Source: an optimization exercise on an open RTL-to-GDS flow (aim: small area and a short achievable clock period). Production flows keep margins and buffers that such runs may drop.
RTL that was checked went through simulation tests only; none was proved equivalent to the original.
The series may have gaps, and a smaller design here may also do less where the tests do not look.
No functional check of the RTL was part of runs 10, 13, 14 and 17.

--- flow/design.v: outline only ---
// module Horner: 1266 lines
module Horner(input clk,
              input rst,
              input [31:0] x,
              input [31:0] cn,
              output wire [31:0] z);
  // ...
==> flow/run.sh <==
#!/bin/bash
# synth_recipe.tcl (not shown) runs the flow's synth.tcl, then flattens the netlist and writes it again
# the make line also repeats each setting of config.mk as NAME=value (left out here)
make -C /OpenROAD-flow-scripts/flow DESIGN_CONFIG=/design/flow/config.mk WORK_HOME=/design/flow/orfs CLKGATE_MAP_FILE= SYNTH_SCRIPT=/design/flow/synth_recipe.tcl finish
==> flow/config.mk <==
export PLATFORM = sky130hd
export DESIGN_NAME = Horner
export DESIGN_NICKNAME = Horner
export VERILOG_FILES = /design/flow/design.v
export SDC_FILE = /design/flow/constraint.sdc
export NUM_CORES = 4
export LEC_CHECK = 0
export CAP_MARGIN = 20
export CORE_MARGIN = 2
export CORE_UTILIZATION = 40
export PLACE_DENSITY = 0.6
export SETUP_SLACK_MARGIN = 2
export SLEW_MARGIN = 20
==> flow/constraint.sdc <==
create_clock -name core_clock -period 8.5 [get_ports {clk}]
set_input_delay 1.7000 -clock core_clock [delete_from_list [all_inputs] [get_ports {clk}]]
set_output_delay 1.7000 -clock core_clock [all_outputs]
set_load 0.01 [all_outputs]
==> run_1/met2.png <==
Cells faint in the background.
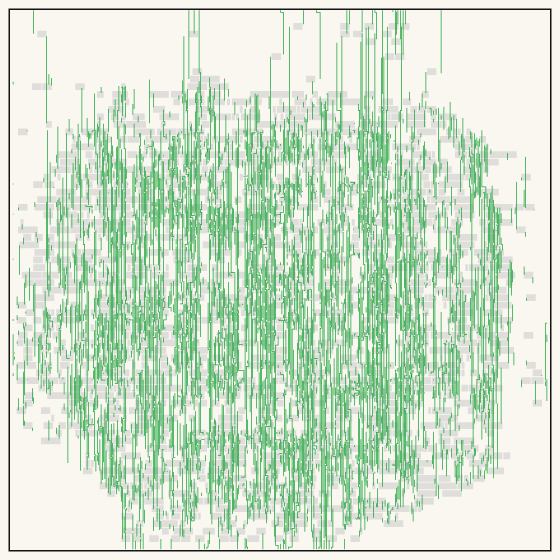
longest straight run: 77.5 um
main direction: vertical
nets with wire on the layer: 1668
wire length on this layer: 23.4 mm
share of all routed wire: 46%

==> run_1/final_clocks.png <==
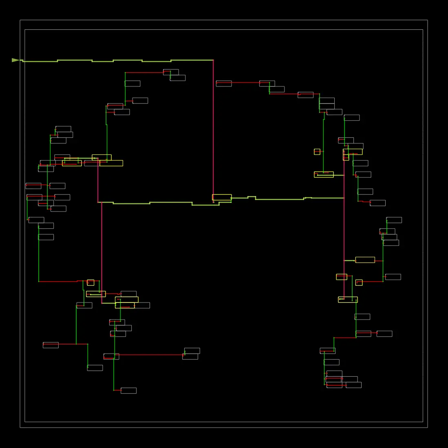
CTS buffer count: 9
Skew-Pair Late Insertion Delay: 0.36 ns
Seq cells: 63

==> run_1/met1.png <==
Supply wires on this layer in grey.
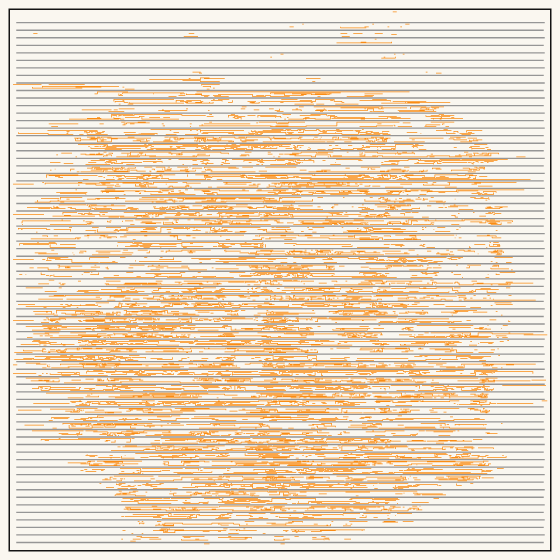
wire length on this layer: 20.0 mm
nets with wire on the layer: 1815
main direction: horizontal

==> flow_summary.json, run 1 <==
{
  "outcome": "complete, no violations",
  "tightest_slew_ns": 1.04,
  "synth_mux_area_frac": 0.0188,
  "synth_compound_area_frac": 0.168,
  "ctsResizeCount": 36,
  "fillers": 3444,
  "clock_tree.root_cell": "clkbuf_16",
  "cts_tree": "built",
  "fin_crit_sh": 0.752,
  "synth-adder-area-share": 0.369,
  "worst_path_max_delay_cell": "nor2_2",
  "drv_slew": 0,
  "final_common_cell": "fa_1",
  "cp_top_family": "adder cells",
  "min_period_ns": 6.39,
  "finalWirelength_mm": 50.4,
  "synth_ff_type": "dfxtp_1",
  "grtUsageMet1": 0.350,
  "grt_util_all_layers": 0.268,
  "wl_per_cell_um": 23.8,
  "layout.nets": 2006,
  "ys_types": 70,
  "synth_top_cells_by_area": "fa_1 33%, xnor2_1 14%, a22oi_1 11%",
  "overflow": 0,
  "post-route-drc-count": 0,
  "row_count": 69,
  "wl_met1_mm": 20.0,
  "syn_to_final_growth_pct": 17.1,
  "final_cell_mix": "237 x fa_1, 230 x inv_1, 227 x xnor2_1",
  "setup_violations": 0,
  "fin_area_sq_um": 17100,
  "finalHoldViolCount": 0,
  "timing.fmax_ghz": 0.156,
  "cp-start-kind": "primary input",
  "ys_seq_area_frac": 0.0864,
  "ys_warn_count": 1,
  "cpMostUsedCell": "fa_1",
  "fp.dieW_um": 195,
  "core-area_sq_um": 35700,
  "firstDrtPassIters": 7,
  "cts.sinks": 63,
  "met3_length_mm": 4.92,
  "hold_depth": 4,
  "port_buffers": 97,
  "max_stage_delay_ns": 0.61,
  "gp_congestion": 0.953,
  "grt_pass1_wl_mm": 76.3,
  "timing.hold.worst.class": "reg2reg",
  "synth_edf_count": 0,
  "netlist_instances": 1589,
  "fin_setup_tns_ns": 0
}
-- run 1: cell families (layout without fill, tap and decap cells) --
group / Yosys count / count (layout)
other cells: 0 / 1
fa+ha+maj: 286 / 286
compound gates: 347 / 347
mux: 27 / 27
xor+xnor: 291 / 291
buf+inv: 384 / 454
simple gates: 191 / 191
flops: 63 / 63
-- run 1: cell type report --
class	instances	area, sq um	area share
antenna	1	2.50	0.000146
timing repair buffer	197	1860	0.109
multi-input combinational	1142	12100	0.710
clock inverter	6	92.6	0.00542
tap	461	577	0.0338
clock buffer	10	239	0.0140
inverter	241	920	0.0538
sequential	63	1260	0.0738
-- run 1: per-stage QoR --
stage	hold slack, ns	worst slack [ns]	std cells
2_1_floorplan	0.880	2.03	1589
3_3_place_gp	0.753	1.33	2067
3_5_place_dp	0.782	1.23	2067
4_1_cts	0.801	1.98	2096
5_1_grt	0.875	1.99	2121
6_report	0.795	2.11	2121
-- run 1: synth_stat cells (all sizes together), types with 38 or more instances --
library cell  number
a21oi             38
a22oi            223
buf               41
clkbuf           102
dfxtp             63
fa               240
ha                46
inv              236
nand2             65
o21ai             54
xnor2            241
xor2              46
==> run_1/met4.png <==
Scale bar: 50 um. Supply wires on this layer in grey.
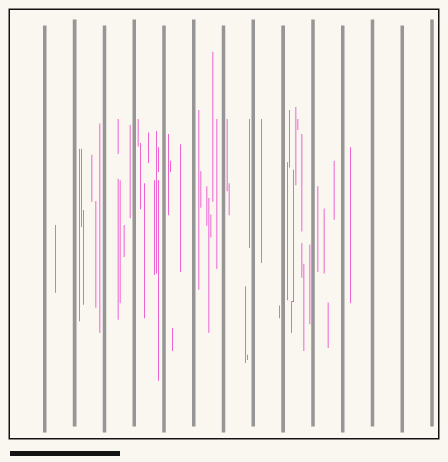

--- run 2 (diff from run 1) ---
--- a/flow/config.mk
+++ b/flow/config.mk
@@ -7,7 +7,7 @@
 export LEC_CHECK = 0
 export CAP_MARGIN = 20
 export CORE_MARGIN = 2
-export CORE_UTILIZATION = 40
-export PLACE_DENSITY = 0.6
+export CORE_UTILIZATION = 60
+export PLACE_DENSITY = 0.7
 export SETUP_SLACK_MARGIN = 2
 export SLEW_MARGIN = 20
==> run_2/met4.png <==
Scale bar: 50 um. Supply wires on this layer in grey.
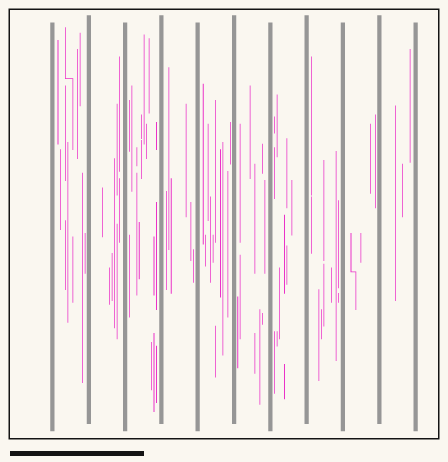
nets with wire on the layer: 72
longest straight run: 79.6 um
main direction: vertical

==> run_2/final_clocks.png <==
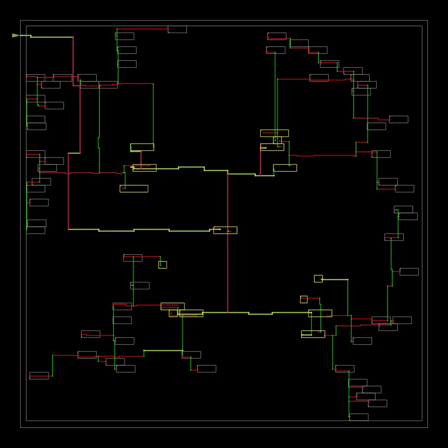
Skew-Pair Late Insertion Delay: 0.35 ns
Clock buffer cells: 9

==> run_2/met2.png <==
Cells faint in the background.
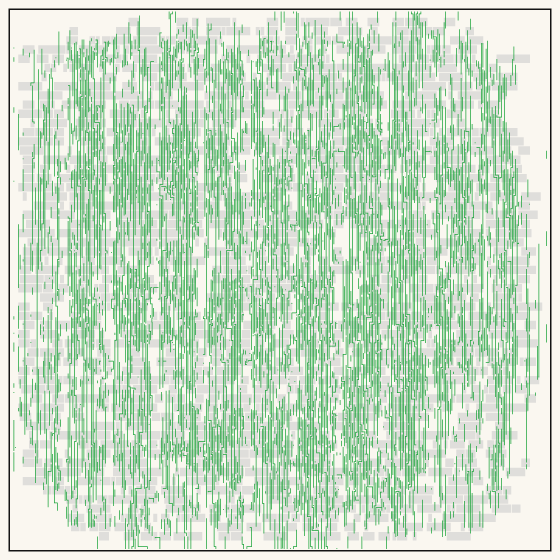
share of all routed wire: 46%
nets with wire on the layer: 1676

==> run 2 against run 1 <==
  * Critical path depth decreased by 1
  * Synthesized cell count unchanged
  * Via count increased by 1.6%
  * First-iteration DRC count rose by 25%
  * Largest cell class unchanged
==> flow_summary.json, run 2 <==
{
  "outcome": "complete, no violations",
  "finalHoldViolCount": 0,
  "core-area_sq_um": 24100,
  "synth_ff_type": "dfxtp_1",
  "ys_types": 70,
  "inv_count": 241,
  "syn_to_final_growth_pct": 15.0,
  "setup_violations": 0,
  "tap_cells": 324,
  "fp.dieW_um": 160,
  "clock_tree.root_cell": "clkbuf_16",
  "synth_compound_area_frac": 0.168,
  "seq_cell_count": 63,
  "overflow": 0,
  "cpMostUsedCell": "fa_1",
  "clock_area_frac": 0.0195,
  "ys_seq_area_frac": 0.0864,
  "num-nonclk-buffers": 193,
  "gp_congestion": 1.01,
  "timing.final.ws_setup_ns": 2.12,
  "drv_slew": 0,
  "tightest_slew_ns": 1.14,
  "numCtsBuffers": 9,
  "row_count": 57,
  "place_ws_ns": 1.19,
  "cp_top_family": "adder cells",
  "synth_top_cells_by_area": "fa_1 33%, xnor2_1 14%, a22oi_1 11%",
  "dp_cells": 1935,
  "bufAreaShareNonClock": 0.107,
  "timing.hold.worst.class": "reg2reg",
  "instances_no_fill": 1979
}
run 2: cell types whose count changed in the layout (fill, tap and decap cells not counted), moves of 3 or more:
| cell | change |
|---|---|
| nor2b_4 | -6 |
| clkinvlp_4 | -3 |
| buf_4 | -4 |
| nor2b_2 | +3 |
| dlymetal6s2s_1 | -4 |
| nor2b_1 | +3 |
| clkdlybuf4s50_1 | +4 |
run 2: timing repair:
item | in CTS | in global routing
resized for setup | 26 | 50
cloned | 0 | 0
pin swaps | 3 | 13
setup buffers | 11 | 17
setup endpoints to repair | 28 | 20
run 2: logic make-up (layout without fill, tap and decap cells):
group	Yosys count	after routing
compound gates	347	347
xor+xnor	291	291
fa+ha+maj	286	286
buf+inv	384	450
flops	63	63
mux	27	27
simple gates	191	191
run 2: routing by layer:
metal | track usage | vias to the layer above | wire, um
met5 | 0 | - | 0
met4 | 0.177 | 0 | 2770
met3 | 0.0857 | 195 | 4750
met2 | 0.606 | 770 | 21500
met1 | 0.471 | 6083 | 17700
li1 | - | 5261 | -
==> run_2/met3.png <==
Cells faint in the background.
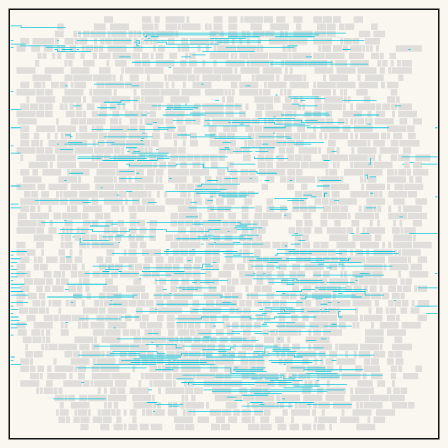

--- run 3 (diff from run 2) ---
--- a/flow/config.mk
+++ b/flow/config.mk
@@ -9,5 +9,5 @@
 export CORE_MARGIN = 2
 export CORE_UTILIZATION = 60
 export PLACE_DENSITY = 0.7
-export SETUP_SLACK_MARGIN = 2
+export SETUP_SLACK_MARGIN = 3
 export SLEW_MARGIN = 20
==> run_3/met3.png <==
Cells faint in the background.
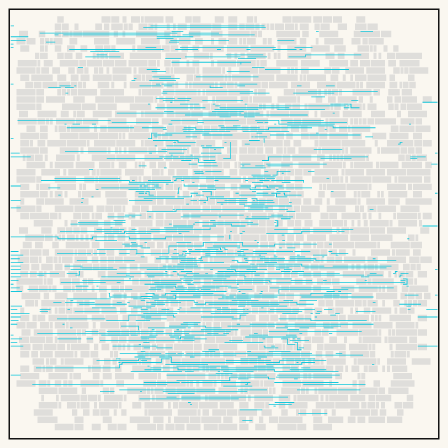
main direction: horizontal
nets with wire on the layer: 339
longest straight run: 84.6 um
share of all routed wire: 12%

==> run_3/met1.png <==
Supply wires on this layer in grey.
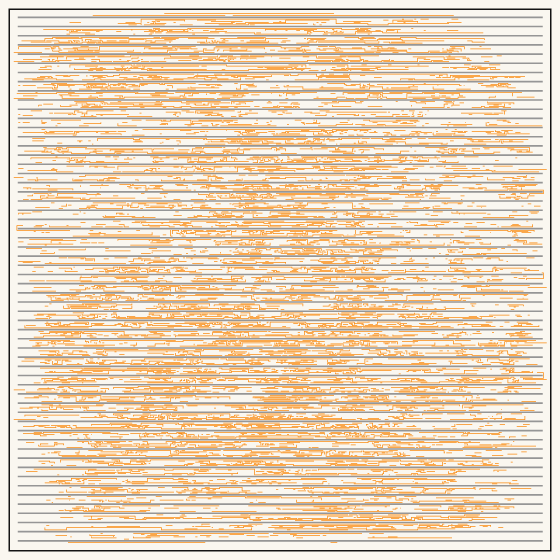
share of all routed wire: 35%
nets with wire on the layer: 1900

==> run_3/met4.png <==
Scale bar: 50 um. Supply wires on this layer in grey.
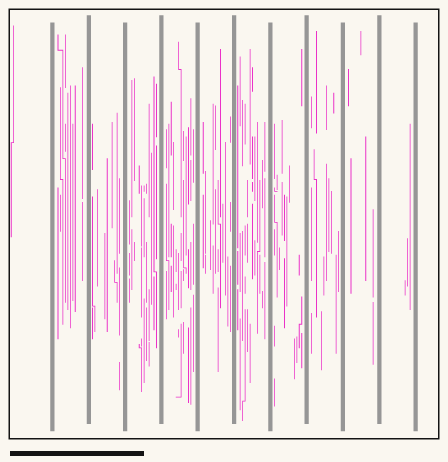
longest straight run: 90.4 um
main direction: vertical

==> run 3 against run 2 <==
  * Register-to-register slack improved by 0.58 ns
  * Via count up 11%
  * First-iteration DRC count increased by 37%
==> flow_summary.json, run 3 <==
{
  "syn_to_final_growth_pct": 32.2,
  "timing.hold.worst.class": "reg2reg",
  "dp_cells": 1913,
  "grtUsageMet1": 0.531,
  "synth_top_cells_by_area": "fa_1 33%, xnor2_1 14%, a22oi_1 11%",
  "cts_setup_buffers": 102,
  "inv_count": 241,
  "outcome": "complete, no violations",
  "setup_violations": 0,
  "instances_no_fill": 2080,
  "ys_seq_area_frac": 0.0864,
  "tap_cells": 324,
  "grt.busiest_layer": "met2",
  "drv_slew": 0,
  "synth_edf_count": 0,
  "final_cell_mix": "204 x xnor2_1, 190 x inv_1, 178 x a22oi_1",
  "ctsResizeCount": 372,
  "gp_congestion": 0.946,
  "synth_compound_area_frac": 0.168,
  "numCtsBuffers": 9,
  "timing.final.ws_setup_ns": 2.78,
  "multi_input_area_sq_um": 13200,
  "wl_per_cell_um": 26.7,
  "hold_depth": 3,
  "cpMostUsedCell": "fa_2",
  "synth-simple-area-share": 0.0707,
  "ys_types": 70,
  "fp.dieW_um": 160,
  "seq_cell_count": 63,
  "clk_latency_ns": 0.36,
  "place_ws_ns": 1.35,
  "cp.required_ns": 8.75,
  "cts_hold_buf": 0,
  "use_met3": 0.103,
  "nClkBuffers": 10,
  "cp_top_family": "adder cells",
  "gr-usage-met2": 0.665,
  "row_count": 57,
  "overflow": 0,
  "whs_ns": 1.01,
  "num-nonclk-buffers": 291,
  "bufAreaShareNonClock": 0.164,
  "tightest_slew_ns": 1.20,
  "synth_ff_type": "dfxtp_1",
  "cp-start-kind": "primary input",
  "clock_tree.root_cell": "clkbuf_16",
  "core-area_sq_um": 24100,
  "clock_area_frac": 0.0150,
  "finalHoldViolCount": 0,
  "drive_above_1_share": 0.322,
  "finalWirelength_mm": 55.4
}
run 3: cell counts after synthesis:
No cell type changed its count.
run 3: layer usage:
metal,routed length [um],part of all wire,vias to the layer above
met2,24700,0.45,1107
met3,6680,0.12,385
met1,19300,0.35,6635
met5,0,0,-
met4,4740,0.086,0
li1,-,-,5480
run 3: cell families (layout without fill, tap and decap cells):
kind of cell / count (synthesis) / in the layout
AOI/OAI and AO/OA: 347 / 349
adders and majority gates: 286 / 286
and+or+nand+nor: 191 / 192
DFF: 63 / 63
buffers and inverters: 384 / 548
xor gates and xnor gates: 291 / 291
muxes: 27 / 27
run 3: worst min-delay path: cells and delay by family, from the launching register on:
family / cells / cell delay, ns
AND/OR/NAND/NOR: 2 / 0.28
XOR/XNOR: 1 / 0.06
flip-flops: 1 / 0.63
==> run_3/met2.png <==
Cells faint in the background.
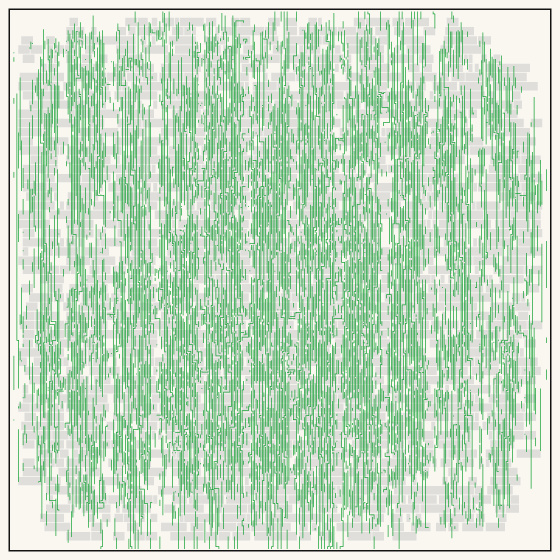

--- run 4 (diff from run 3) ---
--- a/flow/config.mk
+++ b/flow/config.mk
@@ -9,5 +9,5 @@
 export CORE_MARGIN = 2
 export CORE_UTILIZATION = 60
 export PLACE_DENSITY = 0.7
-export SETUP_SLACK_MARGIN = 3
+export SETUP_SLACK_MARGIN = 4
 export SLEW_MARGIN = 20
==> run_4/met2.png <==
Cells faint in the background.
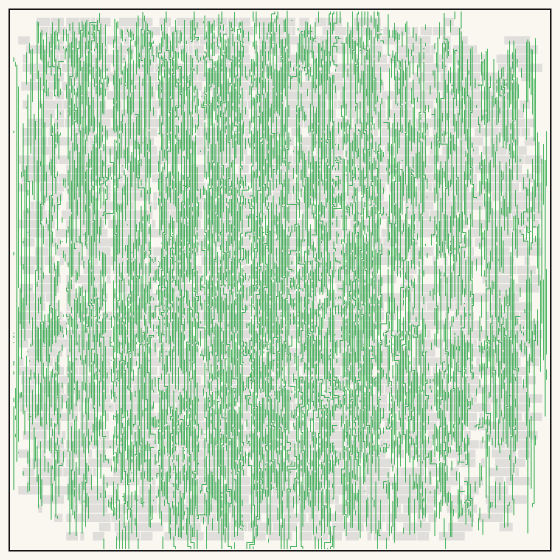
main direction: vertical
wire length on this layer: 26.9 mm
nets with wire on the layer: 1951
longest straight run: 118 um

==> run_4/final_clocks.png <==
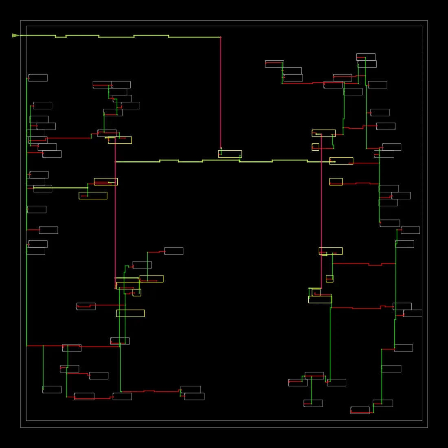
Clock buffer cells: 10

==> run_4/met1.png <==
Supply wires on this layer in grey.
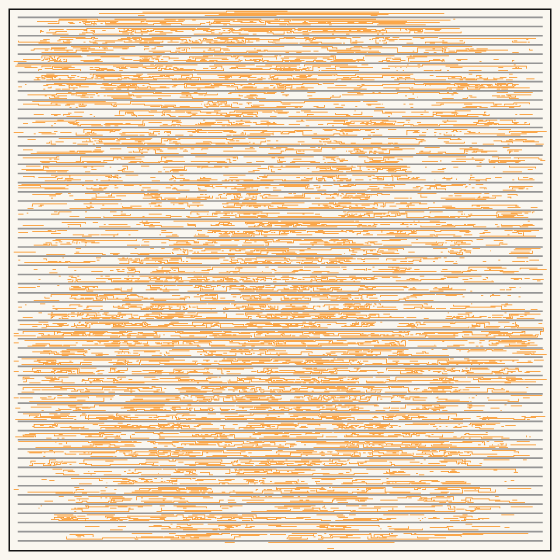
wire length on this layer: 20.6 mm
longest straight run: 102 um
nets with wire on the layer: 2013

==> run 4 against run 3 <==
  * Final cell count rose by 4.0%
  * Register-to-register slack gained 0.04 ns
  * Synthesized cell count did not move
  * Clock skew fell by 0.00065 ns
  * Worst setup slack worse by 0.40 ns
  * Core utilization up 4.3 points
  * Worst hold slack gained 0.063 ns
  * Maximum frequency is 6.5% lower
  * Still clean
==> flow_summary.json, run 4 <==
{
  "outcome": "complete, no violations",
  "fp.dieW_um": 160,
  "overflow": 0,
  "cts_setup_buffers": 154,
  "synth-simple-area-share": 0.0707,
  "setup_violations": 0,
  "cp_top_family": "adder cells",
  "whs_ns": 1.08,
  "cts_hold_buf": 0,
  "synth_top_cells_by_area": "fa_1 33%, xnor2_1 14%, a22oi_1 11%",
  "cp-start-kind": "primary input",
  "instances_no_fill": 2163,
  "clk_latency_ns": 0.36,
  "clock_tree.root_cell": "clkbuf_16",
  "syn_to_final_growth_pct": 39.4,
  "drv_slew": 0,
  "drive_above_1_share": 0.380,
  "timing.hold.worst.class": "reg2reg",
  "place_ws_ns": 1.47,
  "numCtsBuffers": 9,
  "ctsResizeCount": 478,
  "core-area_sq_um": 24100,
  "synth_edf_count": 0,
  "finalWirelength_mm": 63.0,
  "ys_types": 70,
  "ys_seq_area_frac": 0.0864,
  "wl_per_cell_um": 29.1,
  "gp_congestion": 0.942,
  "synth_compound_area_frac": 0.168,
  "tightest_slew_ns": 0.973,
  "dp_cells": 1921,
  "synth_ff_type": "dfxtp_1"
}
==> run 4: layout make-up <==
class / count / area, sq um
clock buffer: 10 / 239
inverter: 241 / 941
tap: 324 / 405
fill: 1284 / 3770
clock inverter: 6 / 92.6
timing repair inverter: 1 / 7.51
timing repair buffer: 372 / 3900
sequential: 63 / 1270
multi-input combinational: 1146 / 13500
==> run 4: per-layer routing <==
layer	wire (um)	vias to the layer above	global-route usage
met2	26900	1374	0.688
met5	8	-	0
met1	20600	6917	0.548
met3	9090	521	0.142
met4	6370	2	0.312
li1	-	5646	-
==> run 4: per-stage QoR <==
step           cell area (sq um)  utilization
2_1_floorplan              15300            -
3_3_place_gp               16100        0.669
3_5_place_dp               16100        0.669
4_1_cts                    19400        0.806
5_1_grt                    20300        0.844
6_report                   20300        0.844
==> run 4: cells by family (layout without fill, tap and decap cells) <==
family          after synthesis  in the layout
buf+inv                     384            630
compound gates              347            349
mux                          27             27
simple gates                191            193
fa+ha+maj                   286            286
xor+xnor                    291            291
flops                        63             63
--- run 5 (diff from run 4) ---
--- a/flow/config.mk
+++ b/flow/config.mk
@@ -9,5 +9,5 @@
 export CORE_MARGIN = 2
 export CORE_UTILIZATION = 60
 export PLACE_DENSITY = 0.7
-export SETUP_SLACK_MARGIN = 4
+export SETUP_SLACK_MARGIN = 2.5
 export SLEW_MARGIN = 20
==> run 5 against run 4 <==
  * Global-route usage decreased by 5.3 points
  * Still clean
  * Worst hold slack lost 0.071 ns
  * First-iteration DRC count decreased by 37%
  * Flip-flop and latch count did not move
  * Clock skew up 0.0015 ns
  * Wire length is 21% lower
==> flow_summary.json, run 5 <==
{
  "ys_seq_area_frac": 0.0864,
  "use_met3": 0.0979,
  "ctsResizeCount": 152,
  "outcome": "complete, no violations",
  "cp_num_cells": 15,
  "synth-simple-area-share": 0.0707,
  "tightest_slew_ns": 1.09,
  "clk_latency_ns": 0.36,
  "cts_hold_buf": 0,
  "multi_input_area_sq_um": 12500,
  "hold_depth": 3,
  "grtUsageMet1": 0.492,
  "overflow": 0,
  "cp-start-kind": "primary input",
  "grt.busiest_layer": "met2",
  "drive_above_1_share": 0.196,
  "finalWirelength_mm": 49.8,
  "fillers": 1825,
  "instances_no_fill": 2031,
  "setup_violations": 0,
  "gr-usage-met2": 0.631,
  "clk_pin_slew_worst_paths_ns": 0.06,
  "ff_latch_area_sq_um": 1260,
  "fin_util": 0.732,
  "drv_slew": 0,
  "synth_edf_count": 0,
  "timing.hold.worst.class": "reg2reg",
  "synth_top_cells_by_area": "fa_1 33%, xnor2_1 14%, a22oi_1 11%",
  "numCtsBuffers": 9,
  "clock_tree.root_cell": "clkbuf_16",
  "fin_worst_skew_ns": 0.0122,
  "dr_total_vias": 12700,
  "fp.dieW_um": 160,
  "cp_top_family": "adder cells",
  "synth_ff_type": "dfxtp_1",
  "dp_cells": 1923,
  "yosys-top-cells-count": "240 x fa_1, 235 x xnor2_1, 233 x inv_1",
  "cts_setup_buffers": 70,
  "synth_compound_area_frac": 0.168,
  "wl_per_cell_um": 24.5,
  "ys_types": 70,
  "diodes": 0,
  "gp_congestion": 0.966
}
==> run 5: cell types whose count changed in the layout (fill, tap and decap cells not counted), sizes merged, moves of 2 or more <==
cell           delta
clkdlybuf4s50    +19
bufinv            -2
clkdlybuf4s15     -3
bufbuf            -2
clkinvlp          -4
buf             -148
clkbuf           +11
clkinv            +2
dlymetal6s2s      -6
dlygate4sd2       +3
==> run 5: area by class of cell <==
type                       instances  share of cell area
clock inverter                     4             0.00128
tap                              324              0.0230
multi-input combinational       1143               0.707
timing repair buffer             245               0.130
clock buffer                      11              0.0138
sequential                        63              0.0715
inverter                         241              0.0529
==> run 5: through the flow <==
step	instance area [sq um]	setup slack, ns
after global placement	15900	1.27
after CTS	17300	2.50
after global routing	17700	2.47
after detailed placement	15900	1.15
final	17700	2.58
after floorplan	14800	2.50
==> run 5: routing by layer <==
metal  part of all wire  up-vias
li1                   -     5368
met5                  0        -
met2               0.45      884
met3               0.11      248
met4              0.073        0
met1               0.36     6167
==> run 5: worst min-delay path, delay by kind of cell (launching register included) <==
kind / cells / cell delay (ns)
XOR/XNOR: 1 / 0.06
flip-flops: 1 / 0.60
AND/OR/NAND/NOR: 2 / 0.29
==> run_5/met1.png <==
Supply wires on this layer in grey.
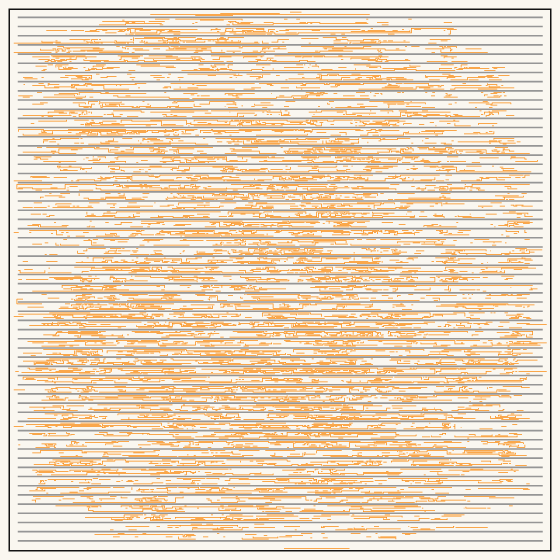
nets with wire on the layer: 1875
wire length on this layer: 18000 um

==> run_5/met4.png <==
Scale bar: 50 um. Supply wires on this layer in grey.
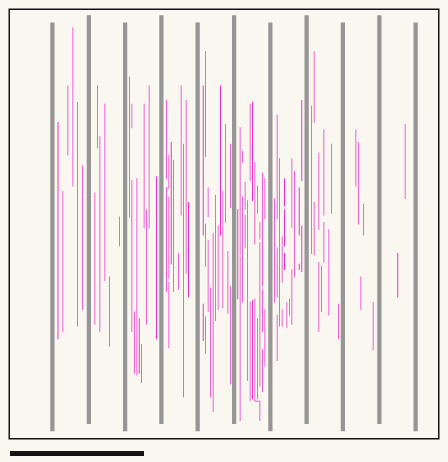
nets with wire on the layer: 87
share of all routed wire: 7.3%
longest straight run: 94.5 um

==> run_5/met2.png <==
Cells faint in the background.
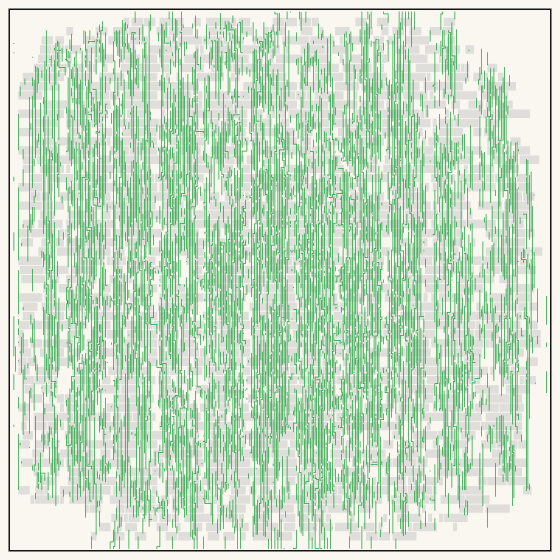
share of all routed wire: 45%
main direction: vertical
wire length on this layer: 22.6 mm
nets with wire on the layer: 1722

--- run 6 (diff from run 5) ---
--- a/flow/config.mk
+++ b/flow/config.mk
@@ -7,7 +7,6 @@
 export LEC_CHECK = 0
 export CAP_MARGIN = 20
 export CORE_MARGIN = 2
-export CORE_UTILIZATION = 60
-export PLACE_DENSITY = 0.7
-export SETUP_SLACK_MARGIN = 2.5
+export CORE_UTILIZATION = 40
+export PLACE_DENSITY = 0.6
 export SLEW_MARGIN = 20
==> run_6/met3.png <==
Cells faint in the background.
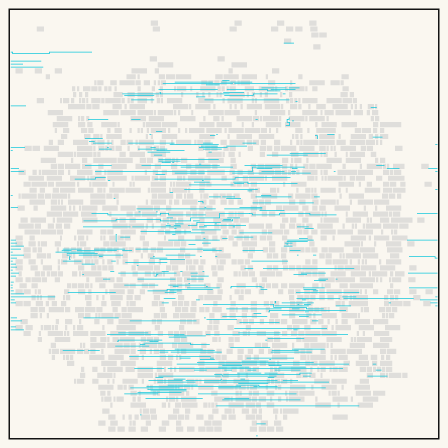
nets with wire on the layer: 208
wire length on this layer: 4330 um
longest straight run: 79.6 um
share of all routed wire: 8.8%
main direction: horizontal

==> run_6/final_clocks.png <==
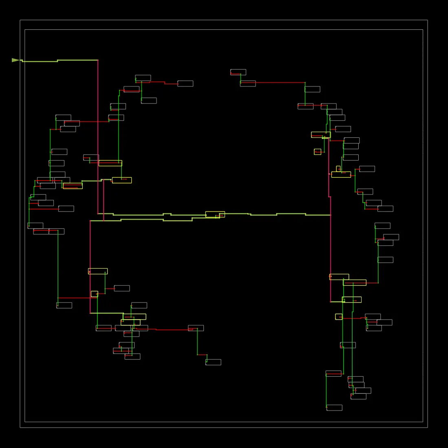
worst clock skew: 0.0124 ns
Skew-Pair Late Insertion Delay: 0.37 ns
Clock buffer cells: 9
clock sinks: 63

==> run 6 against run 5 <==
  * Flip-flop and latch count did not move
  * Maximum frequency fell by 15%
  * Synthesized cell count did not move
  * Largest cell class unchanged
  * Sequential share of layout area rose by 0.54 points
  * Worst hold slack got worse by 0.21 ns
==> flow_summary.json, run 6 <==
{
  "numCtsBuffers": 9,
  "num-nonclk-buffers": 160,
  "dr_total_vias": 11900,
  "timing.final.ws_setup_ns": 1.55,
  "use_met3": 0.0565,
  "synth_top_cells_by_area": "fa_1 33%, xnor2_1 14%, a22oi_1 11%",
  "timing.hold.worst.class": "reg2reg",
  "yosys-top-cells-count": "240 x fa_1, 235 x xnor2_1, 233 x inv_1",
  "drv_slew": 0,
  "fin_util": 0.459,
  "bufAreaShareNonClock": 0.0874,
  "grtUsageMet1": 0.352,
  "fp.dieW_um": 195,
  "overflow": 0,
  "ys_seq_area_frac": 0.0864,
  "drive_above_1_share": 0.0826,
  "cts_hold_buf": 0,
  "place_ws_ns": 1.20,
  "fin_area_sq_um": 16400,
  "diodes": 0,
  "gp_congestion": 0.935,
  "grt.busiest_layer": "met2",
  "clock_area_frac": 0.0211,
  "largest_cell_class": "multi-input combinational cells",
  "inv_count": 241,
  "outcome": "complete, no violations",
  "cts_setup_buffers": 0,
  "multi_input_area_sq_um": 11900,
  "synth_edf_count": 0,
  "nMultiInputCombCells": 1142,
  "multi_input_area_share": 0.724,
  "tightest_slew_ns": 1.21,
  "synth_ff_type": "dfxtp_1",
  "clock_tree.root_cell": "clkbuf_16",
  "finalWirelength_mm": 49.0,
  "setup_violations": 0,
  "wl_per_cell_um": 23.5,
  "hold_depth": 4,
  "ys_types": 70,
  "instances_no_fill": 2083
}
==> run_6/met1.png <==
Supply wires on this layer in grey.
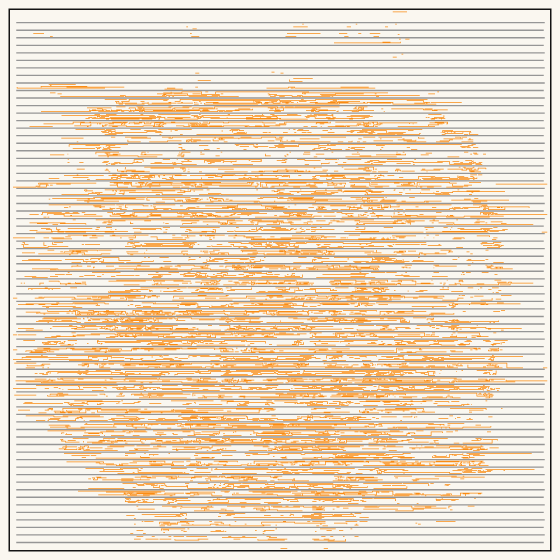
nets with wire on the layer: 1786
longest straight run: 71.8 um

-- run 6: cell counts after synthesis --
No cell type changed its count.
-- run 6: cell families (layout without fill, tap and decap cells) --
group                    Yosys count  in the layout  synth area share
AND/OR/NAND/NOR                  191            191            0.0708
multiplexers                      27             27            0.0188
XOR/XNOR                         291            291             0.183
buffers and inverters            384            417             0.104
AO/OA/AOI/OAI                    347            347             0.168
flip-flops                        63             63            0.0864
adder cells (fa/ha/maj)          286            286             0.369
-- run 6: worst max-delay path: stages --
cell	delay (ns)
clkdlybuf4s50_1	0.61
or3b_2	0.49
a21oi_2	0.72
a22oi_1	0.23
xnor2_1	0.19
fa_1	0.43
fa_1	0.52
fa_1	0.43
fa_1	0.46
fa_1	0.51
fa_1	0.55
inv_1	0.05
ha_1	0.29
-- run 6: layer usage --
layer | part of all wire | wire length (um)
met4 | 0.037 | 1840
met3 | 0.088 | 4330
met1 | 0.42 | 20400
met5 | 0 | 0
met2 | 0.46 | 22500
--- run 7 (diff from run 6) ---
==> flow/flow/run.sh (new file) <==
#!/bin/bash
# Standard layout, with one netlist clean-up between synthesis and floorplan:
# fixinv.py removes the inverters synthesis leaves between full adders
# (a full adder is self-dual, so flipping its polarity needs no inverters).
set -euo pipefail
R=orfs/results/$FLOW_PLATFORM/Horner/base
bash standard.sh synth > synth.log 2>&1
cp $R/1_2_yosys.v $R/1_2_yosys.std.v
python3 flow/fixinv.py $R/1_2_yosys.std.v $R/1_2_yosys.v > fixinv.log 2>&1
rm -f $R/1_synth.odb $R/1_synth.sdc
bash standard.sh finish > layout.log 2>&1
==> flow/flow/fixinv.py (new file) <==
#!/usr/bin/env python3
"""Remove the inverters that synthesis leaves between full adders.

A full adder is self-dual: FA(~a, ~b, ~c) = (~cout, ~sum).  Each full adder
may therefore be flipped (take complemented inputs, give complemented
outputs) without changing what the circuit computes.  This chooses flips
that minimise the inverters needed, removes the plain inverters and adds
back one inverter per signal that still needs its complement.

usage: fixinv.py IN.v OUT.v
"""
import re, sys, collections, os
NOXOR = os.environ.get("NOXOR") == "1"   # debugging: flip full adders only

INV = "sky130_fd_sc_hd__inv_1"
FA = re.compile(r"sky130_fd_sc_hd__fa_\d+$")
FA_IN, FA_OUT = ("A", "B", "CIN"), ("COUT", "SUM")
OUT_PINS = {"X", "Y", "Q", "Q_N", "SUM", "COUT", "HI", "LO"}

src = open(sys.argv[1]).read()
src = re.sub(r"\(\*.*?\*\)", "", src, flags=re.S)
m = re.search(r"\bmodule\b.*?\bendmodule\b", src, re.S)
body = m.group(0)

inst_re = re.compile(r"^\s*(sky130_fd_sc_hd__\w+)\s+(\S+)\s*\((.*?)\);\s*$", re.S | re.M)
pin_re = re.compile(r"\.(\w+)\(\s*([^()]*?)\s*\)")
cells = []
for im in inst_re.finditer(body):
    pins = [(p, n) for p, n in pin_re.findall(im.group(3))]
    cells.append({"type": im.group(1), "name": im.group(2), "pins": pins, "span": im.span()})

locked = set()
for am in re.finditer(r"^\s*assign\s+(.*?);", body, re.M | re.S):
    for tok in re.findall(r"\\\S+|[A-Za-z_][\w$]*(?:\s*\[\d+\])?", am.group(1)):
        locked.add(re.sub(r"\s+", "", tok))
for dm in re.finditer(r"^\s*(input|output|inout)\b(.*?);", body, re.M | re.S):
    for tok in re.findall(r"\\\S+|[A-Za-z_][\w$]*", dm.group(2)):
        locked.add(tok)
def base(n):
    return re.sub(r"\s*\[\d+\]$", "", n)
def is_locked(n):
    return n in locked or base(n) in locked

driver = {}
for c in cells:
    for p, n in c["pins"]:
        if p in OUT_PINS:
            driver[n] = (c, p)

# removable inverters: plain inverters whose nets are not locked
removable = set()
for c in cells:
    if c["type"] == INV:
        d = dict(c["pins"])
        if not is_locked(d["Y"]) and not is_locked(d["A"]):
            removable.add(c["name"])
inv_in = {}
for c in cells:
    if c["name"] in removable:
        d = dict(c["pins"])
        inv_in[d["Y"]] = d["A"]

def trace(n):
    p = 0
    while n in inv_in:
        n = inv_in[n]; p ^= 1
    return n, p

XO = re.compile(r"sky130_fd_sc_hd__x(n?)or2_(\d+)$")
fas = [c for c in cells if FA.match(c["type"]) or (XO.match(c["type"]) and not NOXOR)]
fa_idx = {c["name"]: i for i, c in enumerate(fas)}
flip = [0] * len(fas)
lockfa = [0] * len(fas)
root_fa = {}
for i, c in enumerate(fas):
    for p, n in c["pins"]:
        if p in FA_OUT or (p in ("X", "Y") and XO.match(c["type"])):
            root_fa[n] = i
            if is_locked(n):
                lockfa[i] = 1

# consumers: (cell index, pin index, root, parity, fa index or -1)
cons = []
by_root = collections.defaultdict(list)
fa_cons = collections.defaultdict(list)
for ci, c in enumerate(cells):
    if c["name"] in removable:
        continue
    for pi, (p, n) in enumerate(c["pins"]):
        if p in OUT_PINS or n == "" or n.startswith("1'"):
            continue
        r, par = trace(n)
        j = fa_idx.get(c["name"], -1) if (p in FA_IN and FA.match(c["type"])) else -1
        k = len(cons)
        cons.append((ci, pi, r, par, j))
        by_root[r].append(k)
        if j >= 0:
            fa_cons[j].append(k)

def need(k):
    ci, pi, r, par, j = cons[k]
    q = par
    if r in root_fa:
        q ^= flip[root_fa[r]]
    if j >= 0:
        q ^= flip[j]
    return q

def root_cost(r):
    return 1 if any(need(k) for k in by_root[r]) else 0

def fa_roots(i):
    rs = set(cons[k][2] for k in fa_cons[i])
    for p, n in fas[i]["pins"]:
        if p in FA_OUT or (p in ("X", "Y") and XO.match(fas[i]["type"])):
            rs.add(n)
    return rs

import random
random.seed(1)
before = sum(root_cost(r) for r in by_root)
order = [i for i in range(len(fas)) if not lockfa[i]]
cur = before
best = (cur, list(flip))
T = 1.0
for it in range(60000):
    i = random.choice(order)
    rs = fa_roots(i)
    old = sum(root_cost(r) for r in rs)
    flip[i] ^= 1
    new = sum(root_cost(r) for r in rs)
    d = new - old
    if d <= 0 or random.random() < pow(2.718, -d / T):
        cur += d
        if cur < best[0]:
            best = (cur, list(flip))
    else:
        flip[i] ^= 1
    T = max(0.05, T * 0.9999)
flip = best[1]
improved = True
passes = 0
while improved and passes < 50:
    improved = False; passes += 1
    for i in range(len(fas)):
        if lockfa[i]:
            continue
        rs = fa_roots(i)
        old = sum(root_cost(r) for r in rs)
        flip[i] ^= 1
        new = sum(root_cost(r) for r in rs)
        if new < old:
            improved = True
        else:
            flip[i] ^= 1
after = sum(root_cost(r) for r in by_root)

# rewrite
newpins = {ci: list(c["pins"]) for ci, c in enumerate(cells)}
invnet = {}
for k in range(len(cons)):
    ci, pi, r, par, j = cons[k]
    if need(k):
        if r not in invnet:
            invnet[r] = f"fixinv_{len(invnet)}"
        net = invnet[r]
    else:
        net = r
    p, _ = newpins[ci][pi]
    newpins[ci][pi] = (p, net)
# flipped full adders need no pin change: their outputs keep their nets,
# which now carry the complement, and consumers were resolved above.

out = []
pos = 0
for ci, c in enumerate(cells):
    s, e = c["span"]
    out.append(body[pos:s])
    pos = e
    if c["name"] in removable:
        continue
    pins = ",\n".join(f"    .{p}({n})" for p, n in newpins[ci])
    ty = c["type"]
    xm = XO.match(ty)
    if xm and c["name"] in fa_idx and flip[fa_idx[c["name"]]]:
        ty = f"sky130_fd_sc_hd__x{'' if xm.group(1) else 'n'}or2_{xm.group(2)}"
        opin = "X" if xm.group(1) else "Y"     # xor2 drives X, xnor2 drives Y
        pins = ",\n".join(f"    .{opin if p in ('X', 'Y') else p}({n})" for p, n in newpins[ci])
    out.append(f"  {ty} {c['name']} (\n{pins}\n  );\n")
rest = body[pos:]
extra = []
for r, n in invnet.items():
    extra.append(f"  wire {n};\n")
for r, n in invnet.items():
    extra.append(f"  {INV} {n}_cell (\n    .A({r}),\n    .Y({n})\n  );\n")
rest = rest.replace("endmodule", "".join(extra) + "endmodule", 1)
newbody = "".join(out) + rest
open(sys.argv[2], "w").write(src[:m.start()] + newbody + src[m.end():])
print(f"fixinv: {len(fas)} full adders/xors, {sum(flip)} flipped; "
      f"{len(removable)} inverters removed, {len(invnet)} added "
      f"(cost {before} -> {after}, {passes} passes)")
==> flow/standard.sh (new file) <==
#!/bin/bash
# synth_recipe.tcl (not shown) runs the flow's synth.tcl, then flattens the netlist and writes it again
# the make line also repeats each setting of config.mk as NAME=value (left out here)
make -C /OpenROAD-flow-scripts/flow DESIGN_CONFIG=/design/flow/config.mk WORK_HOME=/design/flow/orfs CLKGATE_MAP_FILE= SYNTH_SCRIPT=/design/flow/synth_recipe.tcl "${@:-finish}"
--- a/flow/config.mk
+++ b/flow/config.mk
@@ -7,6 +7,7 @@
 export LEC_CHECK = 0
 export CAP_MARGIN = 20
 export CORE_MARGIN = 2
-export CORE_UTILIZATION = 40
-export PLACE_DENSITY = 0.6
+export CORE_UTILIZATION = 60
+export PLACE_DENSITY = 0.7
+export SETUP_SLACK_MARGIN = 2
 export SLEW_MARGIN = 20
removed: flow/run.sh
==> run_7/met2.png <==
Cells faint in the background.
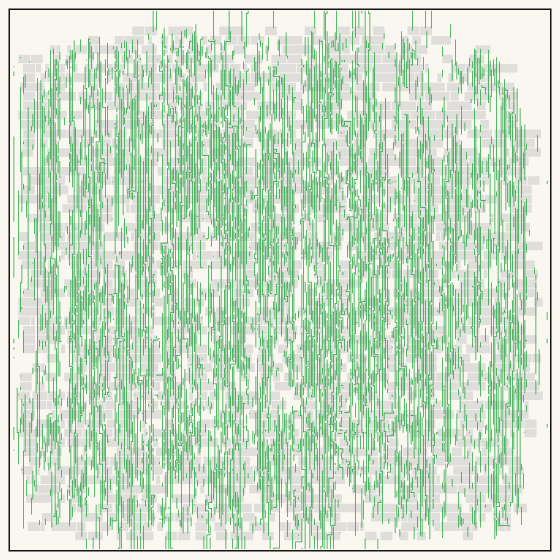
share of all routed wire: 46%
wire length on this layer: 21.4 mm
main direction: vertical
nets with wire on the layer: 1573
longest straight run: 83.8 um

==> run_7/met1.png <==
Supply wires on this layer in grey.
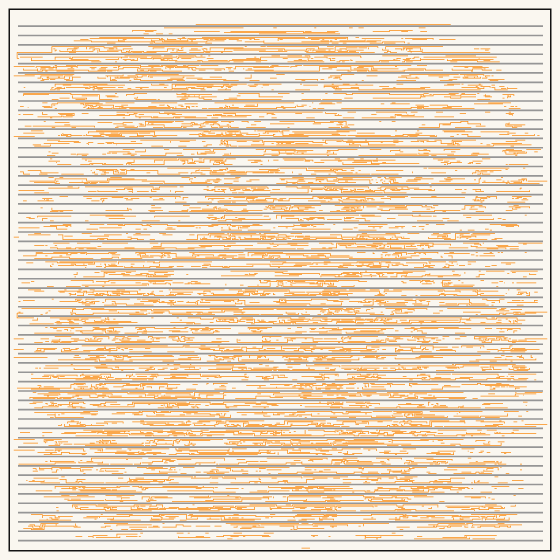
nets with wire on the layer: 1640
share of all routed wire: 37%
longest straight run: 74.1 um
wire length on this layer: 17200 um
main direction: horizontal

==> run 7 against run 6 <==
  * Largest cell class unchanged
  * Flip-flop and latch count is the same
  * Final cell count decreased by 12%
  * Maximum frequency grew 8.7%
  * First-iteration DRC count down 4.4%
  * Cell area fell by 1.1%
  * Via count is 2.4% lower
  * Global-route usage is 13 points higher
  * Clock skew barely moved
  * Core utilization is 25 points higher
  * Count of clock-buffer cells in the layout up 1
==> flow_summary.json, run 7 <==
{
  "cp_num_cells": 14,
  "outcome": "complete, no violations",
  "clock_tree.root_cell": "clkbuf_16",
  "multi_input_area_sq_um": 12100,
  "drv_slew": 0,
  "fin_worst_skew_ns": 0.0128,
  "finalWirelength_mm": 46.1,
  "tightest_slew_ns": 1.06,
  "overflow": 0,
  "worst_path_max_delay_cell": "fa_1",
  "drive_above_1_share": 0.137,
  "clk_pin_slew_worst_paths_ns": 0.06,
  "cts_tree": "built",
  "fin_area_sq_um": 16200,
  "gp_congestion": 0.929,
  "path_cells": "clkdlybuf4s50_1 -> or3b_2 -> a21oi_4 -> buf_12 -> a22oi_1 -> xnor2_1 -> fa_1 -> fa_1 -> fa_2 -> fa_1 -> fa_1 -> fa_1 -> inv_1 -> ha_1",
  "dr_total_vias": 11600,
  "cpMostUsedCell": "fa_1",
  "numCtsBuffers": 9,
  "fin_util": 0.710,
  "setup_violations": 0,
  "cp_top_family": "adder cells",
  "hold_depth": 3,
  "cp_num_buf_inv": 3,
  "syn_to_final_growth_pct": 15.5,
  "timing.hold.worst.class": "reg2reg",
  "cts_hold_buf": 0,
  "fp.dieW_um": 157,
  "wl_per_cell_um": 25.2
}
==> run_7/met3.png <==
Cells faint in the background.
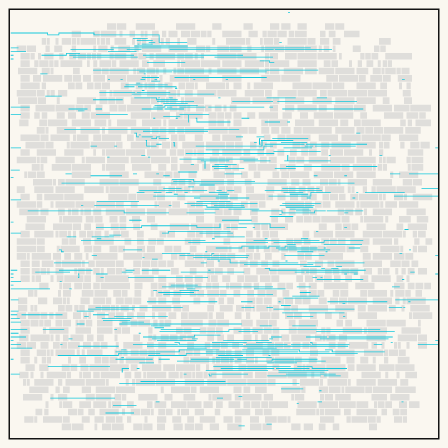
main direction: horizontal
share of all routed wire: 10%
longest straight run: 107 um
wire length on this layer: 4730 um

-- run 7: area by class of cell --
cell class              count  share of cell area
clock buffers              10              0.0147
inverters                  97              0.0231
flip-flops and latches     63              0.0777
diodes                      2            0.000308
multi-input cells        1142               0.745
repair buffers            198               0.110
clock inverters             6             0.00578
well taps                 313              0.0241
-- run 7: metrics by stage --
| stage | worst slack (ns) | std cells |
|---|---|---|
| after floorplan | 2.01 | 1445 |
| after CTS | 1.99 | 1806 |
| after global placement | 1.39 | 1772 |
| after detailed placement | 1.27 | 1773 |
| after global routing | 1.98 | 1831 |
| final | 2.11 | 1831 |
-- run 7: layer usage --
layer	wire (um)	part of all wire	track usage
met5	0	0	0.0166
met4	2820	0.061	0.213
met3	4730	0.10	0.0823
met2	21400	0.46	0.622
met1	17200	0.37	0.505
-- run 7: worst min-delay path: cells and delay by family (launching register included) --
family,cells,cell delay (ns)
xor gates and xnor gates,1,0.07
DFF,1,0.60
and+or+nand+nor,2,0.26
-- run 7: timing repair --
action	in CTS	in global routing
endpoints found under the setup margin	18	14
buffers inserted	15	23
gates cloned	2	0
hold endpoints to repair	0	0
pin swaps	10	15
resized for setup	39	38
--- run 8 (diff from run 7) ---
--- a/flow/config.mk
+++ b/flow/config.mk
@@ -9,5 +9,5 @@
 export CORE_MARGIN = 2
 export CORE_UTILIZATION = 60
 export PLACE_DENSITY = 0.7
-export SETUP_SLACK_MARGIN = 2
+export SETUP_SLACK_MARGIN = 2.5
 export SLEW_MARGIN = 20
==> run_8/met4.png <==
Scale bar: 50 um. Supply wires on this layer in grey.
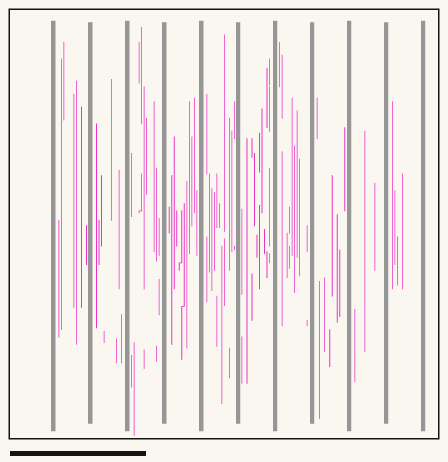
longest straight run: 99.3 um
nets with wire on the layer: 83
share of all routed wire: 6.7%
main direction: vertical
wire length on this layer: 3230 um

==> run_8/met3.png <==
Cells faint in the background.
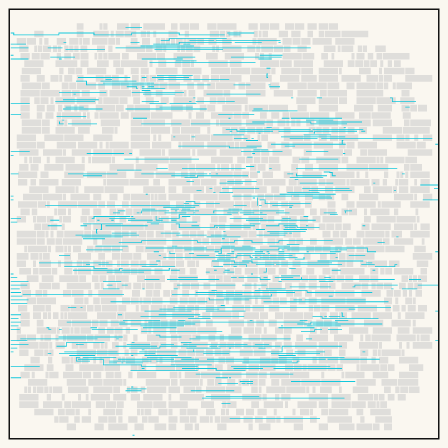
longest straight run: 79.6 um
nets with wire on the layer: 250

==> run_8/met1.png <==
Supply wires on this layer in grey.
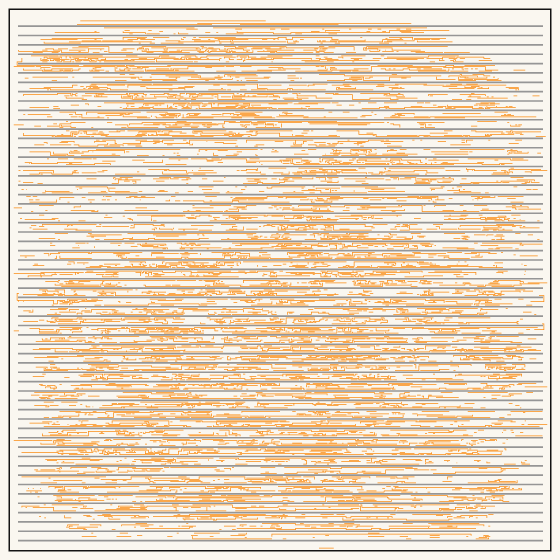
main direction: horizontal
share of all routed wire: 37%
wire length on this layer: 17600 um
longest straight run: 62.1 um

==> run 8 against run 7 <==
  * Non-clock buffer count increased by 34
  * Flip-flop and latch count unchanged
  * Still clean
  * Synthesized area unchanged
  * Cell area increased by 5.6%
  * Highest routed layer is now met5
  * Worst setup slack improved by 0.46 ns
  * Die area unchanged
  * Wire length increased by 4.2%
  * Via count increased by 3.8%
  * Critical endpoint is now a29_1
  * Clock skew decreased by 0.0029 ns
==> flow_summary.json, run 8 <==
{
  "overflow": 0,
  "clk_pin_slew_worst_paths_ns": 0.07,
  "fin_util": 0.750,
  "finalWirelength_mm": 48.1,
  "path_cells": "dlygate4sd2_1 -> or3b_4 -> a21oi_4 -> clkbuf_16 -> a22oi_1 -> xnor2_2 -> fa_2 -> fa_1 -> fa_2 -> fa_2 -> fa_1 -> inv_1 -> fa_1 -> ha_1",
  "clock_tree.root_cell": "clkbuf_16",
  "diodes": 0,
  "cp_num_cells": 14,
  "hold_depth": 4,
  "cts_tree": "built",
  "numCtsBuffers": 9,
  "cts_hold_buf": 0,
  "timing.final.ws_setup_ns": 2.57,
  "instances_no_fill": 1864,
  "syn_to_final_growth_pct": 21.9,
  "worst_path_max_delay_cell": "fa_1",
  "multi_input_area_sq_um": 12600,
  "tightest_slew_ns": 0.937,
  "outcome": "complete, no violations",
  "gp_congestion": 0.967,
  "drv_slew": 0,
  "setup_violations": 0,
  "cp_top_family": "adder cells",
  "wl_per_cell_um": 25.8,
  "cp_num_buf_inv": 3,
  "fp.dieW_um": 157,
  "drive_above_1_share": 0.211,
  "dp_cells": 1762
}
==> run 8: layout make-up <==
type / instances / area share
multi-input cells: 1143 / 0.734
repair buffers: 232 / 0.129
flip-flops and latches: 63 / 0.0737
well taps: 313 / 0.0229
inverters: 97 / 0.0227
clock buffers: 9 / 0.0131
clock inverters: 7 / 0.00467
==> run 8: tightest hold or removal path, delay by kind of cell, from the launching register on <==
family	cells	cell delay, ns
XOR/XNOR	1	0.06
flip-flops	1	0.39
buffers and inverters	1	0.24
AND/OR/NAND/NOR	2	0.16
==> run 8: what timing repair did <==
item,in CTS,in global routing
resized for setup,134,92
buffers inserted,55,28
gates cloned,2,1
endpoints found under the setup margin,35,23
pin swaps,58,54
==> run 8: routing by layer <==
metal | wire length [um] | up-vias | global-route usage
li1 | - | 5060 | -
met1 | 17600 | 5941 | 0.526
met3 | 5280 | 223 | 0.0980
met2 | 21900 | 848 | 0.631
met4 | 3230 | 2 | 0.225
met5 | 13 | - | 0
--- run 9 (diff from run 8) ---
--- a/flow/config.mk
+++ b/flow/config.mk
@@ -7,7 +7,7 @@
 export LEC_CHECK = 0
 export CAP_MARGIN = 20
 export CORE_MARGIN = 2
-export CORE_UTILIZATION = 60
-export PLACE_DENSITY = 0.7
+export CORE_UTILIZATION = 75
+export PLACE_DENSITY = 0.8
 export SETUP_SLACK_MARGIN = 2.5
 export SLEW_MARGIN = 20
==> run 9 against run 8 <==
  * The run now fails in 5_1_grt
  * Synthesized area stayed put
  * Synthesized cell count stayed put
==> flow_summary.json, run 9 <==
{
  "port_buffers": 97,
  "place_area_sq_um": 15200,
  "fp.dieH_um": 141,
  "io_pins": 98,
  "start_util": 0.759,
  "clock_tree.root_cell": "clkbuf_16",
  "row_count": 50,
  "lastStage": "5_1_grt",
  "gp_congestion": 0.982,
  "netlist_instances": 1445,
  "grt_start_max_net_pins": 40,
  "numCtsBuffers": 9,
  "clk_path_buf_depth": 2,
  "hpwlAfterDp_mm": 33.2,
  "synth_nets": 1797,
  "outcome": "did not finish",
  "fp.dieW_um": 141,
  "tool.error": "[ERROR GRT-0232] Routing congestion too high. Check the congestion heatmap in the GUI.",
  "endpoint_type": "register input",
  "overflow": 5,
  "cts.htree.levels": 3,
  "synth_area_sq_um": 14000,
  "synth.avg_cell_area_sq_um": 9.72,
  "ys_warn_count": 1,
  "grt_util_all_layers": 0.743
}
==> run 9: per-stage QoR <==
stage               std cells  setup WS [ns]  hold WS (ns)
floorplan                1445           2.50         0.880
global placement         1685           1.42         0.759
detailed placement       1685           1.32         0.793
CTS                      1790           2.48         0.811
==> run 9: layer usage <==
layer,overflow,GRT usage
met2,0,0.928
met5,0,0.168
met3,0,0.552
met1,0,0.774
met4,5,0.711
==> run 9: repair_timing <==
item,CTS
pin swaps,57
hold buffers,0
gates cloned,6
setup endpoints to repair,34
endpoints found under the hold margin,0
resized for setup,158
setup buffers,83
## Run 10: large edit since run 9, in outline
flow/design.v: 1266 -> 1253 lines; modules unchanged: 0
  Horner: edited, 1266 -> 1253 lines
--- a/flow/config.mk
+++ b/flow/config.mk
@@ -8,6 +8,6 @@
 export CAP_MARGIN = 20
 export CORE_MARGIN = 2
-export CORE_UTILIZATION = 75
-export PLACE_DENSITY = 0.8
+export CORE_UTILIZATION = 60
+export PLACE_DENSITY = 0.7
 export SETUP_SLACK_MARGIN = 2.5
 export SLEW_MARGIN = 20
==> run_10/met3.png <==
Cells faint in the background.
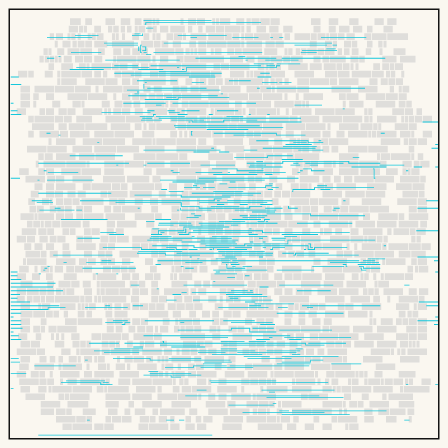
longest straight run: 65.6 um
main direction: horizontal
share of all routed wire: 11%

==> run_10/final_clocks.png <==
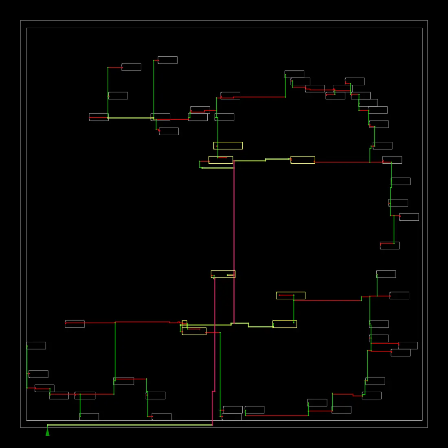
CTS buffer count: 5
clock sinks: 49
Skew-Pair Late Insertion Delay: 0.31 ns
Seq cells: 49

==> run 10 against run 9 <==
  * The run now finishes clean
  * Synthesized area shrank 2.4%
  * Synthesized cell count grew 0.83%
==> flow_summary.json, run 10 <==
{
  "grt_start_max_net_pins": 43,
  "synth_area_sq_um": 13700,
  "cts_hold_buf": 0,
  "gr-usage-met2": 0.597,
  "cp_num_cells": 24,
  "row_count": 55,
  "clock_tree.root_cell": "clkbuf_16",
  "fin_crit_sh": 0.708,
  "ys_warn_count": 1,
  "port_buffers": 97,
  "cts_setup_buffers": 37,
  "ctsResizeCount": 161,
  "hpwlAfterDp_mm": 31.6,
  "use_met3": 0.0655,
  "gp_congestion": 0.939,
  "overflow": 0,
  "synth.avg_cell_area_sq_um": 9.41,
  "cp-end-kind": "register",
  "clk_path_buf_depth": 2,
  "grt_util_all_layers": 0.384,
  "cts.htree.levels": 2,
  "outcome": "complete, no violations",
  "grtUsageMet1": 0.538,
  "antenna_found_initial": 0,
  "cp.arrival_ns": 6.22,
  "netlist_instances": 1457,
  "timing.fmax_ghz": 0.166,
  "fp.dieW_um": 155,
  "final_cell_mix": "218 x fa_1, 217 x a22oi_1, 176 x xnor2_1",
  "fp.dieH_um": 155,
  "io_pins": 98,
  "synth_nets": 1809,
  "start_util": 0.608
}
==> run_10/met2.png <==
Cells faint in the background.
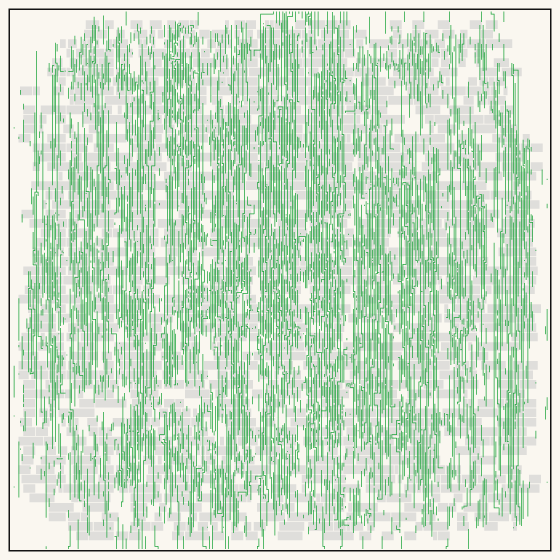
main direction: vertical
wire length on this layer: 20.2 mm

-- run 10: metrics by stage --
step	util	cell area, sq um	setup WS (ns)	hold WS (ns)	cells
after floorplan	-	13900	2.50	0.539	1457
after global placement	0.661	14900	1.54	0.567	1745
after detailed placement	0.661	14900	1.45	0.586	1745
after CTS	0.715	16100	2.48	0.609	1796
after global routing	0.732	16500	2.30	0.616	1817
final	0.732	16500	2.49	0.600	1817
-- run 10: cell type report --
type / count / area [sq um] / share of cell area
inverter: 91 / 357 / 0.0216
clock buffer: 5 / 125 / 0.00757
multi-input combinational: 1177 / 12600 / 0.763
sequential: 49 / 983 / 0.0595
clock inverter: 3 / 65.1 / 0.00394
timing repair buffer: 207 / 2030 / 0.123
tap: 285 / 357 / 0.0216
--- run 11 (diff from run 10) ---
--- a/flow/design.v
+++ b/flow/design.v
@@ -52,6 +52,13 @@
     reg  a31_0;
     reg  a31_1;
     reg  a31_2;
+    reg  a31_3;
+    reg  a31_4;
+    reg  a31_5;
+    reg  a31_6;
+    reg  a31_7;
+    reg  a31_8;
+    reg  a31_9;
     wire [31:0] acc;
     wire [31:0] cq = cn & {32{~rst}};
     assign z = acc;
@@ -86,7 +93,7 @@
     wire g29 = a29_0 & a29_1;
     wire p30 = a30_0 ^ a30_1;
     wire g30 = a30_0 & a30_1;
-    wire p31 = a31_0 ^ a31_1 ^ a31_2;
+    wire p31 = a31_0 ^ a31_1 ^ a31_2 ^ a31_3 ^ a31_4 ^ a31_5 ^ a31_6 ^ a31_7 ^ a31_8 ^ a31_9;
     wire G1_1 = 1'b0 | (a1_0 & 1'b0);
     wire G1_2 = 1'b0 | (a2_0 & 1'b0);
     wire P1_2 = a2_0 & a1_0;
@@ -1188,17 +1195,10 @@
     wire t16 = fc226 ^ fc227;
     wire t17 = fc228 ^ fc229;
     wire t18 = fc230 ^ fc231;
-    wire t19 = t16 ^ t17;
-    wire t20 = t18 ^ t19;
-    wire t21 = fc232 ^ fc233;
-    wire t22 = fc234 ^ t20;
-    wire t23 = t21 ^ t22;
-    wire t24 = fc235 ^ fc236;
-    wire t25 = t23 ^ t24;
-    wire t26 = t25 ^ fc237;
-    wire t27 = fc238 ^ t26;
-    wire t28 = t27 ^ fc239;
-    wire t29 = t28 ^ fc240;
+    wire t19 = fc232 ^ fc233;
+    wire t20 = fc234 ^ fc235;
+    wire t21 = fc236 ^ fc237;
+    wire t22 = fc238 ^ fc239;
     always @(posedge clk) begin
         a0_0 <= fs0;
         a1_0 <= fs1;
@@ -1246,8 +1246,15 @@
         a29_1 <= hs13;
         a30_0 <= hc13;
         a30_1 <= hs14;
-        a31_0 <= t15;
-        a31_1 <= t29;
-        a31_2 <= hc14;
+        a31_0 <= t16;
+        a31_1 <= t17;
+        a31_2 <= t18;
+        a31_3 <= t15;
+        a31_4 <= t19;
+        a31_5 <= t20;
+        a31_6 <= t21;
+        a31_7 <= t22;
+        a31_8 <= fc240;
+        a31_9 <= hc14;
     end
 endmodule
==> run_11/met4.png <==
Scale bar: 50 um. Supply wires on this layer in grey.
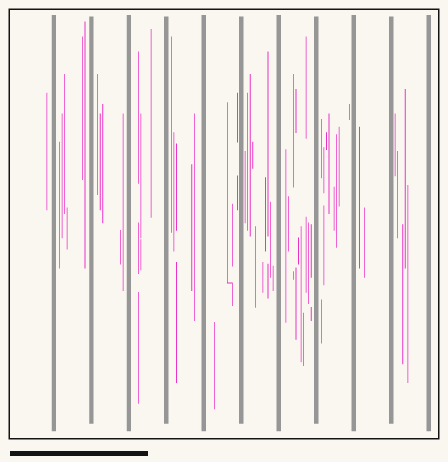
wire length on this layer: 2450 um
main direction: vertical
share of all routed wire: 5.4%
nets with wire on the layer: 63

==> run_11/met2.png <==
Cells faint in the background.
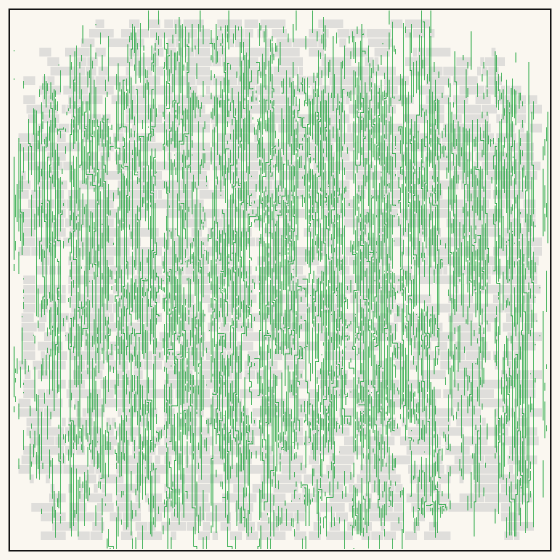
longest straight run: 70.0 um
wire length on this layer: 21.1 mm
main direction: vertical

==> run 11 against run 10 <==
  * Via count fell by 0.58%
  * Still clean
  * Global-route usage fell by 0.68 points
  * Flip-flop and latch count rose by 7
  * Synthesized area fell by 0.36%
  * Clock skew barely moved
  * Count of clock-buffer cells in the layout did not move
  * Largest cell class unchanged
  * Critical path depth fell by 4
  * Wire length fell by 0.25%
==> flow_summary.json, run 11 <==
{
  "timing.fmax_ghz": 0.167,
  "dp_cells": 1726,
  "clock_area_frac": 0.0105,
  "nClkBuffers": 5,
  "ff_latch_area_sq_um": 1120,
  "cp.arrival_ns": 6.19,
  "largest_cell_class": "multi-input combinational cells",
  "fin_area_sq_um": 16400,
  "clk_latency_ns": 0.32,
  "io_pins": 98,
  "post-route-drc-count": 0,
  "tap_cells": 285,
  "antenna_found_initial": 0,
  "place_area_sq_um": 14900,
  "netlist_instances": 1436,
  "fin_util": 0.728,
  "cts.sinks": 56,
  "outcome": "complete, no violations",
  "overflow": 0,
  "multi_input_area_sq_um": 12400,
  "setup_violations": 0,
  "fp.dieW_um": 155,
  "final_cell_mix": "221 x fa_1, 216 x a22oi_1, 150 x xnor2_1",
  "clock_tree.root_cell": "clkbuf_16",
  "seq-cell-share": 0.0686,
  "row_count": 55,
  "grt_util_all_layers": 0.378,
  "nMultiInputCombCells": 1144,
  "start_util": 0.607,
  "num-nonclk-buffers": 219,
  "cts.htree.levels": 2,
  "gp_congestion": 0.942,
  "synth_area_sq_um": 13700,
  "port_buffers": 97,
  "multi_input_area_share": 0.756,
  "ys_warn_count": 1,
  "clk_path_buf_depth": 2,
  "fp.dieH_um": 155,
  "fillers": 1666,
  "numCtsBuffers": 5,
  "seq_cell_count": 56,
  "fin_crit_sh": 0.704,
  "cp_num_cells": 20,
  "synth.avg_cell_area_sq_um": 9.51,
  "fin_setup_tns_ns": 0
}
==> run_11/met3.png <==
Cells faint in the background.
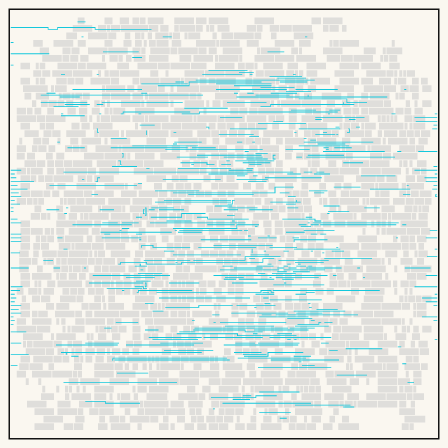
longest straight run: 82.8 um
wire length on this layer: 4290 um
nets with wire on the layer: 288

run 11: cell count changes in the layout (fill, tap and decap cells not counted), sizes merged, moves of 5 or more:
cell,previous run,this run
dfxtp,49,56
xnor2,184,157
xor2,108,131
nand2b,32,37
nand2,68,77
mux2,0,5
and3,10,2
o21a,6,0
buf,111,123
nor3,13,2
a21o,12,3
a21oi,32,23
run 11: metal layers:
metal	track usage	share of wire
met5	0	0
met4	0.158	0.054
met3	0.0568	0.095
met2	0.619	0.47
met1	0.504	0.39
run 11: timing repair:
item,CTS,global route
setup endpoints to repair,35,21
setup buffers,44,21
pin swaps,38,52
gates resized for setup,136,57
hold buffers,0,0
cloned,2,2
run 11: through the flow:
stage | setup slack (ns) | hold slack, ns
after floorplan | 2.50 | 0.539
after global placement | 1.56 | 0.566
after detailed placement | 1.49 | 0.575
after CTS | 2.46 | 0.600
after global routing | 2.37 | 0.644
final | 2.52 | 0.595
run 11: tightest hold or removal path: stages (launching register included):
cell     delay [ns]
dfxtp_1        0.33
nand2_1        0.10
xor2_1         0.07
nor2_1         0.07
## Run 12: large edit since run 11, in outline
flow/design.v: 1260 -> 1253 lines; modules unchanged: 0
  Horner: edited, 1260 -> 1253 lines
==> run_12/met3.png <==
Cells faint in the background.
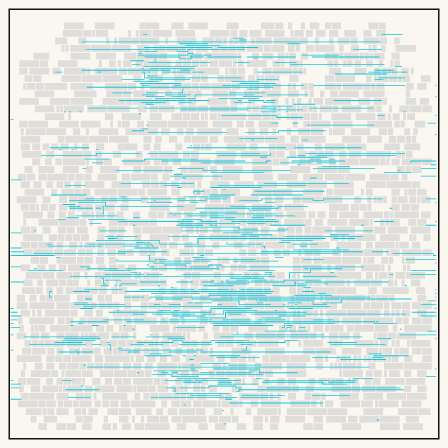
share of all routed wire: 13%
nets with wire on the layer: 296
wire length on this layer: 6310 um

==> run_12/met4.png <==
Scale bar: 50 um. Supply wires on this layer in grey.
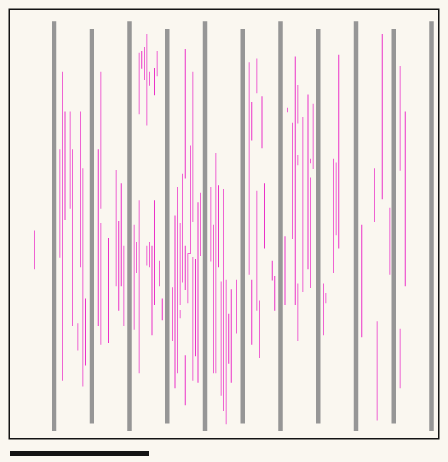
nets with wire on the layer: 86
longest straight run: 111 um

==> run_12/met1.png <==
Supply wires on this layer in grey.
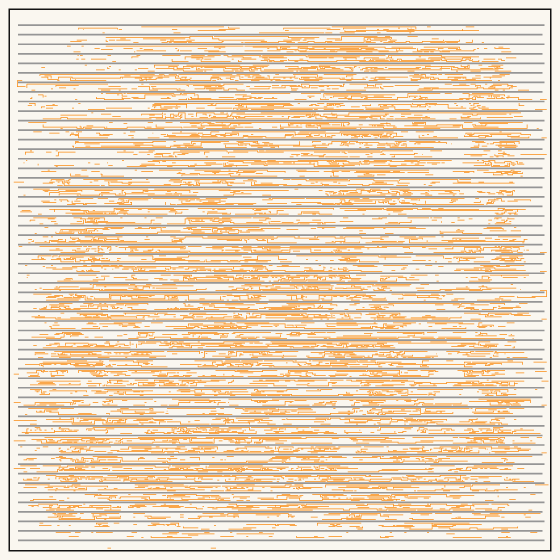
nets with wire on the layer: 1653
share of all routed wire: 36%
longest straight run: 49.0 um

==> run 12 against run 11 <==
  * Via count grew 5.3%
  * Synthesized area shrank 1.3%
  * Register-to-register slack gained 0.07 ns
  * Sequential share of layout area shrank 0.93 points
  * Highest routed layer unchanged
==> flow_summary.json, run 12 <==
{
  "outcome": "complete, no violations",
  "final_cell_mix": "209 x fa_1, 207 x a22oi_1, 136 x xnor2_1",
  "timing.final.ws_setup_ns": 2.46,
  "port_buffers": 97,
  "clk_latency_ns": 0.31,
  "ys_warn_count": 1,
  "wl_met1_mm": 17.6,
  "antenna_found_initial": 0,
  "clock_tree.root_cell": "clkbuf_16",
  "cp.arrival_ns": 6.22,
  "fin_area_sq_um": 16500,
  "grt_util_all_layers": 0.401,
  "netlist_instances": 1449,
  "start_util": 0.614,
  "post-route-drc-count": 0,
  "fin_crit_sh": 0.710,
  "maxUsedRoutingLayer": "met4",
  "setup_violations": 0,
  "grtUsageMet1": 0.527,
  "numCtsBuffers": 5,
  "place_area_sq_um": 14700,
  "io_pins": 98,
  "wl_met2_mm": 21.7,
  "synth_area_sq_um": 13500,
  "whs_ns": 0.793,
  "cts_hold_buf": 0,
  "cts.htree.levels": 2,
  "gr-usage-met2": 0.622
}
[run 12: what timing repair did]
item                                    CTS  global route
endpoints found under the setup margin   32            17
setup buffers                            36            48
pin swaps                                27            54
gates cloned                              5             5
resized for setup                       159           104
[run 12: worst max-delay path: stages]
cell	delay [ns]
buf_16	0.14
buf_16	0.16
buf_4	0.14
nor2b_4	0.30
buf_4	0.36
a22oi_1	0.16
xnor2_1	0.20
fa_1	0.50
fa_1	0.42
fa_1	0.60
fa_1	0.48
fa_1	0.49
ha_1	0.23
ha_1	0.30
[run 12: final cells by class]
type,instances,area [sq um]
Clock inverter,3,21.3
Sequential cell,49,981
Fill cell,1586,5430
Timing Repair Buffer,241,2270
Clock buffer,5,125
Multi-Input combinational cell,1179,12500
Tap cell,280,350
Timing Repair inverter,1,11.3
Inverter,69,288
--- run 13 (diff from run 12) ---
--- a/flow/design.v
+++ b/flow/design.v
@@ -52,6 +52,13 @@
     reg  a31_0;
     reg  a31_1;
     reg  a31_2;
+    reg  a31_3;
+    reg  a31_4;
+    reg  a31_5;
+    reg  a31_6;
+    reg  a31_7;
+    reg  a31_8;
+    reg  a31_9;
     wire [31:0] acc;
     wire [31:0] cq = cn & {32{~rst}};
     assign z = acc;
@@ -86,7 +93,7 @@
     wire g29 = a29_0 & a29_1;
     wire p30 = a30_0 ^ a30_1;
     wire g30 = a30_0 & a30_1;
-    wire p31 = a31_0 ^ a31_1 ^ a31_2;
+    wire p31 = a31_0 ^ a31_1 ^ a31_2 ^ a31_3 ^ a31_4 ^ a31_5 ^ a31_6 ^ a31_7 ^ a31_8 ^ a31_9;
     wire G1_1 = 1'b0 | (a1_0 & 1'b0);
     wire G1_2 = 1'b0 | (a2_0 & 1'b0);
     wire P1_2 = a2_0 & a1_0;
@@ -1188,17 +1195,10 @@
     wire t16 = fc226 ^ fc227;
     wire t17 = fc228 ^ fc229;
     wire t18 = fc230 ^ fc231;
-    wire t19 = t16 ^ t17;
-    wire t20 = t18 ^ fc232;
-    wire t21 = t19 ^ fc233;
-    wire t22 = fc234 ^ t20;
-    wire t23 = t21 ^ t22;
-    wire t24 = fc235 ^ fc236;
-    wire t25 = t23 ^ t24;
-    wire t26 = fc237 ^ t25;
-    wire t27 = fc238 ^ t26;
-    wire t28 = t27 ^ fc239;
-    wire t29 = t28 ^ fc240;
+    wire t19 = fc232 ^ fc233;
+    wire t20 = fc234 ^ fc235;
+    wire t21 = fc236 ^ fc237;
+    wire t22 = fc238 ^ fc239;
     always @(posedge clk) begin
         a0_0 <= fs0;
         a1_0 <= fs1;
@@ -1246,8 +1246,15 @@
         a29_1 <= hs13;
         a30_0 <= hc13;
         a30_1 <= hs14;
-        a31_0 <= t15;
-        a31_1 <= t29;
-        a31_2 <= hc14;
+        a31_0 <= t16;
+        a31_1 <= t17;
+        a31_2 <= t18;
+        a31_3 <= t15;
+        a31_4 <= t19;
+        a31_5 <= t20;
+        a31_6 <= t21;
+        a31_7 <= t22;
+        a31_8 <= fc240;
+        a31_9 <= hc14;
     end
 endmodule
==> run 13 against run 12 <==
  * Count of clock-buffer cells in the layout unchanged
  * Sequential share of layout area grew 0.97 points
  * Clock skew up 0.010 ns
  * Largest cell class unchanged
  * Wire length fell by 4.0%
  * Final cell count down 0.11%
  * Highest routed layer unchanged
==> flow_summary.json, run 13 <==
{
  "outcome": "complete, no violations",
  "post-route-drc-count": 0,
  "cpMostUsedCell": "fa_1",
  "cts_hold_buf": 0,
  "antenna_found_initial": 1,
  "port_buffers": 97,
  "whs_ns": 0.861,
  "max_stage_delay_ns": 0.54,
  "maxSlewHeadroom": 0.449,
  "start_util": 0.607,
  "cts_setup_buffers": 23,
  "timing.final.ws_setup_ns": 2.52,
  "worst_path_max_delay_cell": "fa_1",
  "syn_to_final_growth_pct": 18.8,
  "cts.htree.levels": 2,
  "cp_num_buf_inv": 3,
  "fillers": 1712,
  "synth_nets": 1819,
  "final_cell_mix": "218 x a22oi_1, 218 x fa_1, 164 x xnor2_1",
  "clk_latency_ns": 0.32,
  "fin_crit_sh": 0.704,
  "numCtsBuffers": 5,
  "path_cells": "clkdlybuf4s50_1 -> nand2b_1 -> o21ai_4 -> buf_4 -> a22oi_1 -> xnor2_1 -> fa_1 -> fa_1 -> fa_2 -> fa_2 -> fa_1 -> fa_1 -> inv_1 -> ha_1",
  "grt_util_all_layers": 0.383,
  "cp.arrival_ns": 6.18,
  "cp_top_family": "adder cells",
  "cp_num_cells": 14,
  "setup_violations": 0,
  "clock_tree.root_cell": "clkbuf_16",
  "crit_type": "in2reg",
  "io_pins": 98,
  "overflow": 0,
  "synth_area_sq_um": 13700,
  "ys_warn_count": 1,
  "hold_depth": 4,
  "ctsResizeCount": 139
}
-- run 13: layer usage --
| layer | GRT usage | part of all wire | vias to the layer above |
|---|---|---|---|
| met5 | 0 | 0 | - |
| met4 | 0.148 | 0.050 | 0 |
| met3 | 0.0671 | 0.11 | 162 |
| met2 | 0.614 | 0.46 | 853 |
| met1 | 0.524 | 0.38 | 5891 |
| li1 | - | - | 5088 |
-- run 13: metrics by stage --
step | utilization | instance area, sq um
final | 0.722 | 16200
after global routing | 0.722 | 16200
after global placement | 0.657 | 14800
after CTS | 0.698 | 15700
after floorplan | - | 13700
after detailed placement | 0.657 | 14800
-- run 13: layout make-up --
cell class,instances,area [sq um],share of cell area
Multi-Input combinational cell,1174,12200,0.750
Tap cell,285,357,0.0220
Timing Repair Buffer,200,2020,0.124
Inverter,102,390,0.0240
Clock buffer,5,125,0.00770
Clock inverter,3,50.0,0.00308
Sequential cell,56,1120,0.0690
==> run_13/met1.png <==
Supply wires on this layer in grey.
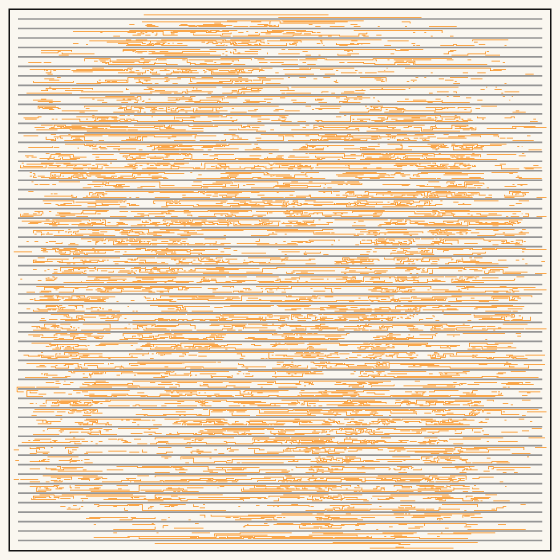
share of all routed wire: 38%
nets with wire on the layer: 1686
main direction: horizontal
wire length on this layer: 17700 um

==> run_13/met2.png <==
Cells faint in the background.
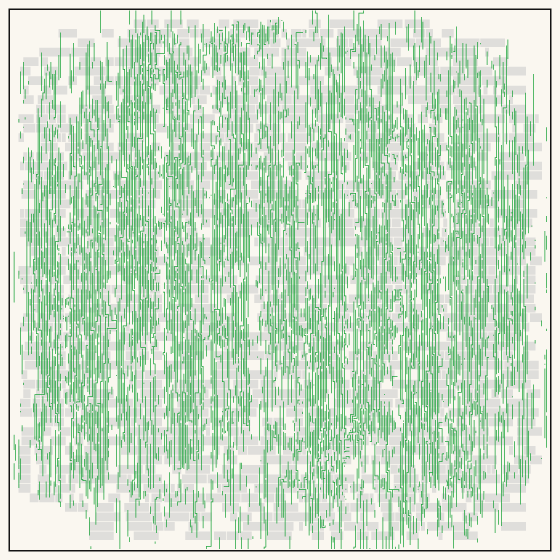
wire length on this layer: 21.4 mm
main direction: vertical
share of all routed wire: 46%

==> run_13/met4.png <==
Scale bar: 50 um. Supply wires on this layer in grey.
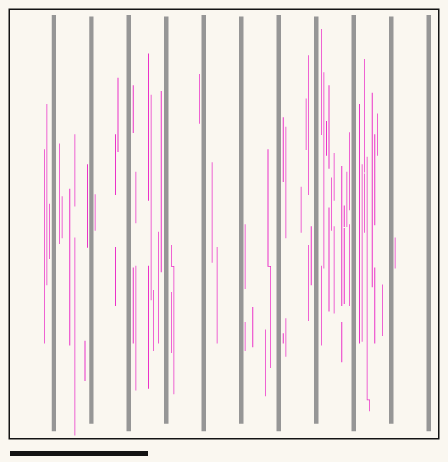
wire length on this layer: 2360 um
main direction: vertical

--- run 14 (diff from run 13) ---
==> flow/flow/run.sh (replaced) <==
#!/bin/bash
set -euo pipefail
R=orfs/results/$FLOW_PLATFORM/Horner/base
bash standard.sh synth > synth.log 2>&1
cp $R/1_2_yosys.v $R/1_2_yosys.std.v
python3 flow/mapnet.py "$FLOW_DESIGN" $R/1_2_yosys.map.v > mapnet.log 2>&1
regs() { grep -o 'dfxtp_1 \\[^ ]*' "$1" | sort; }
if [[ "$(regs $R/1_2_yosys.std.v)" == "$(regs $R/1_2_yosys.map.v)" ]]; then
  echo "registers match: using the mapped netlist" >> mapnet.log
  cp $R/1_2_yosys.map.v $R/1_2_yosys.v
else
  echo "registers differ: using the standard netlist" >> mapnet.log
  python3 flow/fixinv.py $R/1_2_yosys.std.v $R/1_2_yosys.v > fixinv.log 2>&1
fi
rm -f $R/1_synth.odb $R/1_synth.sdc
bash standard.sh finish > layout.log 2>&1
==> flow/flow/mapnet.py (new file) <==
#!/usr/bin/env python3
"""Map the generated Horner RTL (rtl/Horner1.v, written by gen/gen.py) straight
to sky130hd cells, one cell per operator of the RTL's structure: full and half
adders where the RTL has them, a22oi+xnor2 Booth selectors, a Kogge-Stone adder.
Registers keep the names and cell type the standard synthesis gives them
(\\<reg>$_DFF_P_, sky130_fd_sc_hd__dfxtp_1).

usage: mapnet.py RTL.v OUT.v"""
import re, sys

P = "sky130_fd_sc_hd__"
src = open(sys.argv[1]).read()
stmts = [s.strip() for s in re.sub(r"//[^\n]*", "", src).split(";")]

cells = []            # (type, instance, [(pin, net)])
alias = {}            # rtl name -> net
consts = {}           # rtl name -> constant value
nets = set()
regs = []             # (name, source)
counter = [0]

def net(s):
    s = s.strip()
    while s in alias:
        s = alias[s]
    m = re.match(r"(am|cq|acc)\[(\d+)\]$", s)
    if m:
        if m.group(1) == "acc":
            return net(f"acc_{m.group(2)}")
        return f"{m.group(1)}_{m.group(2)}"
    return s

def new(prefix="n"):
    counter[0] += 1
    return f"_{prefix}{counter[0]}_"

def cell(ty, pins):
    for p, n in pins:
        if not re.match(r"(x|cn|z)\[\d+\]$|clk$|rst$", n):
            nets.add(n)
    cells.append((P + ty, f"m{len(cells)}", pins))

# --- expression parsing with constant folding ---------------------------------
def tokens(e):
    return re.findall(r"1'b[01]|[A-Za-z_][\w]*(?:\[\d+\])?|[~&|^()]", e)

def parse(e):
    toks = tokens(e); pos = [0]
    def peek():
        return toks[pos[0]] if pos[0] < len(toks) else None
    def eat():
        pos[0] += 1; return toks[pos[0] - 1]
    def prim():
        t = eat()
        if t == "~":
            return ("not", prim())
        if t == "(":
            v = orr(); assert eat() == ")"; return v
        if t == "1'b0":
            return 0
        if t == "1'b1":
            return 1
        if t in consts:
            return consts[t]
        return t
    def band():
        v = prim()
        while peek() == "&":
            eat(); v = ("and", v, prim())
        return v
    def bxor():
        v = band()
        while peek() == "^":
            eat(); v = ("xor", v, band())
        return v
    def orr():
        v = bxor()
        while peek() == "|":
            eat(); v = ("or", v, bxor())
        return v
    v = orr(); assert pos[0] == len(toks), e
    return fold(v)

def fold(v):
    if not isinstance(v, tuple):
        return v
    if v[0] == "not":
        a = fold(v[1])
        return 1 - a if isinstance(a, int) else ("not", a)
    a, b = fold(v[1]), fold(v[2])
    if v[0] == "and":
        if a == 0 or b == 0: return 0
        if a == 1: return b
        if b == 1: return a
    if v[0] == "or":
        if a == 1 or b == 1: return 1
        if a == 0: return b
        if b == 0: return a
    if v[0] == "xor":
        if a == 0: return b
        if b == 0: return a
    return (v[0], a, b)

def emit(v, out=None):
    """Generic mapping of a folded expression; returns the net holding it."""
    if isinstance(v, str):
        n = net(v)
        if out is None:
            return n
        cell("buf_1", [("A", n), ("X", out)]); return out
    assert not isinstance(v, int), "constant"
    o = out or new()
    op = v[0]
    if op == "not":
        cell("inv_1", [("A", emit(v[1])), ("Y", o)]); return o
    # a | (b & c)  -> a21o
    if op == "or" and isinstance(v[2], tuple) and v[2][0] == "and":
        cell("a21o_1", [("A1", emit(v[2][1])), ("A2", emit(v[2][2])), ("B1", emit(v[1])), ("X", o)]); return o
    ty = {"and": "and2_1", "or": "or2_1", "xor": "xor2_1"}[op]
    cell(ty, [("A", emit(v[1])), ("B", emit(v[2])), ("X", o)])
    return o

def xor_tree(ins, out):
    ins = [net(i) for i in ins]
    while len(ins) > 2:
        o = new(); cell("xor2_1", [("A", ins[0]), ("B", ins[1]), ("X", o)])
        ins = ins[2:] + [o]
    cell("xor2_1", [("A", ins[0]), ("B", ins[1]), ("X", out)])

defs = {}
order = []
for s in stmts:
    m = re.match(r"(?:wire|assign)\s+(?:\[31:0\]\s+)?([\w\[\]]+)\s*=\s*(.*)$", s, re.S)
    if m:
        defs[m.group(1)] = m.group(2).strip(); order.append(m.group(1)); continue
    m = re.match(r"(?:always @\(posedge clk\) begin\s*)?(a\d+_\d+)\s*<=\s*(\S+)$", s)
    if m:
        regs.append((m.group(1), m.group(2)))

done = set()
for name in order:
    e = defs[name]
    if name in done:
        continue
    if name == "z":                       # assign z = acc
        continue
    if name in ("am", "cq"):              # X & {32{~rst}}
        srcn = e.split("&")[0].strip()
        if srcn == "acc":
            continue                       # after acc is mapped, below
        for k in range(32):
            s = net(f"acc[{k}]") if srcn == "acc" else f"cn[{k}]"
            cell("nor2b_1", [("A", "rst"), ("B_N", s), ("Y", f"{name}_{k}")])
        continue
    m = re.match(r"acc\[(\d+)\]$", name)
    if m:                                  # assign acc[k] = p ^ c
        k = int(m.group(1))
        v = parse(e)
        if isinstance(v, str):
            alias[f"acc_{k}"] = net(v)
        else:
            emit(v, f"z[{k}]"); alias[f"acc_{k}"] = f"z[{k}]"
        continue
    m = re.match(r"(fs|hs)(\d+)$", name)
    if m:                                  # full / half adder
        co = ("fc" if m.group(1) == "fs" else "hc") + m.group(2)
        ins = [t for t in tokens(e) if t not in "^"]
        if co in defs:
            if m.group(1) == "fs":
                cell("fa_1", [("A", net(ins[0])), ("B", net(ins[1])), ("CIN", net(ins[2])),
                              ("COUT", co), ("SUM", name)])
            else:
                cell("ha_1", [("A", net(ins[0])), ("B", net(ins[1])), ("COUT", co), ("SUM", name)])
            done.add(co)
        else:
            xor_tree(ins, name)
        continue
    if re.match(r"(fc|hc)\d+$", name):     # carry without its sum (never expected)
        emit(parse(e), name); continue
    m = re.match(r"one(\d+)$", name)
    if m:
        v = parse(e)
        if isinstance(v, str):
            alias[name] = net(v)
        else:
            cell("xor2_1", [("A", net(v[1])), ("B", net(v[2])), ("X", name)])
        continue
    m = re.match(r"two(\d+)$", name)
    if m:
        i = int(m.group(1))
        if i == 0:                         # b2 & ~b1
            v = parse(e)
            cell("nor2b_1", [("A", net(v[2][1])), ("B_N", net(v[1])), ("Y", name)])
        else:                              # two = ~(b1 ^ b0) & (b2 ^ b1) = nor(one, xnor(b2, b1))
            b2, b1 = f"x[{2*i+1}]", f"x[{2*i}]"
            t = new("tw")
            cell("xnor2_1", [("A", b2), ("B", b1), ("Y", t)])
            cell("nor2_1", [("A", net(f"one{i}")), ("B", t), ("Y", name)])
        continue
    m = re.match(r"neg(\d+)$", name)
    if m:
        i = int(m.group(1))
        v = parse(e)
        if isinstance(v, str):
            alias[name] = net(v)
        else:                              # b2 & ~(b1 & b0)
            cell("a21boi_0", [("A1", f"x[{2*i}]"), ("A2", f"x[{2*i-1}]"), ("B1_N", f"x[{2*i+1}]"), ("Y", name)])
        continue
    m = re.match(r"pp(\d+)_(\d+)$", name)
    if m:
        i, j = int(m.group(1)), int(m.group(2))
        y = new("sel")
        if j == 0:
            cell("nand2_1", [("A", net(f"one{i}")), ("B", net("am[0]")), ("Y", y)])
        else:
            cell("a22oi_1", [("A1", net(f"one{i}")), ("A2", net(f"am[{j}]")),
                             ("B1", net(f"two{i}")), ("B2", net(f"am[{j-1}]")), ("Y", y)])
        cell("xnor2_1", [("A", y), ("B", net(f"neg{i}")), ("Y", name)])
        continue
    m = re.match(r"p(\d+)$", name)
    if m:
        ins = [t for t in tokens(e) if t != "^"]
        if len(ins) > 2:
            xor_tree(ins, name); continue
    v = parse(e)
    if isinstance(v, int):
        consts[name] = v
    elif isinstance(v, str):
        alias[name] = net(v)
    else:
        emit(v, name)

if "am" in defs:
    for k in range(32):
        cell("nor2b_1", [("A", "rst"), ("B_N", net(f"acc[{k}]")), ("Y", f"am_{k}")])
for r, s in regs:
    cells.append((P + "dfxtp_1", f"\\{r}$_DFF_P_ ", [("CLK", "clk"), ("D", net(s)), ("Q", r)]))
    nets.add(r)
# outputs that ended up as aliases get a buffer
for k in range(32):
    n = net(f"acc_{k}")
    if n != f"z[{k}]":
        cell("buf_1", [("A", n), ("X", f"z[{k}]")])

o = ["module Horner(clk, rst, x, cn, z);", "  input clk;", "  input rst;", "  input [31:0] x;",
     "  input [31:0] cn;", "  output [31:0] z;"]
for n in sorted(nets):
    o.append(f"  wire {n};")
for ty, nm, pins in cells:
    o.append(f"  {ty} {nm} (" + ", ".join(f".{p}({n})" for p, n in pins) + ");")
o.append("endmodule")
open(sys.argv[2], "w").write("\n".join(o) + "\n")
print(f"mapnet: {len(cells)} cells, {len(regs)} registers")
==> run 14 against run 13 <==
  * Worst setup slack gained 0.030 ns
  * Global-route usage shrank 0.64 points
  * Non-clock buffer count shrank 4
  * Core utilization grew 1.5 points
  * Count of clock-buffer cells in the layout is the same
  * Die area shrank 3.9%
  * Largest cell class unchanged
==> flow_summary.json, run 14 <==
{
  "grt.busiest_layer": "met2",
  "cp_top_family": "adder cells",
  "use_met3": 0.0876,
  "ys_warn_count": 1,
  "cp_num_cells": 14,
  "clock_tree.root_cell": "clkbuf_16",
  "timing.final.ws_setup_ns": 2.55,
  "max_stage_delay_ns": 0.55,
  "fin_crit_sh": 0.700,
  "gr-usage-met2": 0.623,
  "setup_violations": 0,
  "met3_length_mm": 4.16,
  "fillers": 1635,
  "cp.arrival_ns": 6.15,
  "outcome": "complete, no violations",
  "fin_area_sq_um": 15900,
  "maxUsedRoutingLayer": "met4",
  "post-route-drc-count": 0,
  "grtUsageMet1": 0.484,
  "numCtsBuffers": 5,
  "synth_area_sq_um": 13100,
  "io_pins": 98,
  "maxSlewHeadroom": 0.513,
  "fin_util": 0.737,
  "syn_to_final_growth_pct": 21.4,
  "final_cell_mix": "287 x xnor2_1, 255 x a22oi_1, 241 x fa_1",
  "cpMostUsedCell": "fa_1",
  "cts_hold_buf": 0,
  "whs_ns": 0.853,
  "clk_latency_ns": 0.31,
  "cts.htree.levels": 2,
  "cp_num_buf_inv": 3,
  "synth_nets": 1547,
  "crit_type": "in2reg",
  "start_util": 0.606,
  "wl_met2_mm": 21.1,
  "place_area_sq_um": 15100,
  "antenna_found_initial": 0,
  "grt_util_all_layers": 0.377
}
-- run 14: changes by cell type in the layout (fill, tap and decap cells not counted), sizes merged, moves of 30 or more --
cell,change
a21o,+67
a21oi,-47
a22oi,+30
and2,+85
ha,-31
inv,-102
nand2,-64
nor2b,+43
o21ai,-44
xnor2,+116
xor2,-30
-- run 14: area by class of cell --
class / count / area (sq um) / area share
multi-input cells: 1162 / 12400 / 0.777
repair buffers: 196 / 1910 / 0.120
flip-flops and latches: 56 / 1120 / 0.0704
well taps: 280 / 350 / 0.0220
clock buffers: 5 / 125 / 0.00786
clock inverters: 3 / 47.5 / 0.00299
-- run 14: repair_timing --
| item | CTS | global route |
|---|---|---|
| pin swaps | 9 | 10 |
| setup buffers | 16 | 17 |
| cloned | 1 | 1 |
| setup endpoints to repair | 32 | 18 |
| hold endpoints to repair | 0 | 0 |
| resized for setup | 58 | 37 |
==> run_14/met2.png <==
Cells faint in the background.
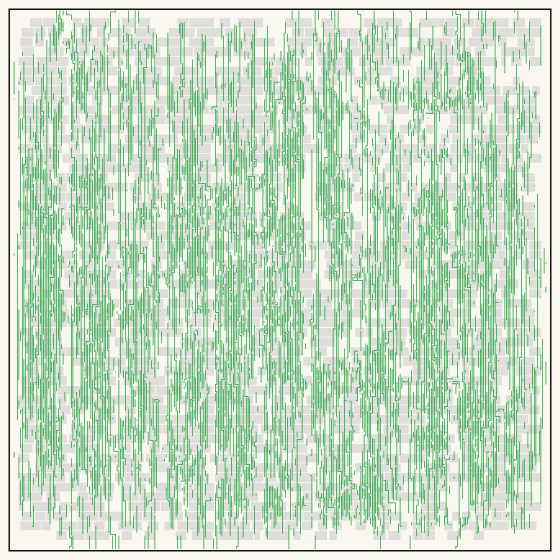
main direction: vertical
wire length on this layer: 21.1 mm
longest straight run: 67.0 um
share of all routed wire: 49%
nets with wire on the layer: 1533

==> run_14/met1.png <==
Supply wires on this layer in grey.
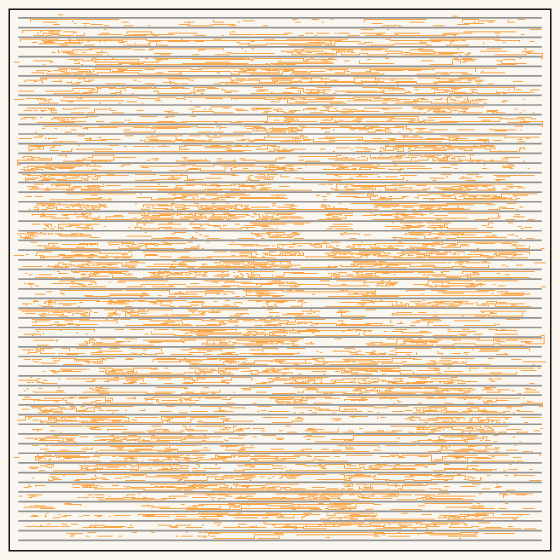
share of all routed wire: 38%
main direction: horizontal

==> run_14/met3.png <==
Cells faint in the background.
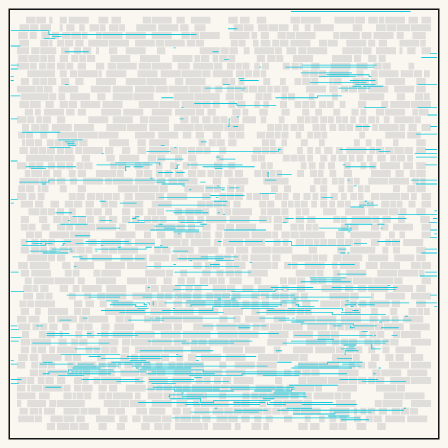
wire length on this layer: 4160 um
longest straight run: 80.7 um
share of all routed wire: 9.6%
main direction: horizontal
nets with wire on the layer: 207

--- run 15 (diff from run 14) ---
--- a/flow/design.v
+++ b/flow/design.v
@@ -52,13 +52,6 @@
     reg  a31_0;
     reg  a31_1;
     reg  a31_2;
-    reg  a31_3;
-    reg  a31_4;
-    reg  a31_5;
-    reg  a31_6;
-    reg  a31_7;
-    reg  a31_8;
-    reg  a31_9;
     wire [31:0] acc;
     wire [31:0] cq = cn & {32{~rst}};
     assign z = acc;
@@ -93,7 +86,7 @@
     wire g29 = a29_0 & a29_1;
     wire p30 = a30_0 ^ a30_1;
     wire g30 = a30_0 & a30_1;
-    wire p31 = a31_0 ^ a31_1 ^ a31_2 ^ a31_3 ^ a31_4 ^ a31_5 ^ a31_6 ^ a31_7 ^ a31_8 ^ a31_9;
+    wire p31 = a31_0 ^ a31_1 ^ a31_2;
     wire G1_1 = 1'b0 | (a1_0 & 1'b0);
     wire G1_2 = 1'b0 | (a2_0 & 1'b0);
     wire P1_2 = a2_0 & a1_0;
@@ -1195,10 +1188,17 @@
     wire t16 = fc226 ^ fc227;
     wire t17 = fc228 ^ fc229;
     wire t18 = fc230 ^ fc231;
-    wire t19 = fc232 ^ fc233;
-    wire t20 = fc234 ^ fc235;
-    wire t21 = fc236 ^ fc237;
-    wire t22 = fc238 ^ fc239;
+    wire t19 = t16 ^ t17;
+    wire t20 = t18 ^ fc232;
+    wire t21 = t19 ^ fc233;
+    wire t22 = fc234 ^ t20;
+    wire t23 = t21 ^ t22;
+    wire t24 = fc235 ^ fc236;
+    wire t25 = t23 ^ t24;
+    wire t26 = fc237 ^ t25;
+    wire t27 = fc238 ^ t26;
+    wire t28 = t27 ^ fc239;
+    wire t29 = t28 ^ fc240;
     always @(posedge clk) begin
         a0_0 <= fs0;
         a1_0 <= fs1;
@@ -1246,15 +1246,8 @@
         a29_1 <= hs13;
         a30_0 <= hc13;
         a30_1 <= hs14;
-        a31_0 <= t16;
-        a31_1 <= t17;
-        a31_2 <= t18;
-        a31_3 <= t15;
-        a31_4 <= t19;
-        a31_5 <= t20;
-        a31_6 <= t21;
-        a31_7 <= t22;
-        a31_8 <= fc240;
-        a31_9 <= hc14;
+        a31_0 <= t15;
+        a31_1 <= t29;
+        a31_2 <= hc14;
     end
 endmodule
==> run 15 against run 14 <==
  * Global-route usage rose by 1.4 points
  * Critical path depth is 1 lower
  * Non-clock buffer count rose by 17
  * Wire length up 0.50%
  * Synthesized area down 1.1%
  * Worst setup slack improved by 0.032 ns
  * Final cell count is 0.41% higher
  * Sequential share of layout area decreased by 0.86 points
  * Still clean
  * Count of clock-buffer cells in the layout up 2
  * Critical endpoint is now a26_1
  * Die area down 1.0%
  * Highest routed layer unchanged
==> flow_summary.json, run 15 <==
{
  "ys_warn_count": 1,
  "numCtsBuffers": 5,
  "grt_util_all_layers": 0.391,
  "cts_hold_buf": 0,
  "start_util": 0.613,
  "fin_crit_sh": 0.696,
  "antenna_found_initial": 1,
  "synth_nets": 1540,
  "r2r_slack_ns": 2.74,
  "finalWirelength_mm": 43.5,
  "post-route-drc-count": 0,
  "fp.dieH_um": 151,
  "whs_ns": 1.18,
  "grt_start_max_net_pins": 39,
  "fin_area_sq_um": 15900,
  "setup_violations": 0,
  "crit_type": "in2reg",
  "gr-usage-met2": 0.650,
  "timing.final.ws_setup_ns": 2.58,
  "grtUsageMet1": 0.477,
  "drv_cap": 0,
  "cp.arrival_ns": 6.10,
  "synth_area_sq_um": 13000,
  "use_met3": 0.101,
  "port_buffers": 97,
  "clock_tree.root_cell": "clkbuf_16",
  "place_area_sq_um": 15000,
  "final_cell_mix": "285 x xnor2_1, 255 x a22oi_1, 239 x fa_1",
  "r2r_cells": 16,
  "outcome": "complete, no violations",
  "fp.dieW_um": 151,
  "fin_util": 0.751,
  "fillers": 1529,
  "grt.busiest_layer": "met2",
  "maxSlewHeadroom": 0.335,
  "fin_setup_tns_ns": 0,
  "cts.htree.levels": 2,
  "row_count": 53,
  "final_common_cell": "xnor2_1",
  "io_pins": 98,
  "finalHoldViolCount": 0,
  "syn_to_final_growth_pct": 22.4
}
## run 15: area by class of cell
class | count | area [sq um] | share of cell area
clock inverters | 1 | 7.51 | 0.000473
clock buffers | 7 | 133 | 0.00835
flip-flops and latches | 49 | 981 | 0.0618
multi-input cells | 1164 | 12400 | 0.782
well taps | 275 | 344 | 0.0217
repair buffers | 213 | 2000 | 0.126
## run 15: layer usage
metal  up-vias  share of wire
met5         -              0
met4         0          0.054
met3       153          0.099
met2       692           0.48
met1      5580           0.37
li1       4711              -
## run 15: timing repair
item                       in CTS  in global routing
resized for setup              66                 41
cloned                          2                  0
buffers inserted               35                 14
setup endpoints to repair      34                 19
pin swaps                       8                 14
## run 15: critical path, cell delays in order
cell             delay [ns]
clkdlybuf4s15_1        0.42
xnor2_2                0.50
nor2_4                 0.14
buf_4                  0.20
a22oi_1                0.17
xnor2_1                0.18
fa_1                   0.50
fa_1                   0.50
fa_1                   0.40
fa_1                   0.51
fa_1                   0.42
ha_1                   0.19
ha_1                   0.27
==> run_15/met4.png <==
Scale bar: 50 um. Supply wires on this layer in grey.
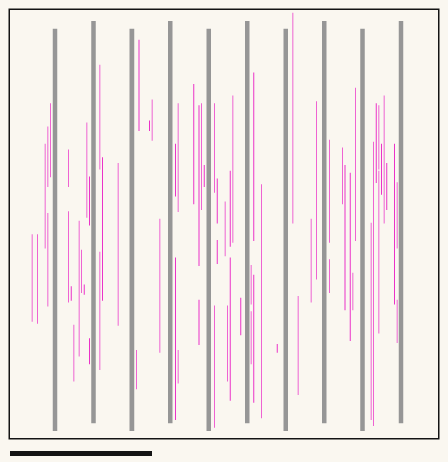
main direction: vertical
longest straight run: 100 um
wire length on this layer: 2350 um
nets with wire on the layer: 63
share of all routed wire: 5.4%

==> run_15/met1.png <==
Supply wires on this layer in grey.
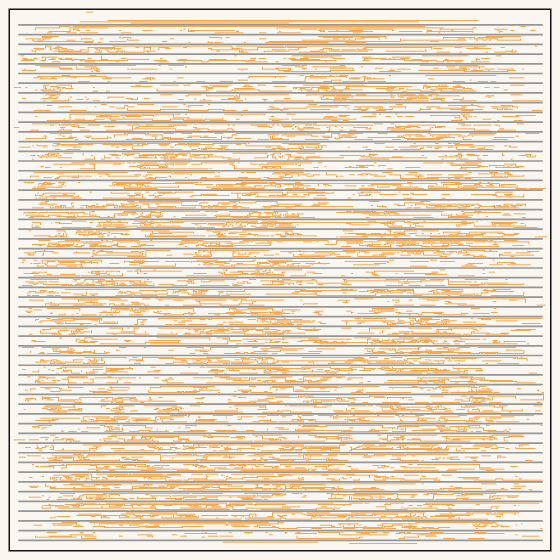
wire length on this layer: 16000 um
main direction: horizontal
longest straight run: 104 um

==> run_15/final_clocks.png <==
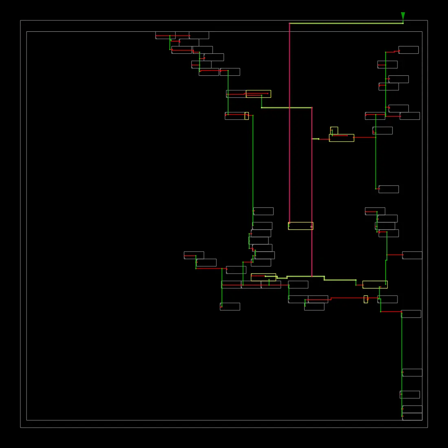
Skew-Pair Late Insertion Delay: 0.30 ns
worst clock skew: 0.00649 ns
Clock buffer cells: 7

==> run_15/met3.png <==
Cells faint in the background.
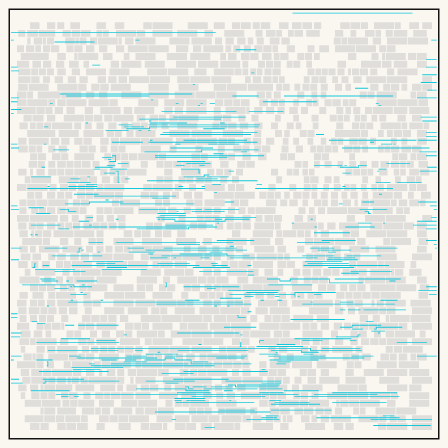

--- run 16 (diff from run 15) ---
--- a/flow/flow/run.sh
+++ b/flow/flow/run.sh
@@ -13,4 +13,6 @@
   python3 flow/fixinv.py $R/1_2_yosys.std.v $R/1_2_yosys.v > fixinv.log 2>&1
 fi
 rm -f $R/1_synth.odb $R/1_synth.sdc
+# port buffers: plain buffers rather than the delay cells buffer_ports picks by default
+export BUFFER_PORTS_ARGS="-buffer_cell sky130_fd_sc_hd__buf_2"
 bash standard.sh finish > layout.log 2>&1
==> run_16/met3.png <==
Cells faint in the background.
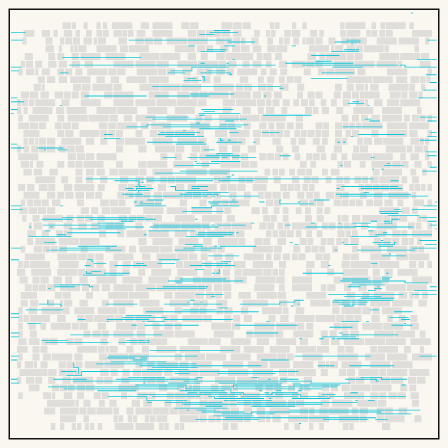
share of all routed wire: 11%
wire length on this layer: 4550 um
longest straight run: 101 um
nets with wire on the layer: 226

==> run_16/met1.png <==
Supply wires on this layer in grey.
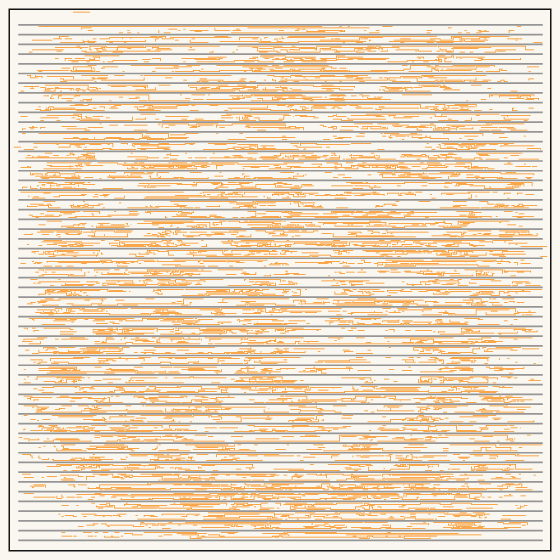
nets with wire on the layer: 1504
wire length on this layer: 15800 um
share of all routed wire: 37%

==> run 16 against run 15 <==
  * Still clean on timing, DRC and antenna
  * Via count shrank 1.1%
  * Register-to-register slack worse by 0.02 ns
  * Core utilization shrank 5.1 points
  * Count of clock-buffer cells in the layout shrank 2
  * Critical path depth down 1
  * First-iteration DRC count up 23%
  * Wire length shrank 1.9%
  * Synthesized cell count stayed put
  * Sequential share of layout area is 0.45 points higher
  * Synthesized area unchanged
  * Critical path type unchanged
==> flow_summary.json, run 16 <==
{
  "outcome": "complete, no violations",
  "path_cells": "buf_6 -> nor2b_2 -> buf_4 -> a22oi_1 -> xnor2_1 -> fa_1 -> fa_1 -> fa_1 -> fa_1 -> fa_1 -> fa_1 -> ha_1",
  "syn_to_final_growth_pct": 14.2,
  "grt.busiest_layer": "met2",
  "r2r_slack_ns": 2.72,
  "final_cell_mix": "287 x xnor2_1, 256 x a22oi_1, 241 x fa_1",
  "cts.htree.levels": 2,
  "multi_input_area_sq_um": 12300,
  "post-route-drc-count": 0,
  "grt_start_max_net_pins": 34,
  "fin_setup_tns_ns": 0,
  "drv_cap": 0,
  "finalHoldViolCount": 0,
  "maxUsedRoutingLayer": "met4",
  "wl_met1_mm": 15.8,
  "met3_length_mm": 4.55,
  "wl_met2_mm": 20.3,
  "cp_num_buf_inv": 2,
  "place_area_sq_um": 14400,
  "port_buffers": 97,
  "row_count": 53,
  "clock_tree.root_cell": "clkbuf_16",
  "grtUsageMet1": 0.477,
  "antenna_found_initial": 0,
  "worst_path_max_delay_cell": "fa_1",
  "ff_latch_area_sq_um": 981,
  "use_met3": 0.0892,
  "io_pins": 98,
  "fp.dieH_um": 151,
  "cp_num_cells": 12,
  "start_util": 0.613,
  "fin_crit_sh": 0.693,
  "r2r_cells": 17,
  "ys_warn_count": 1,
  "grt_util_all_layers": 0.385,
  "numCtsBuffers": 5,
  "cp.arrival_ns": 6.09,
  "fp.dieW_um": 151,
  "gr-usage-met2": 0.631,
  "crit_type": "in2reg",
  "finalWirelength_mm": 42.7
}
==> run_16/final_clocks.png <==
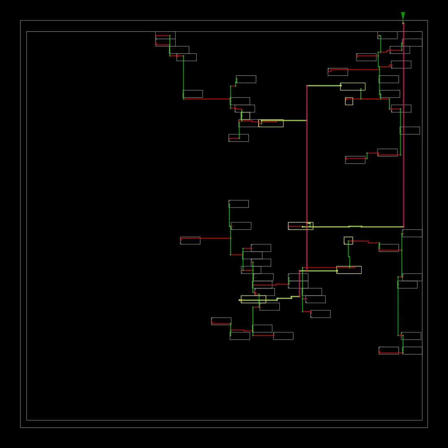
Clock buffer cells: 5
worst clock skew: 0.00605 ns

[run 16: layout make-up]
type / count / share of cell area
multi-input cells: 1164 / 0.830
well taps: 275 / 0.0232
repair buffers: 167 / 0.0707
clock inverters: 3 / 0.00169
flip-flops and latches: 49 / 0.0662
clock buffers: 5 / 0.00845
[run 16: repair_timing]
item / in CTS / in global routing
resized for setup: 10 / 21
cloned: 0 / 2
setup endpoints to repair: 22 / 16
pin swaps: 0 / 4
hold buffers: 0 / 0
setup buffers: 0 / 11
[run 16: stage by stage]
step / std cells / setup WS [ns] / util / hold slack [ns]
finish: 1663 / 2.61 / 0.700 / 1.21
global route: 1663 / 2.50 / 0.700 / 1.24
CTS: 1650 / 2.45 / 0.691 / 1.18
detailed placement: 1642 / 1.81 / 0.681 / 1.16
global placement: 1642 / 1.77 / 0.681 / 1.17
floorplan: 1218 / 2.46 / - / 0.974
==> run_16/met2.png <==
Cells faint in the background.
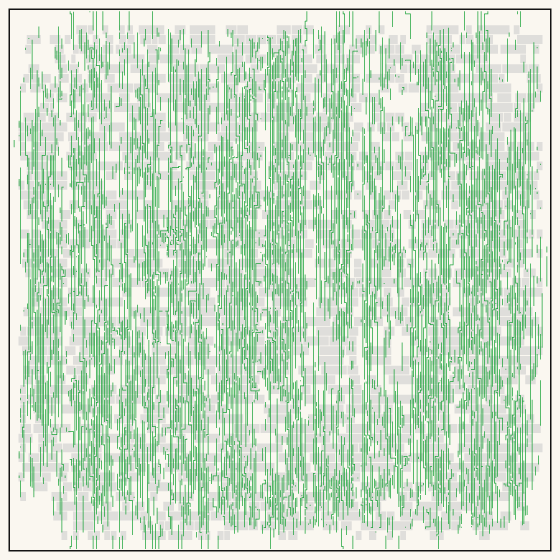

--- run 17 (diff from run 16) ---
--- a/flow/design.v
+++ b/flow/design.v
@@ -51,7 +51,6 @@
     reg  a30_1;
     reg  a31_0;
     reg  a31_1;
-    reg  a31_2;
     wire [31:0] acc;
     wire [31:0] cq = cn & {32{~rst}};
     assign z = acc;
@@ -86,7 +85,7 @@
     wire g29 = a29_0 & a29_1;
     wire p30 = a30_0 ^ a30_1;
     wire g30 = a30_0 & a30_1;
-    wire p31 = a31_0 ^ a31_1 ^ a31_2;
+    wire p31 = a31_0 ^ a31_1;
     wire G1_1 = 1'b0 | (a1_0 & 1'b0);
     wire G1_2 = 1'b0 | (a2_0 & 1'b0);
     wire P1_2 = a2_0 & a1_0;
@@ -1180,25 +1179,26 @@
     wire t8 = pp6_19 ^ pp7_17;
     wire t9 = t1 ^ t2;
     wire t10 = t3 ^ t4;
-    wire t11 = t5 ^ t6;
-    wire t12 = t7 ^ t8;
-    wire t13 = t9 ^ t10;
-    wire t14 = t11 ^ t12;
-    wire t15 = t13 ^ t14;
-    wire t16 = fc226 ^ fc227;
-    wire t17 = fc228 ^ fc229;
-    wire t18 = fc230 ^ fc231;
-    wire t19 = t16 ^ t17;
-    wire t20 = t18 ^ fc232;
-    wire t21 = t19 ^ fc233;
-    wire t22 = fc234 ^ t20;
-    wire t23 = t21 ^ t22;
-    wire t24 = fc235 ^ fc236;
-    wire t25 = t23 ^ t24;
-    wire t26 = fc237 ^ t25;
-    wire t27 = fc238 ^ t26;
-    wire t28 = t27 ^ fc239;
-    wire t29 = t28 ^ fc240;
+    wire t11 = t5 ^ fc226;
+    wire t12 = t6 ^ t7;
+    wire t13 = t8 ^ t9;
+    wire t14 = fc227 ^ t10;
+    wire t15 = fc228 ^ t11;
+    wire t16 = t12 ^ fc229;
+    wire t17 = fc230 ^ t13;
+    wire t18 = fc231 ^ t14;
+    wire t19 = t15 ^ t16;
+    wire t20 = t17 ^ t18;
+    wire t21 = fc232 ^ t19;
+    wire t22 = fc233 ^ t20;
+    wire t23 = fc234 ^ t21;
+    wire t24 = t22 ^ t23;
+    wire t25 = fc235 ^ fc236;
+    wire t26 = t24 ^ t25;
+    wire t27 = fc237 ^ t26;
+    wire t28 = fc238 ^ t27;
+    wire t29 = t28 ^ fc239;
+    wire t30 = t29 ^ fc240;
     always @(posedge clk) begin
         a0_0 <= fs0;
         a1_0 <= fs1;
@@ -1246,8 +1246,7 @@
         a29_1 <= hs13;
         a30_0 <= hc13;
         a30_1 <= hs14;
-        a31_0 <= t15;
-        a31_1 <= t29;
-        a31_2 <= hc14;
+        a31_0 <= t30;
+        a31_1 <= hc14;
     end
 endmodule
--- a/flow/flow/run.sh
+++ b/flow/flow/run.sh
@@ -13,6 +13,4 @@
   python3 flow/fixinv.py $R/1_2_yosys.std.v $R/1_2_yosys.v > fixinv.log 2>&1
 fi
 rm -f $R/1_synth.odb $R/1_synth.sdc
-# port buffers: plain buffers rather than the delay cells buffer_ports picks by default
-export BUFFER_PORTS_ARGS="-buffer_cell sky130_fd_sc_hd__buf_2"
 bash standard.sh finish > layout.log 2>&1
==> run_17/met2.png <==
Cells faint in the background.
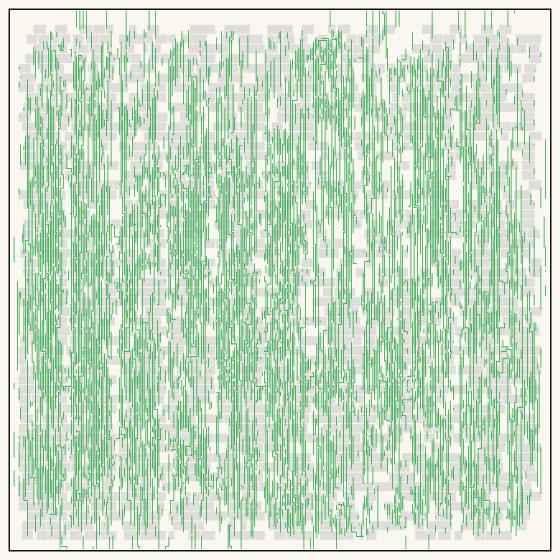
share of all routed wire: 48%
main direction: vertical
wire length on this layer: 21.0 mm

==> run_17/met4.png <==
Scale bar: 50 um. Supply wires on this layer in grey.
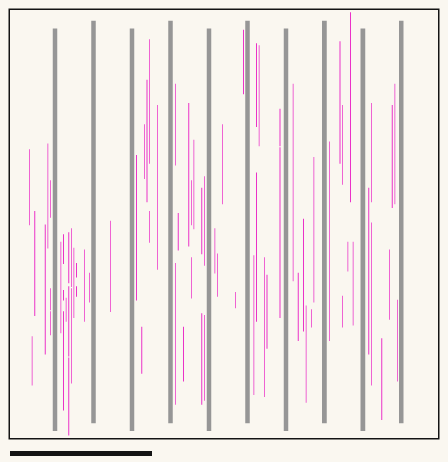
share of all routed wire: 5.2%
longest straight run: 70.0 um
wire length on this layer: 2270 um
main direction: vertical

==> run_17/met3.png <==
Cells faint in the background.
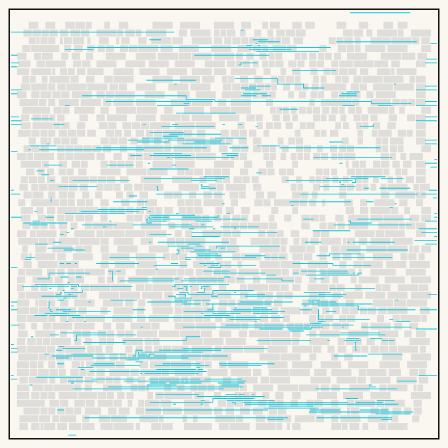
main direction: horizontal
share of all routed wire: 10%
wire length on this layer: 4530 um
longest straight run: 85.6 um
nets with wire on the layer: 272

==> run 17 against run 16 <==
  * Still clean
  * Non-clock buffer count rose by 43
  * Global-route usage rose by 1.3 points
  * Worst setup slack got worse by 0.0013 ns
  * Largest cell class unchanged
  * Highest routed layer unchanged
==> flow_summary.json, run 17 <==
{
  "syn_to_final_growth_pct": 23.4,
  "io_pins": 98,
  "finalWirelength_mm": 44.0,
  "wl_met2_mm": 21.0,
  "r2r_cells": 16,
  "fp.dieH_um": 151,
  "cp_num_cells": 12,
  "post-route-drc-count": 0,
  "clock_tree.root_cell": "clkbuf_16",
  "path_cells": "clkdlybuf4s50_1 -> xnor2_1 -> nor2_4 -> a22oi_1 -> xnor2_1 -> fa_1 -> fa_1 -> fa_1 -> fa_1 -> fa_1 -> fa_1 -> ha_1",
  "r2r_slack_ns": 2.73,
  "ys_warn_count": 1,
  "fin_worst_skew_ns": 0.0105,
  "drv_cap": 0,
  "grt.busiest_layer": "met2",
  "finalHoldViolCount": 0,
  "outcome": "complete, no violations",
  "maxUsedRoutingLayer": "met4",
  "fin_crit_sh": 0.694,
  "met3_length_mm": 4.53,
  "start_util": 0.614,
  "cp.arrival_ns": 6.09,
  "grtUsageMet1": 0.505,
  "fp.dieW_um": 151,
  "gr-usage-met2": 0.654,
  "place_area_sq_um": 14800,
  "use_met3": 0.0883,
  "row_count": 53,
  "grt_start_max_net_pins": 42
}
run 17: what timing repair did:
| action | in CTS | in global routing |
|---|---|---|
| setup buffers | 46 | 15 |
| pin swaps | 15 | 12 |
| setup endpoints to repair | 37 | 24 |
| gates resized for setup | 67 | 46 |
| cloned | 5 | 1 |
run 17: per-stage QoR:
stage,utilization,setup slack (ns),hold WS (ns),std cells
finish,0.758,2.60,1.14,1709
global route,0.758,2.44,1.21,1709
CTS,0.745,2.46,1.13,1693
detailed placement,0.702,1.30,1.17,1634
global placement,0.702,1.36,1.15,1634
floorplan,-,2.46,0.974,1217
run 17: layout make-up:
type,instances,area (sq um),area share
tap,275,344,0.0215
sequential,48,961,0.0601
multi-input combinational,1168,12600,0.785
timing repair buffer,210,1960,0.123
clock buffer,6,129,0.00806
clock inverter,2,35.0,0.00219

[what the ideal ports hide]
The flow's constraints put no driver on any port. The routed layouts listed below were extracted and timed again, unchanged, in two steps. Step 1 assumes that a clkbuf_16 drives the clock port and a buf_2 every other input. Step 2, shift: input delay + t, output delay - t, t = (earliest + latest rising clock arrival at the registers) / 2. This alone moves slack from input paths to output paths. Slacks: ideal ports / drivers / drivers and shift; pairs: ideal ports / drivers.
| run | t, ns | setup slack, ns | worst hold slack (ns) | worst setup path at the end |
|---|---|---|---|---|
| run 1 | 0.405 | 2.110 / 2.137 / 1.732 | 0.795 / 0.795 / 0.795 | input to register |
| run 2 | 0.402 | 2.117 / 2.151 / 1.750 | 0.784 / 0.784 / 0.784 | input to register |
| run 3 | 0.405 | 2.782 / 2.780 / 2.375 | 1.012 / 1.012 / 1.012 | input to register |
| run 4 | 0.404 | 2.383 / 2.382 / 1.978 | 1.075 / 1.075 / 1.075 | input to register |
| run 5 | 0.401 | 2.582 / 2.612 / 2.211 | 1.004 / 1.004 / 1.004 | input to register |
| run 6 | 0.413 | 1.550 / 1.575 / 1.161 | 0.792 / 0.792 / 0.792 | input to register |
| run 7 | 0.400 | 2.106 / 2.134 / 1.734 | 0.965 / 0.965 / 0.965 | input to register |
| run 8 | 0.400 | 2.568 / 2.600 / 2.200 | 0.890 / 0.890 / 0.890 | input to register |
| run 10 | 0.351 | 2.485 / 2.485 / 2.172 | 0.600 / 0.600 / 0.600 | input to register |
| run 11 | 0.365 | 2.519 / 2.519 / 2.208 | 0.595 / 0.595 / 0.595 | input to register |
| run 12 | 0.349 | 2.465 / 2.386 / 2.037 | 0.793 / 0.793 / 0.793 | input to register |
| run 13 | 0.360 | 2.518 / 2.493 / 2.133 | 0.861 / 0.861 / 0.861 | input to register |
| run 14 | 0.348 | 2.548 / 2.566 / 2.218 | 0.853 / 0.853 / 0.853 | input to register |
| run 15 | 0.341 | 2.580 / 2.568 / 2.228 | 1.175 / 1.175 / 1.175 | input to register |
| run 16 | 0.349 | 2.605 / 2.622 / 2.273 | 1.208 / 1.208 / 1.208 | input to register |
| run 17 | 0.349 | 2.604 / 2.622 / 2.273 | 1.141 / 1.141 / 1.141 | input to register |
After both steps every run listed still meets setup and hold. For run 12, which loses most, drivers alone change the setup slack by -0.079 ns; drivers and shift together by -0.428 ns.
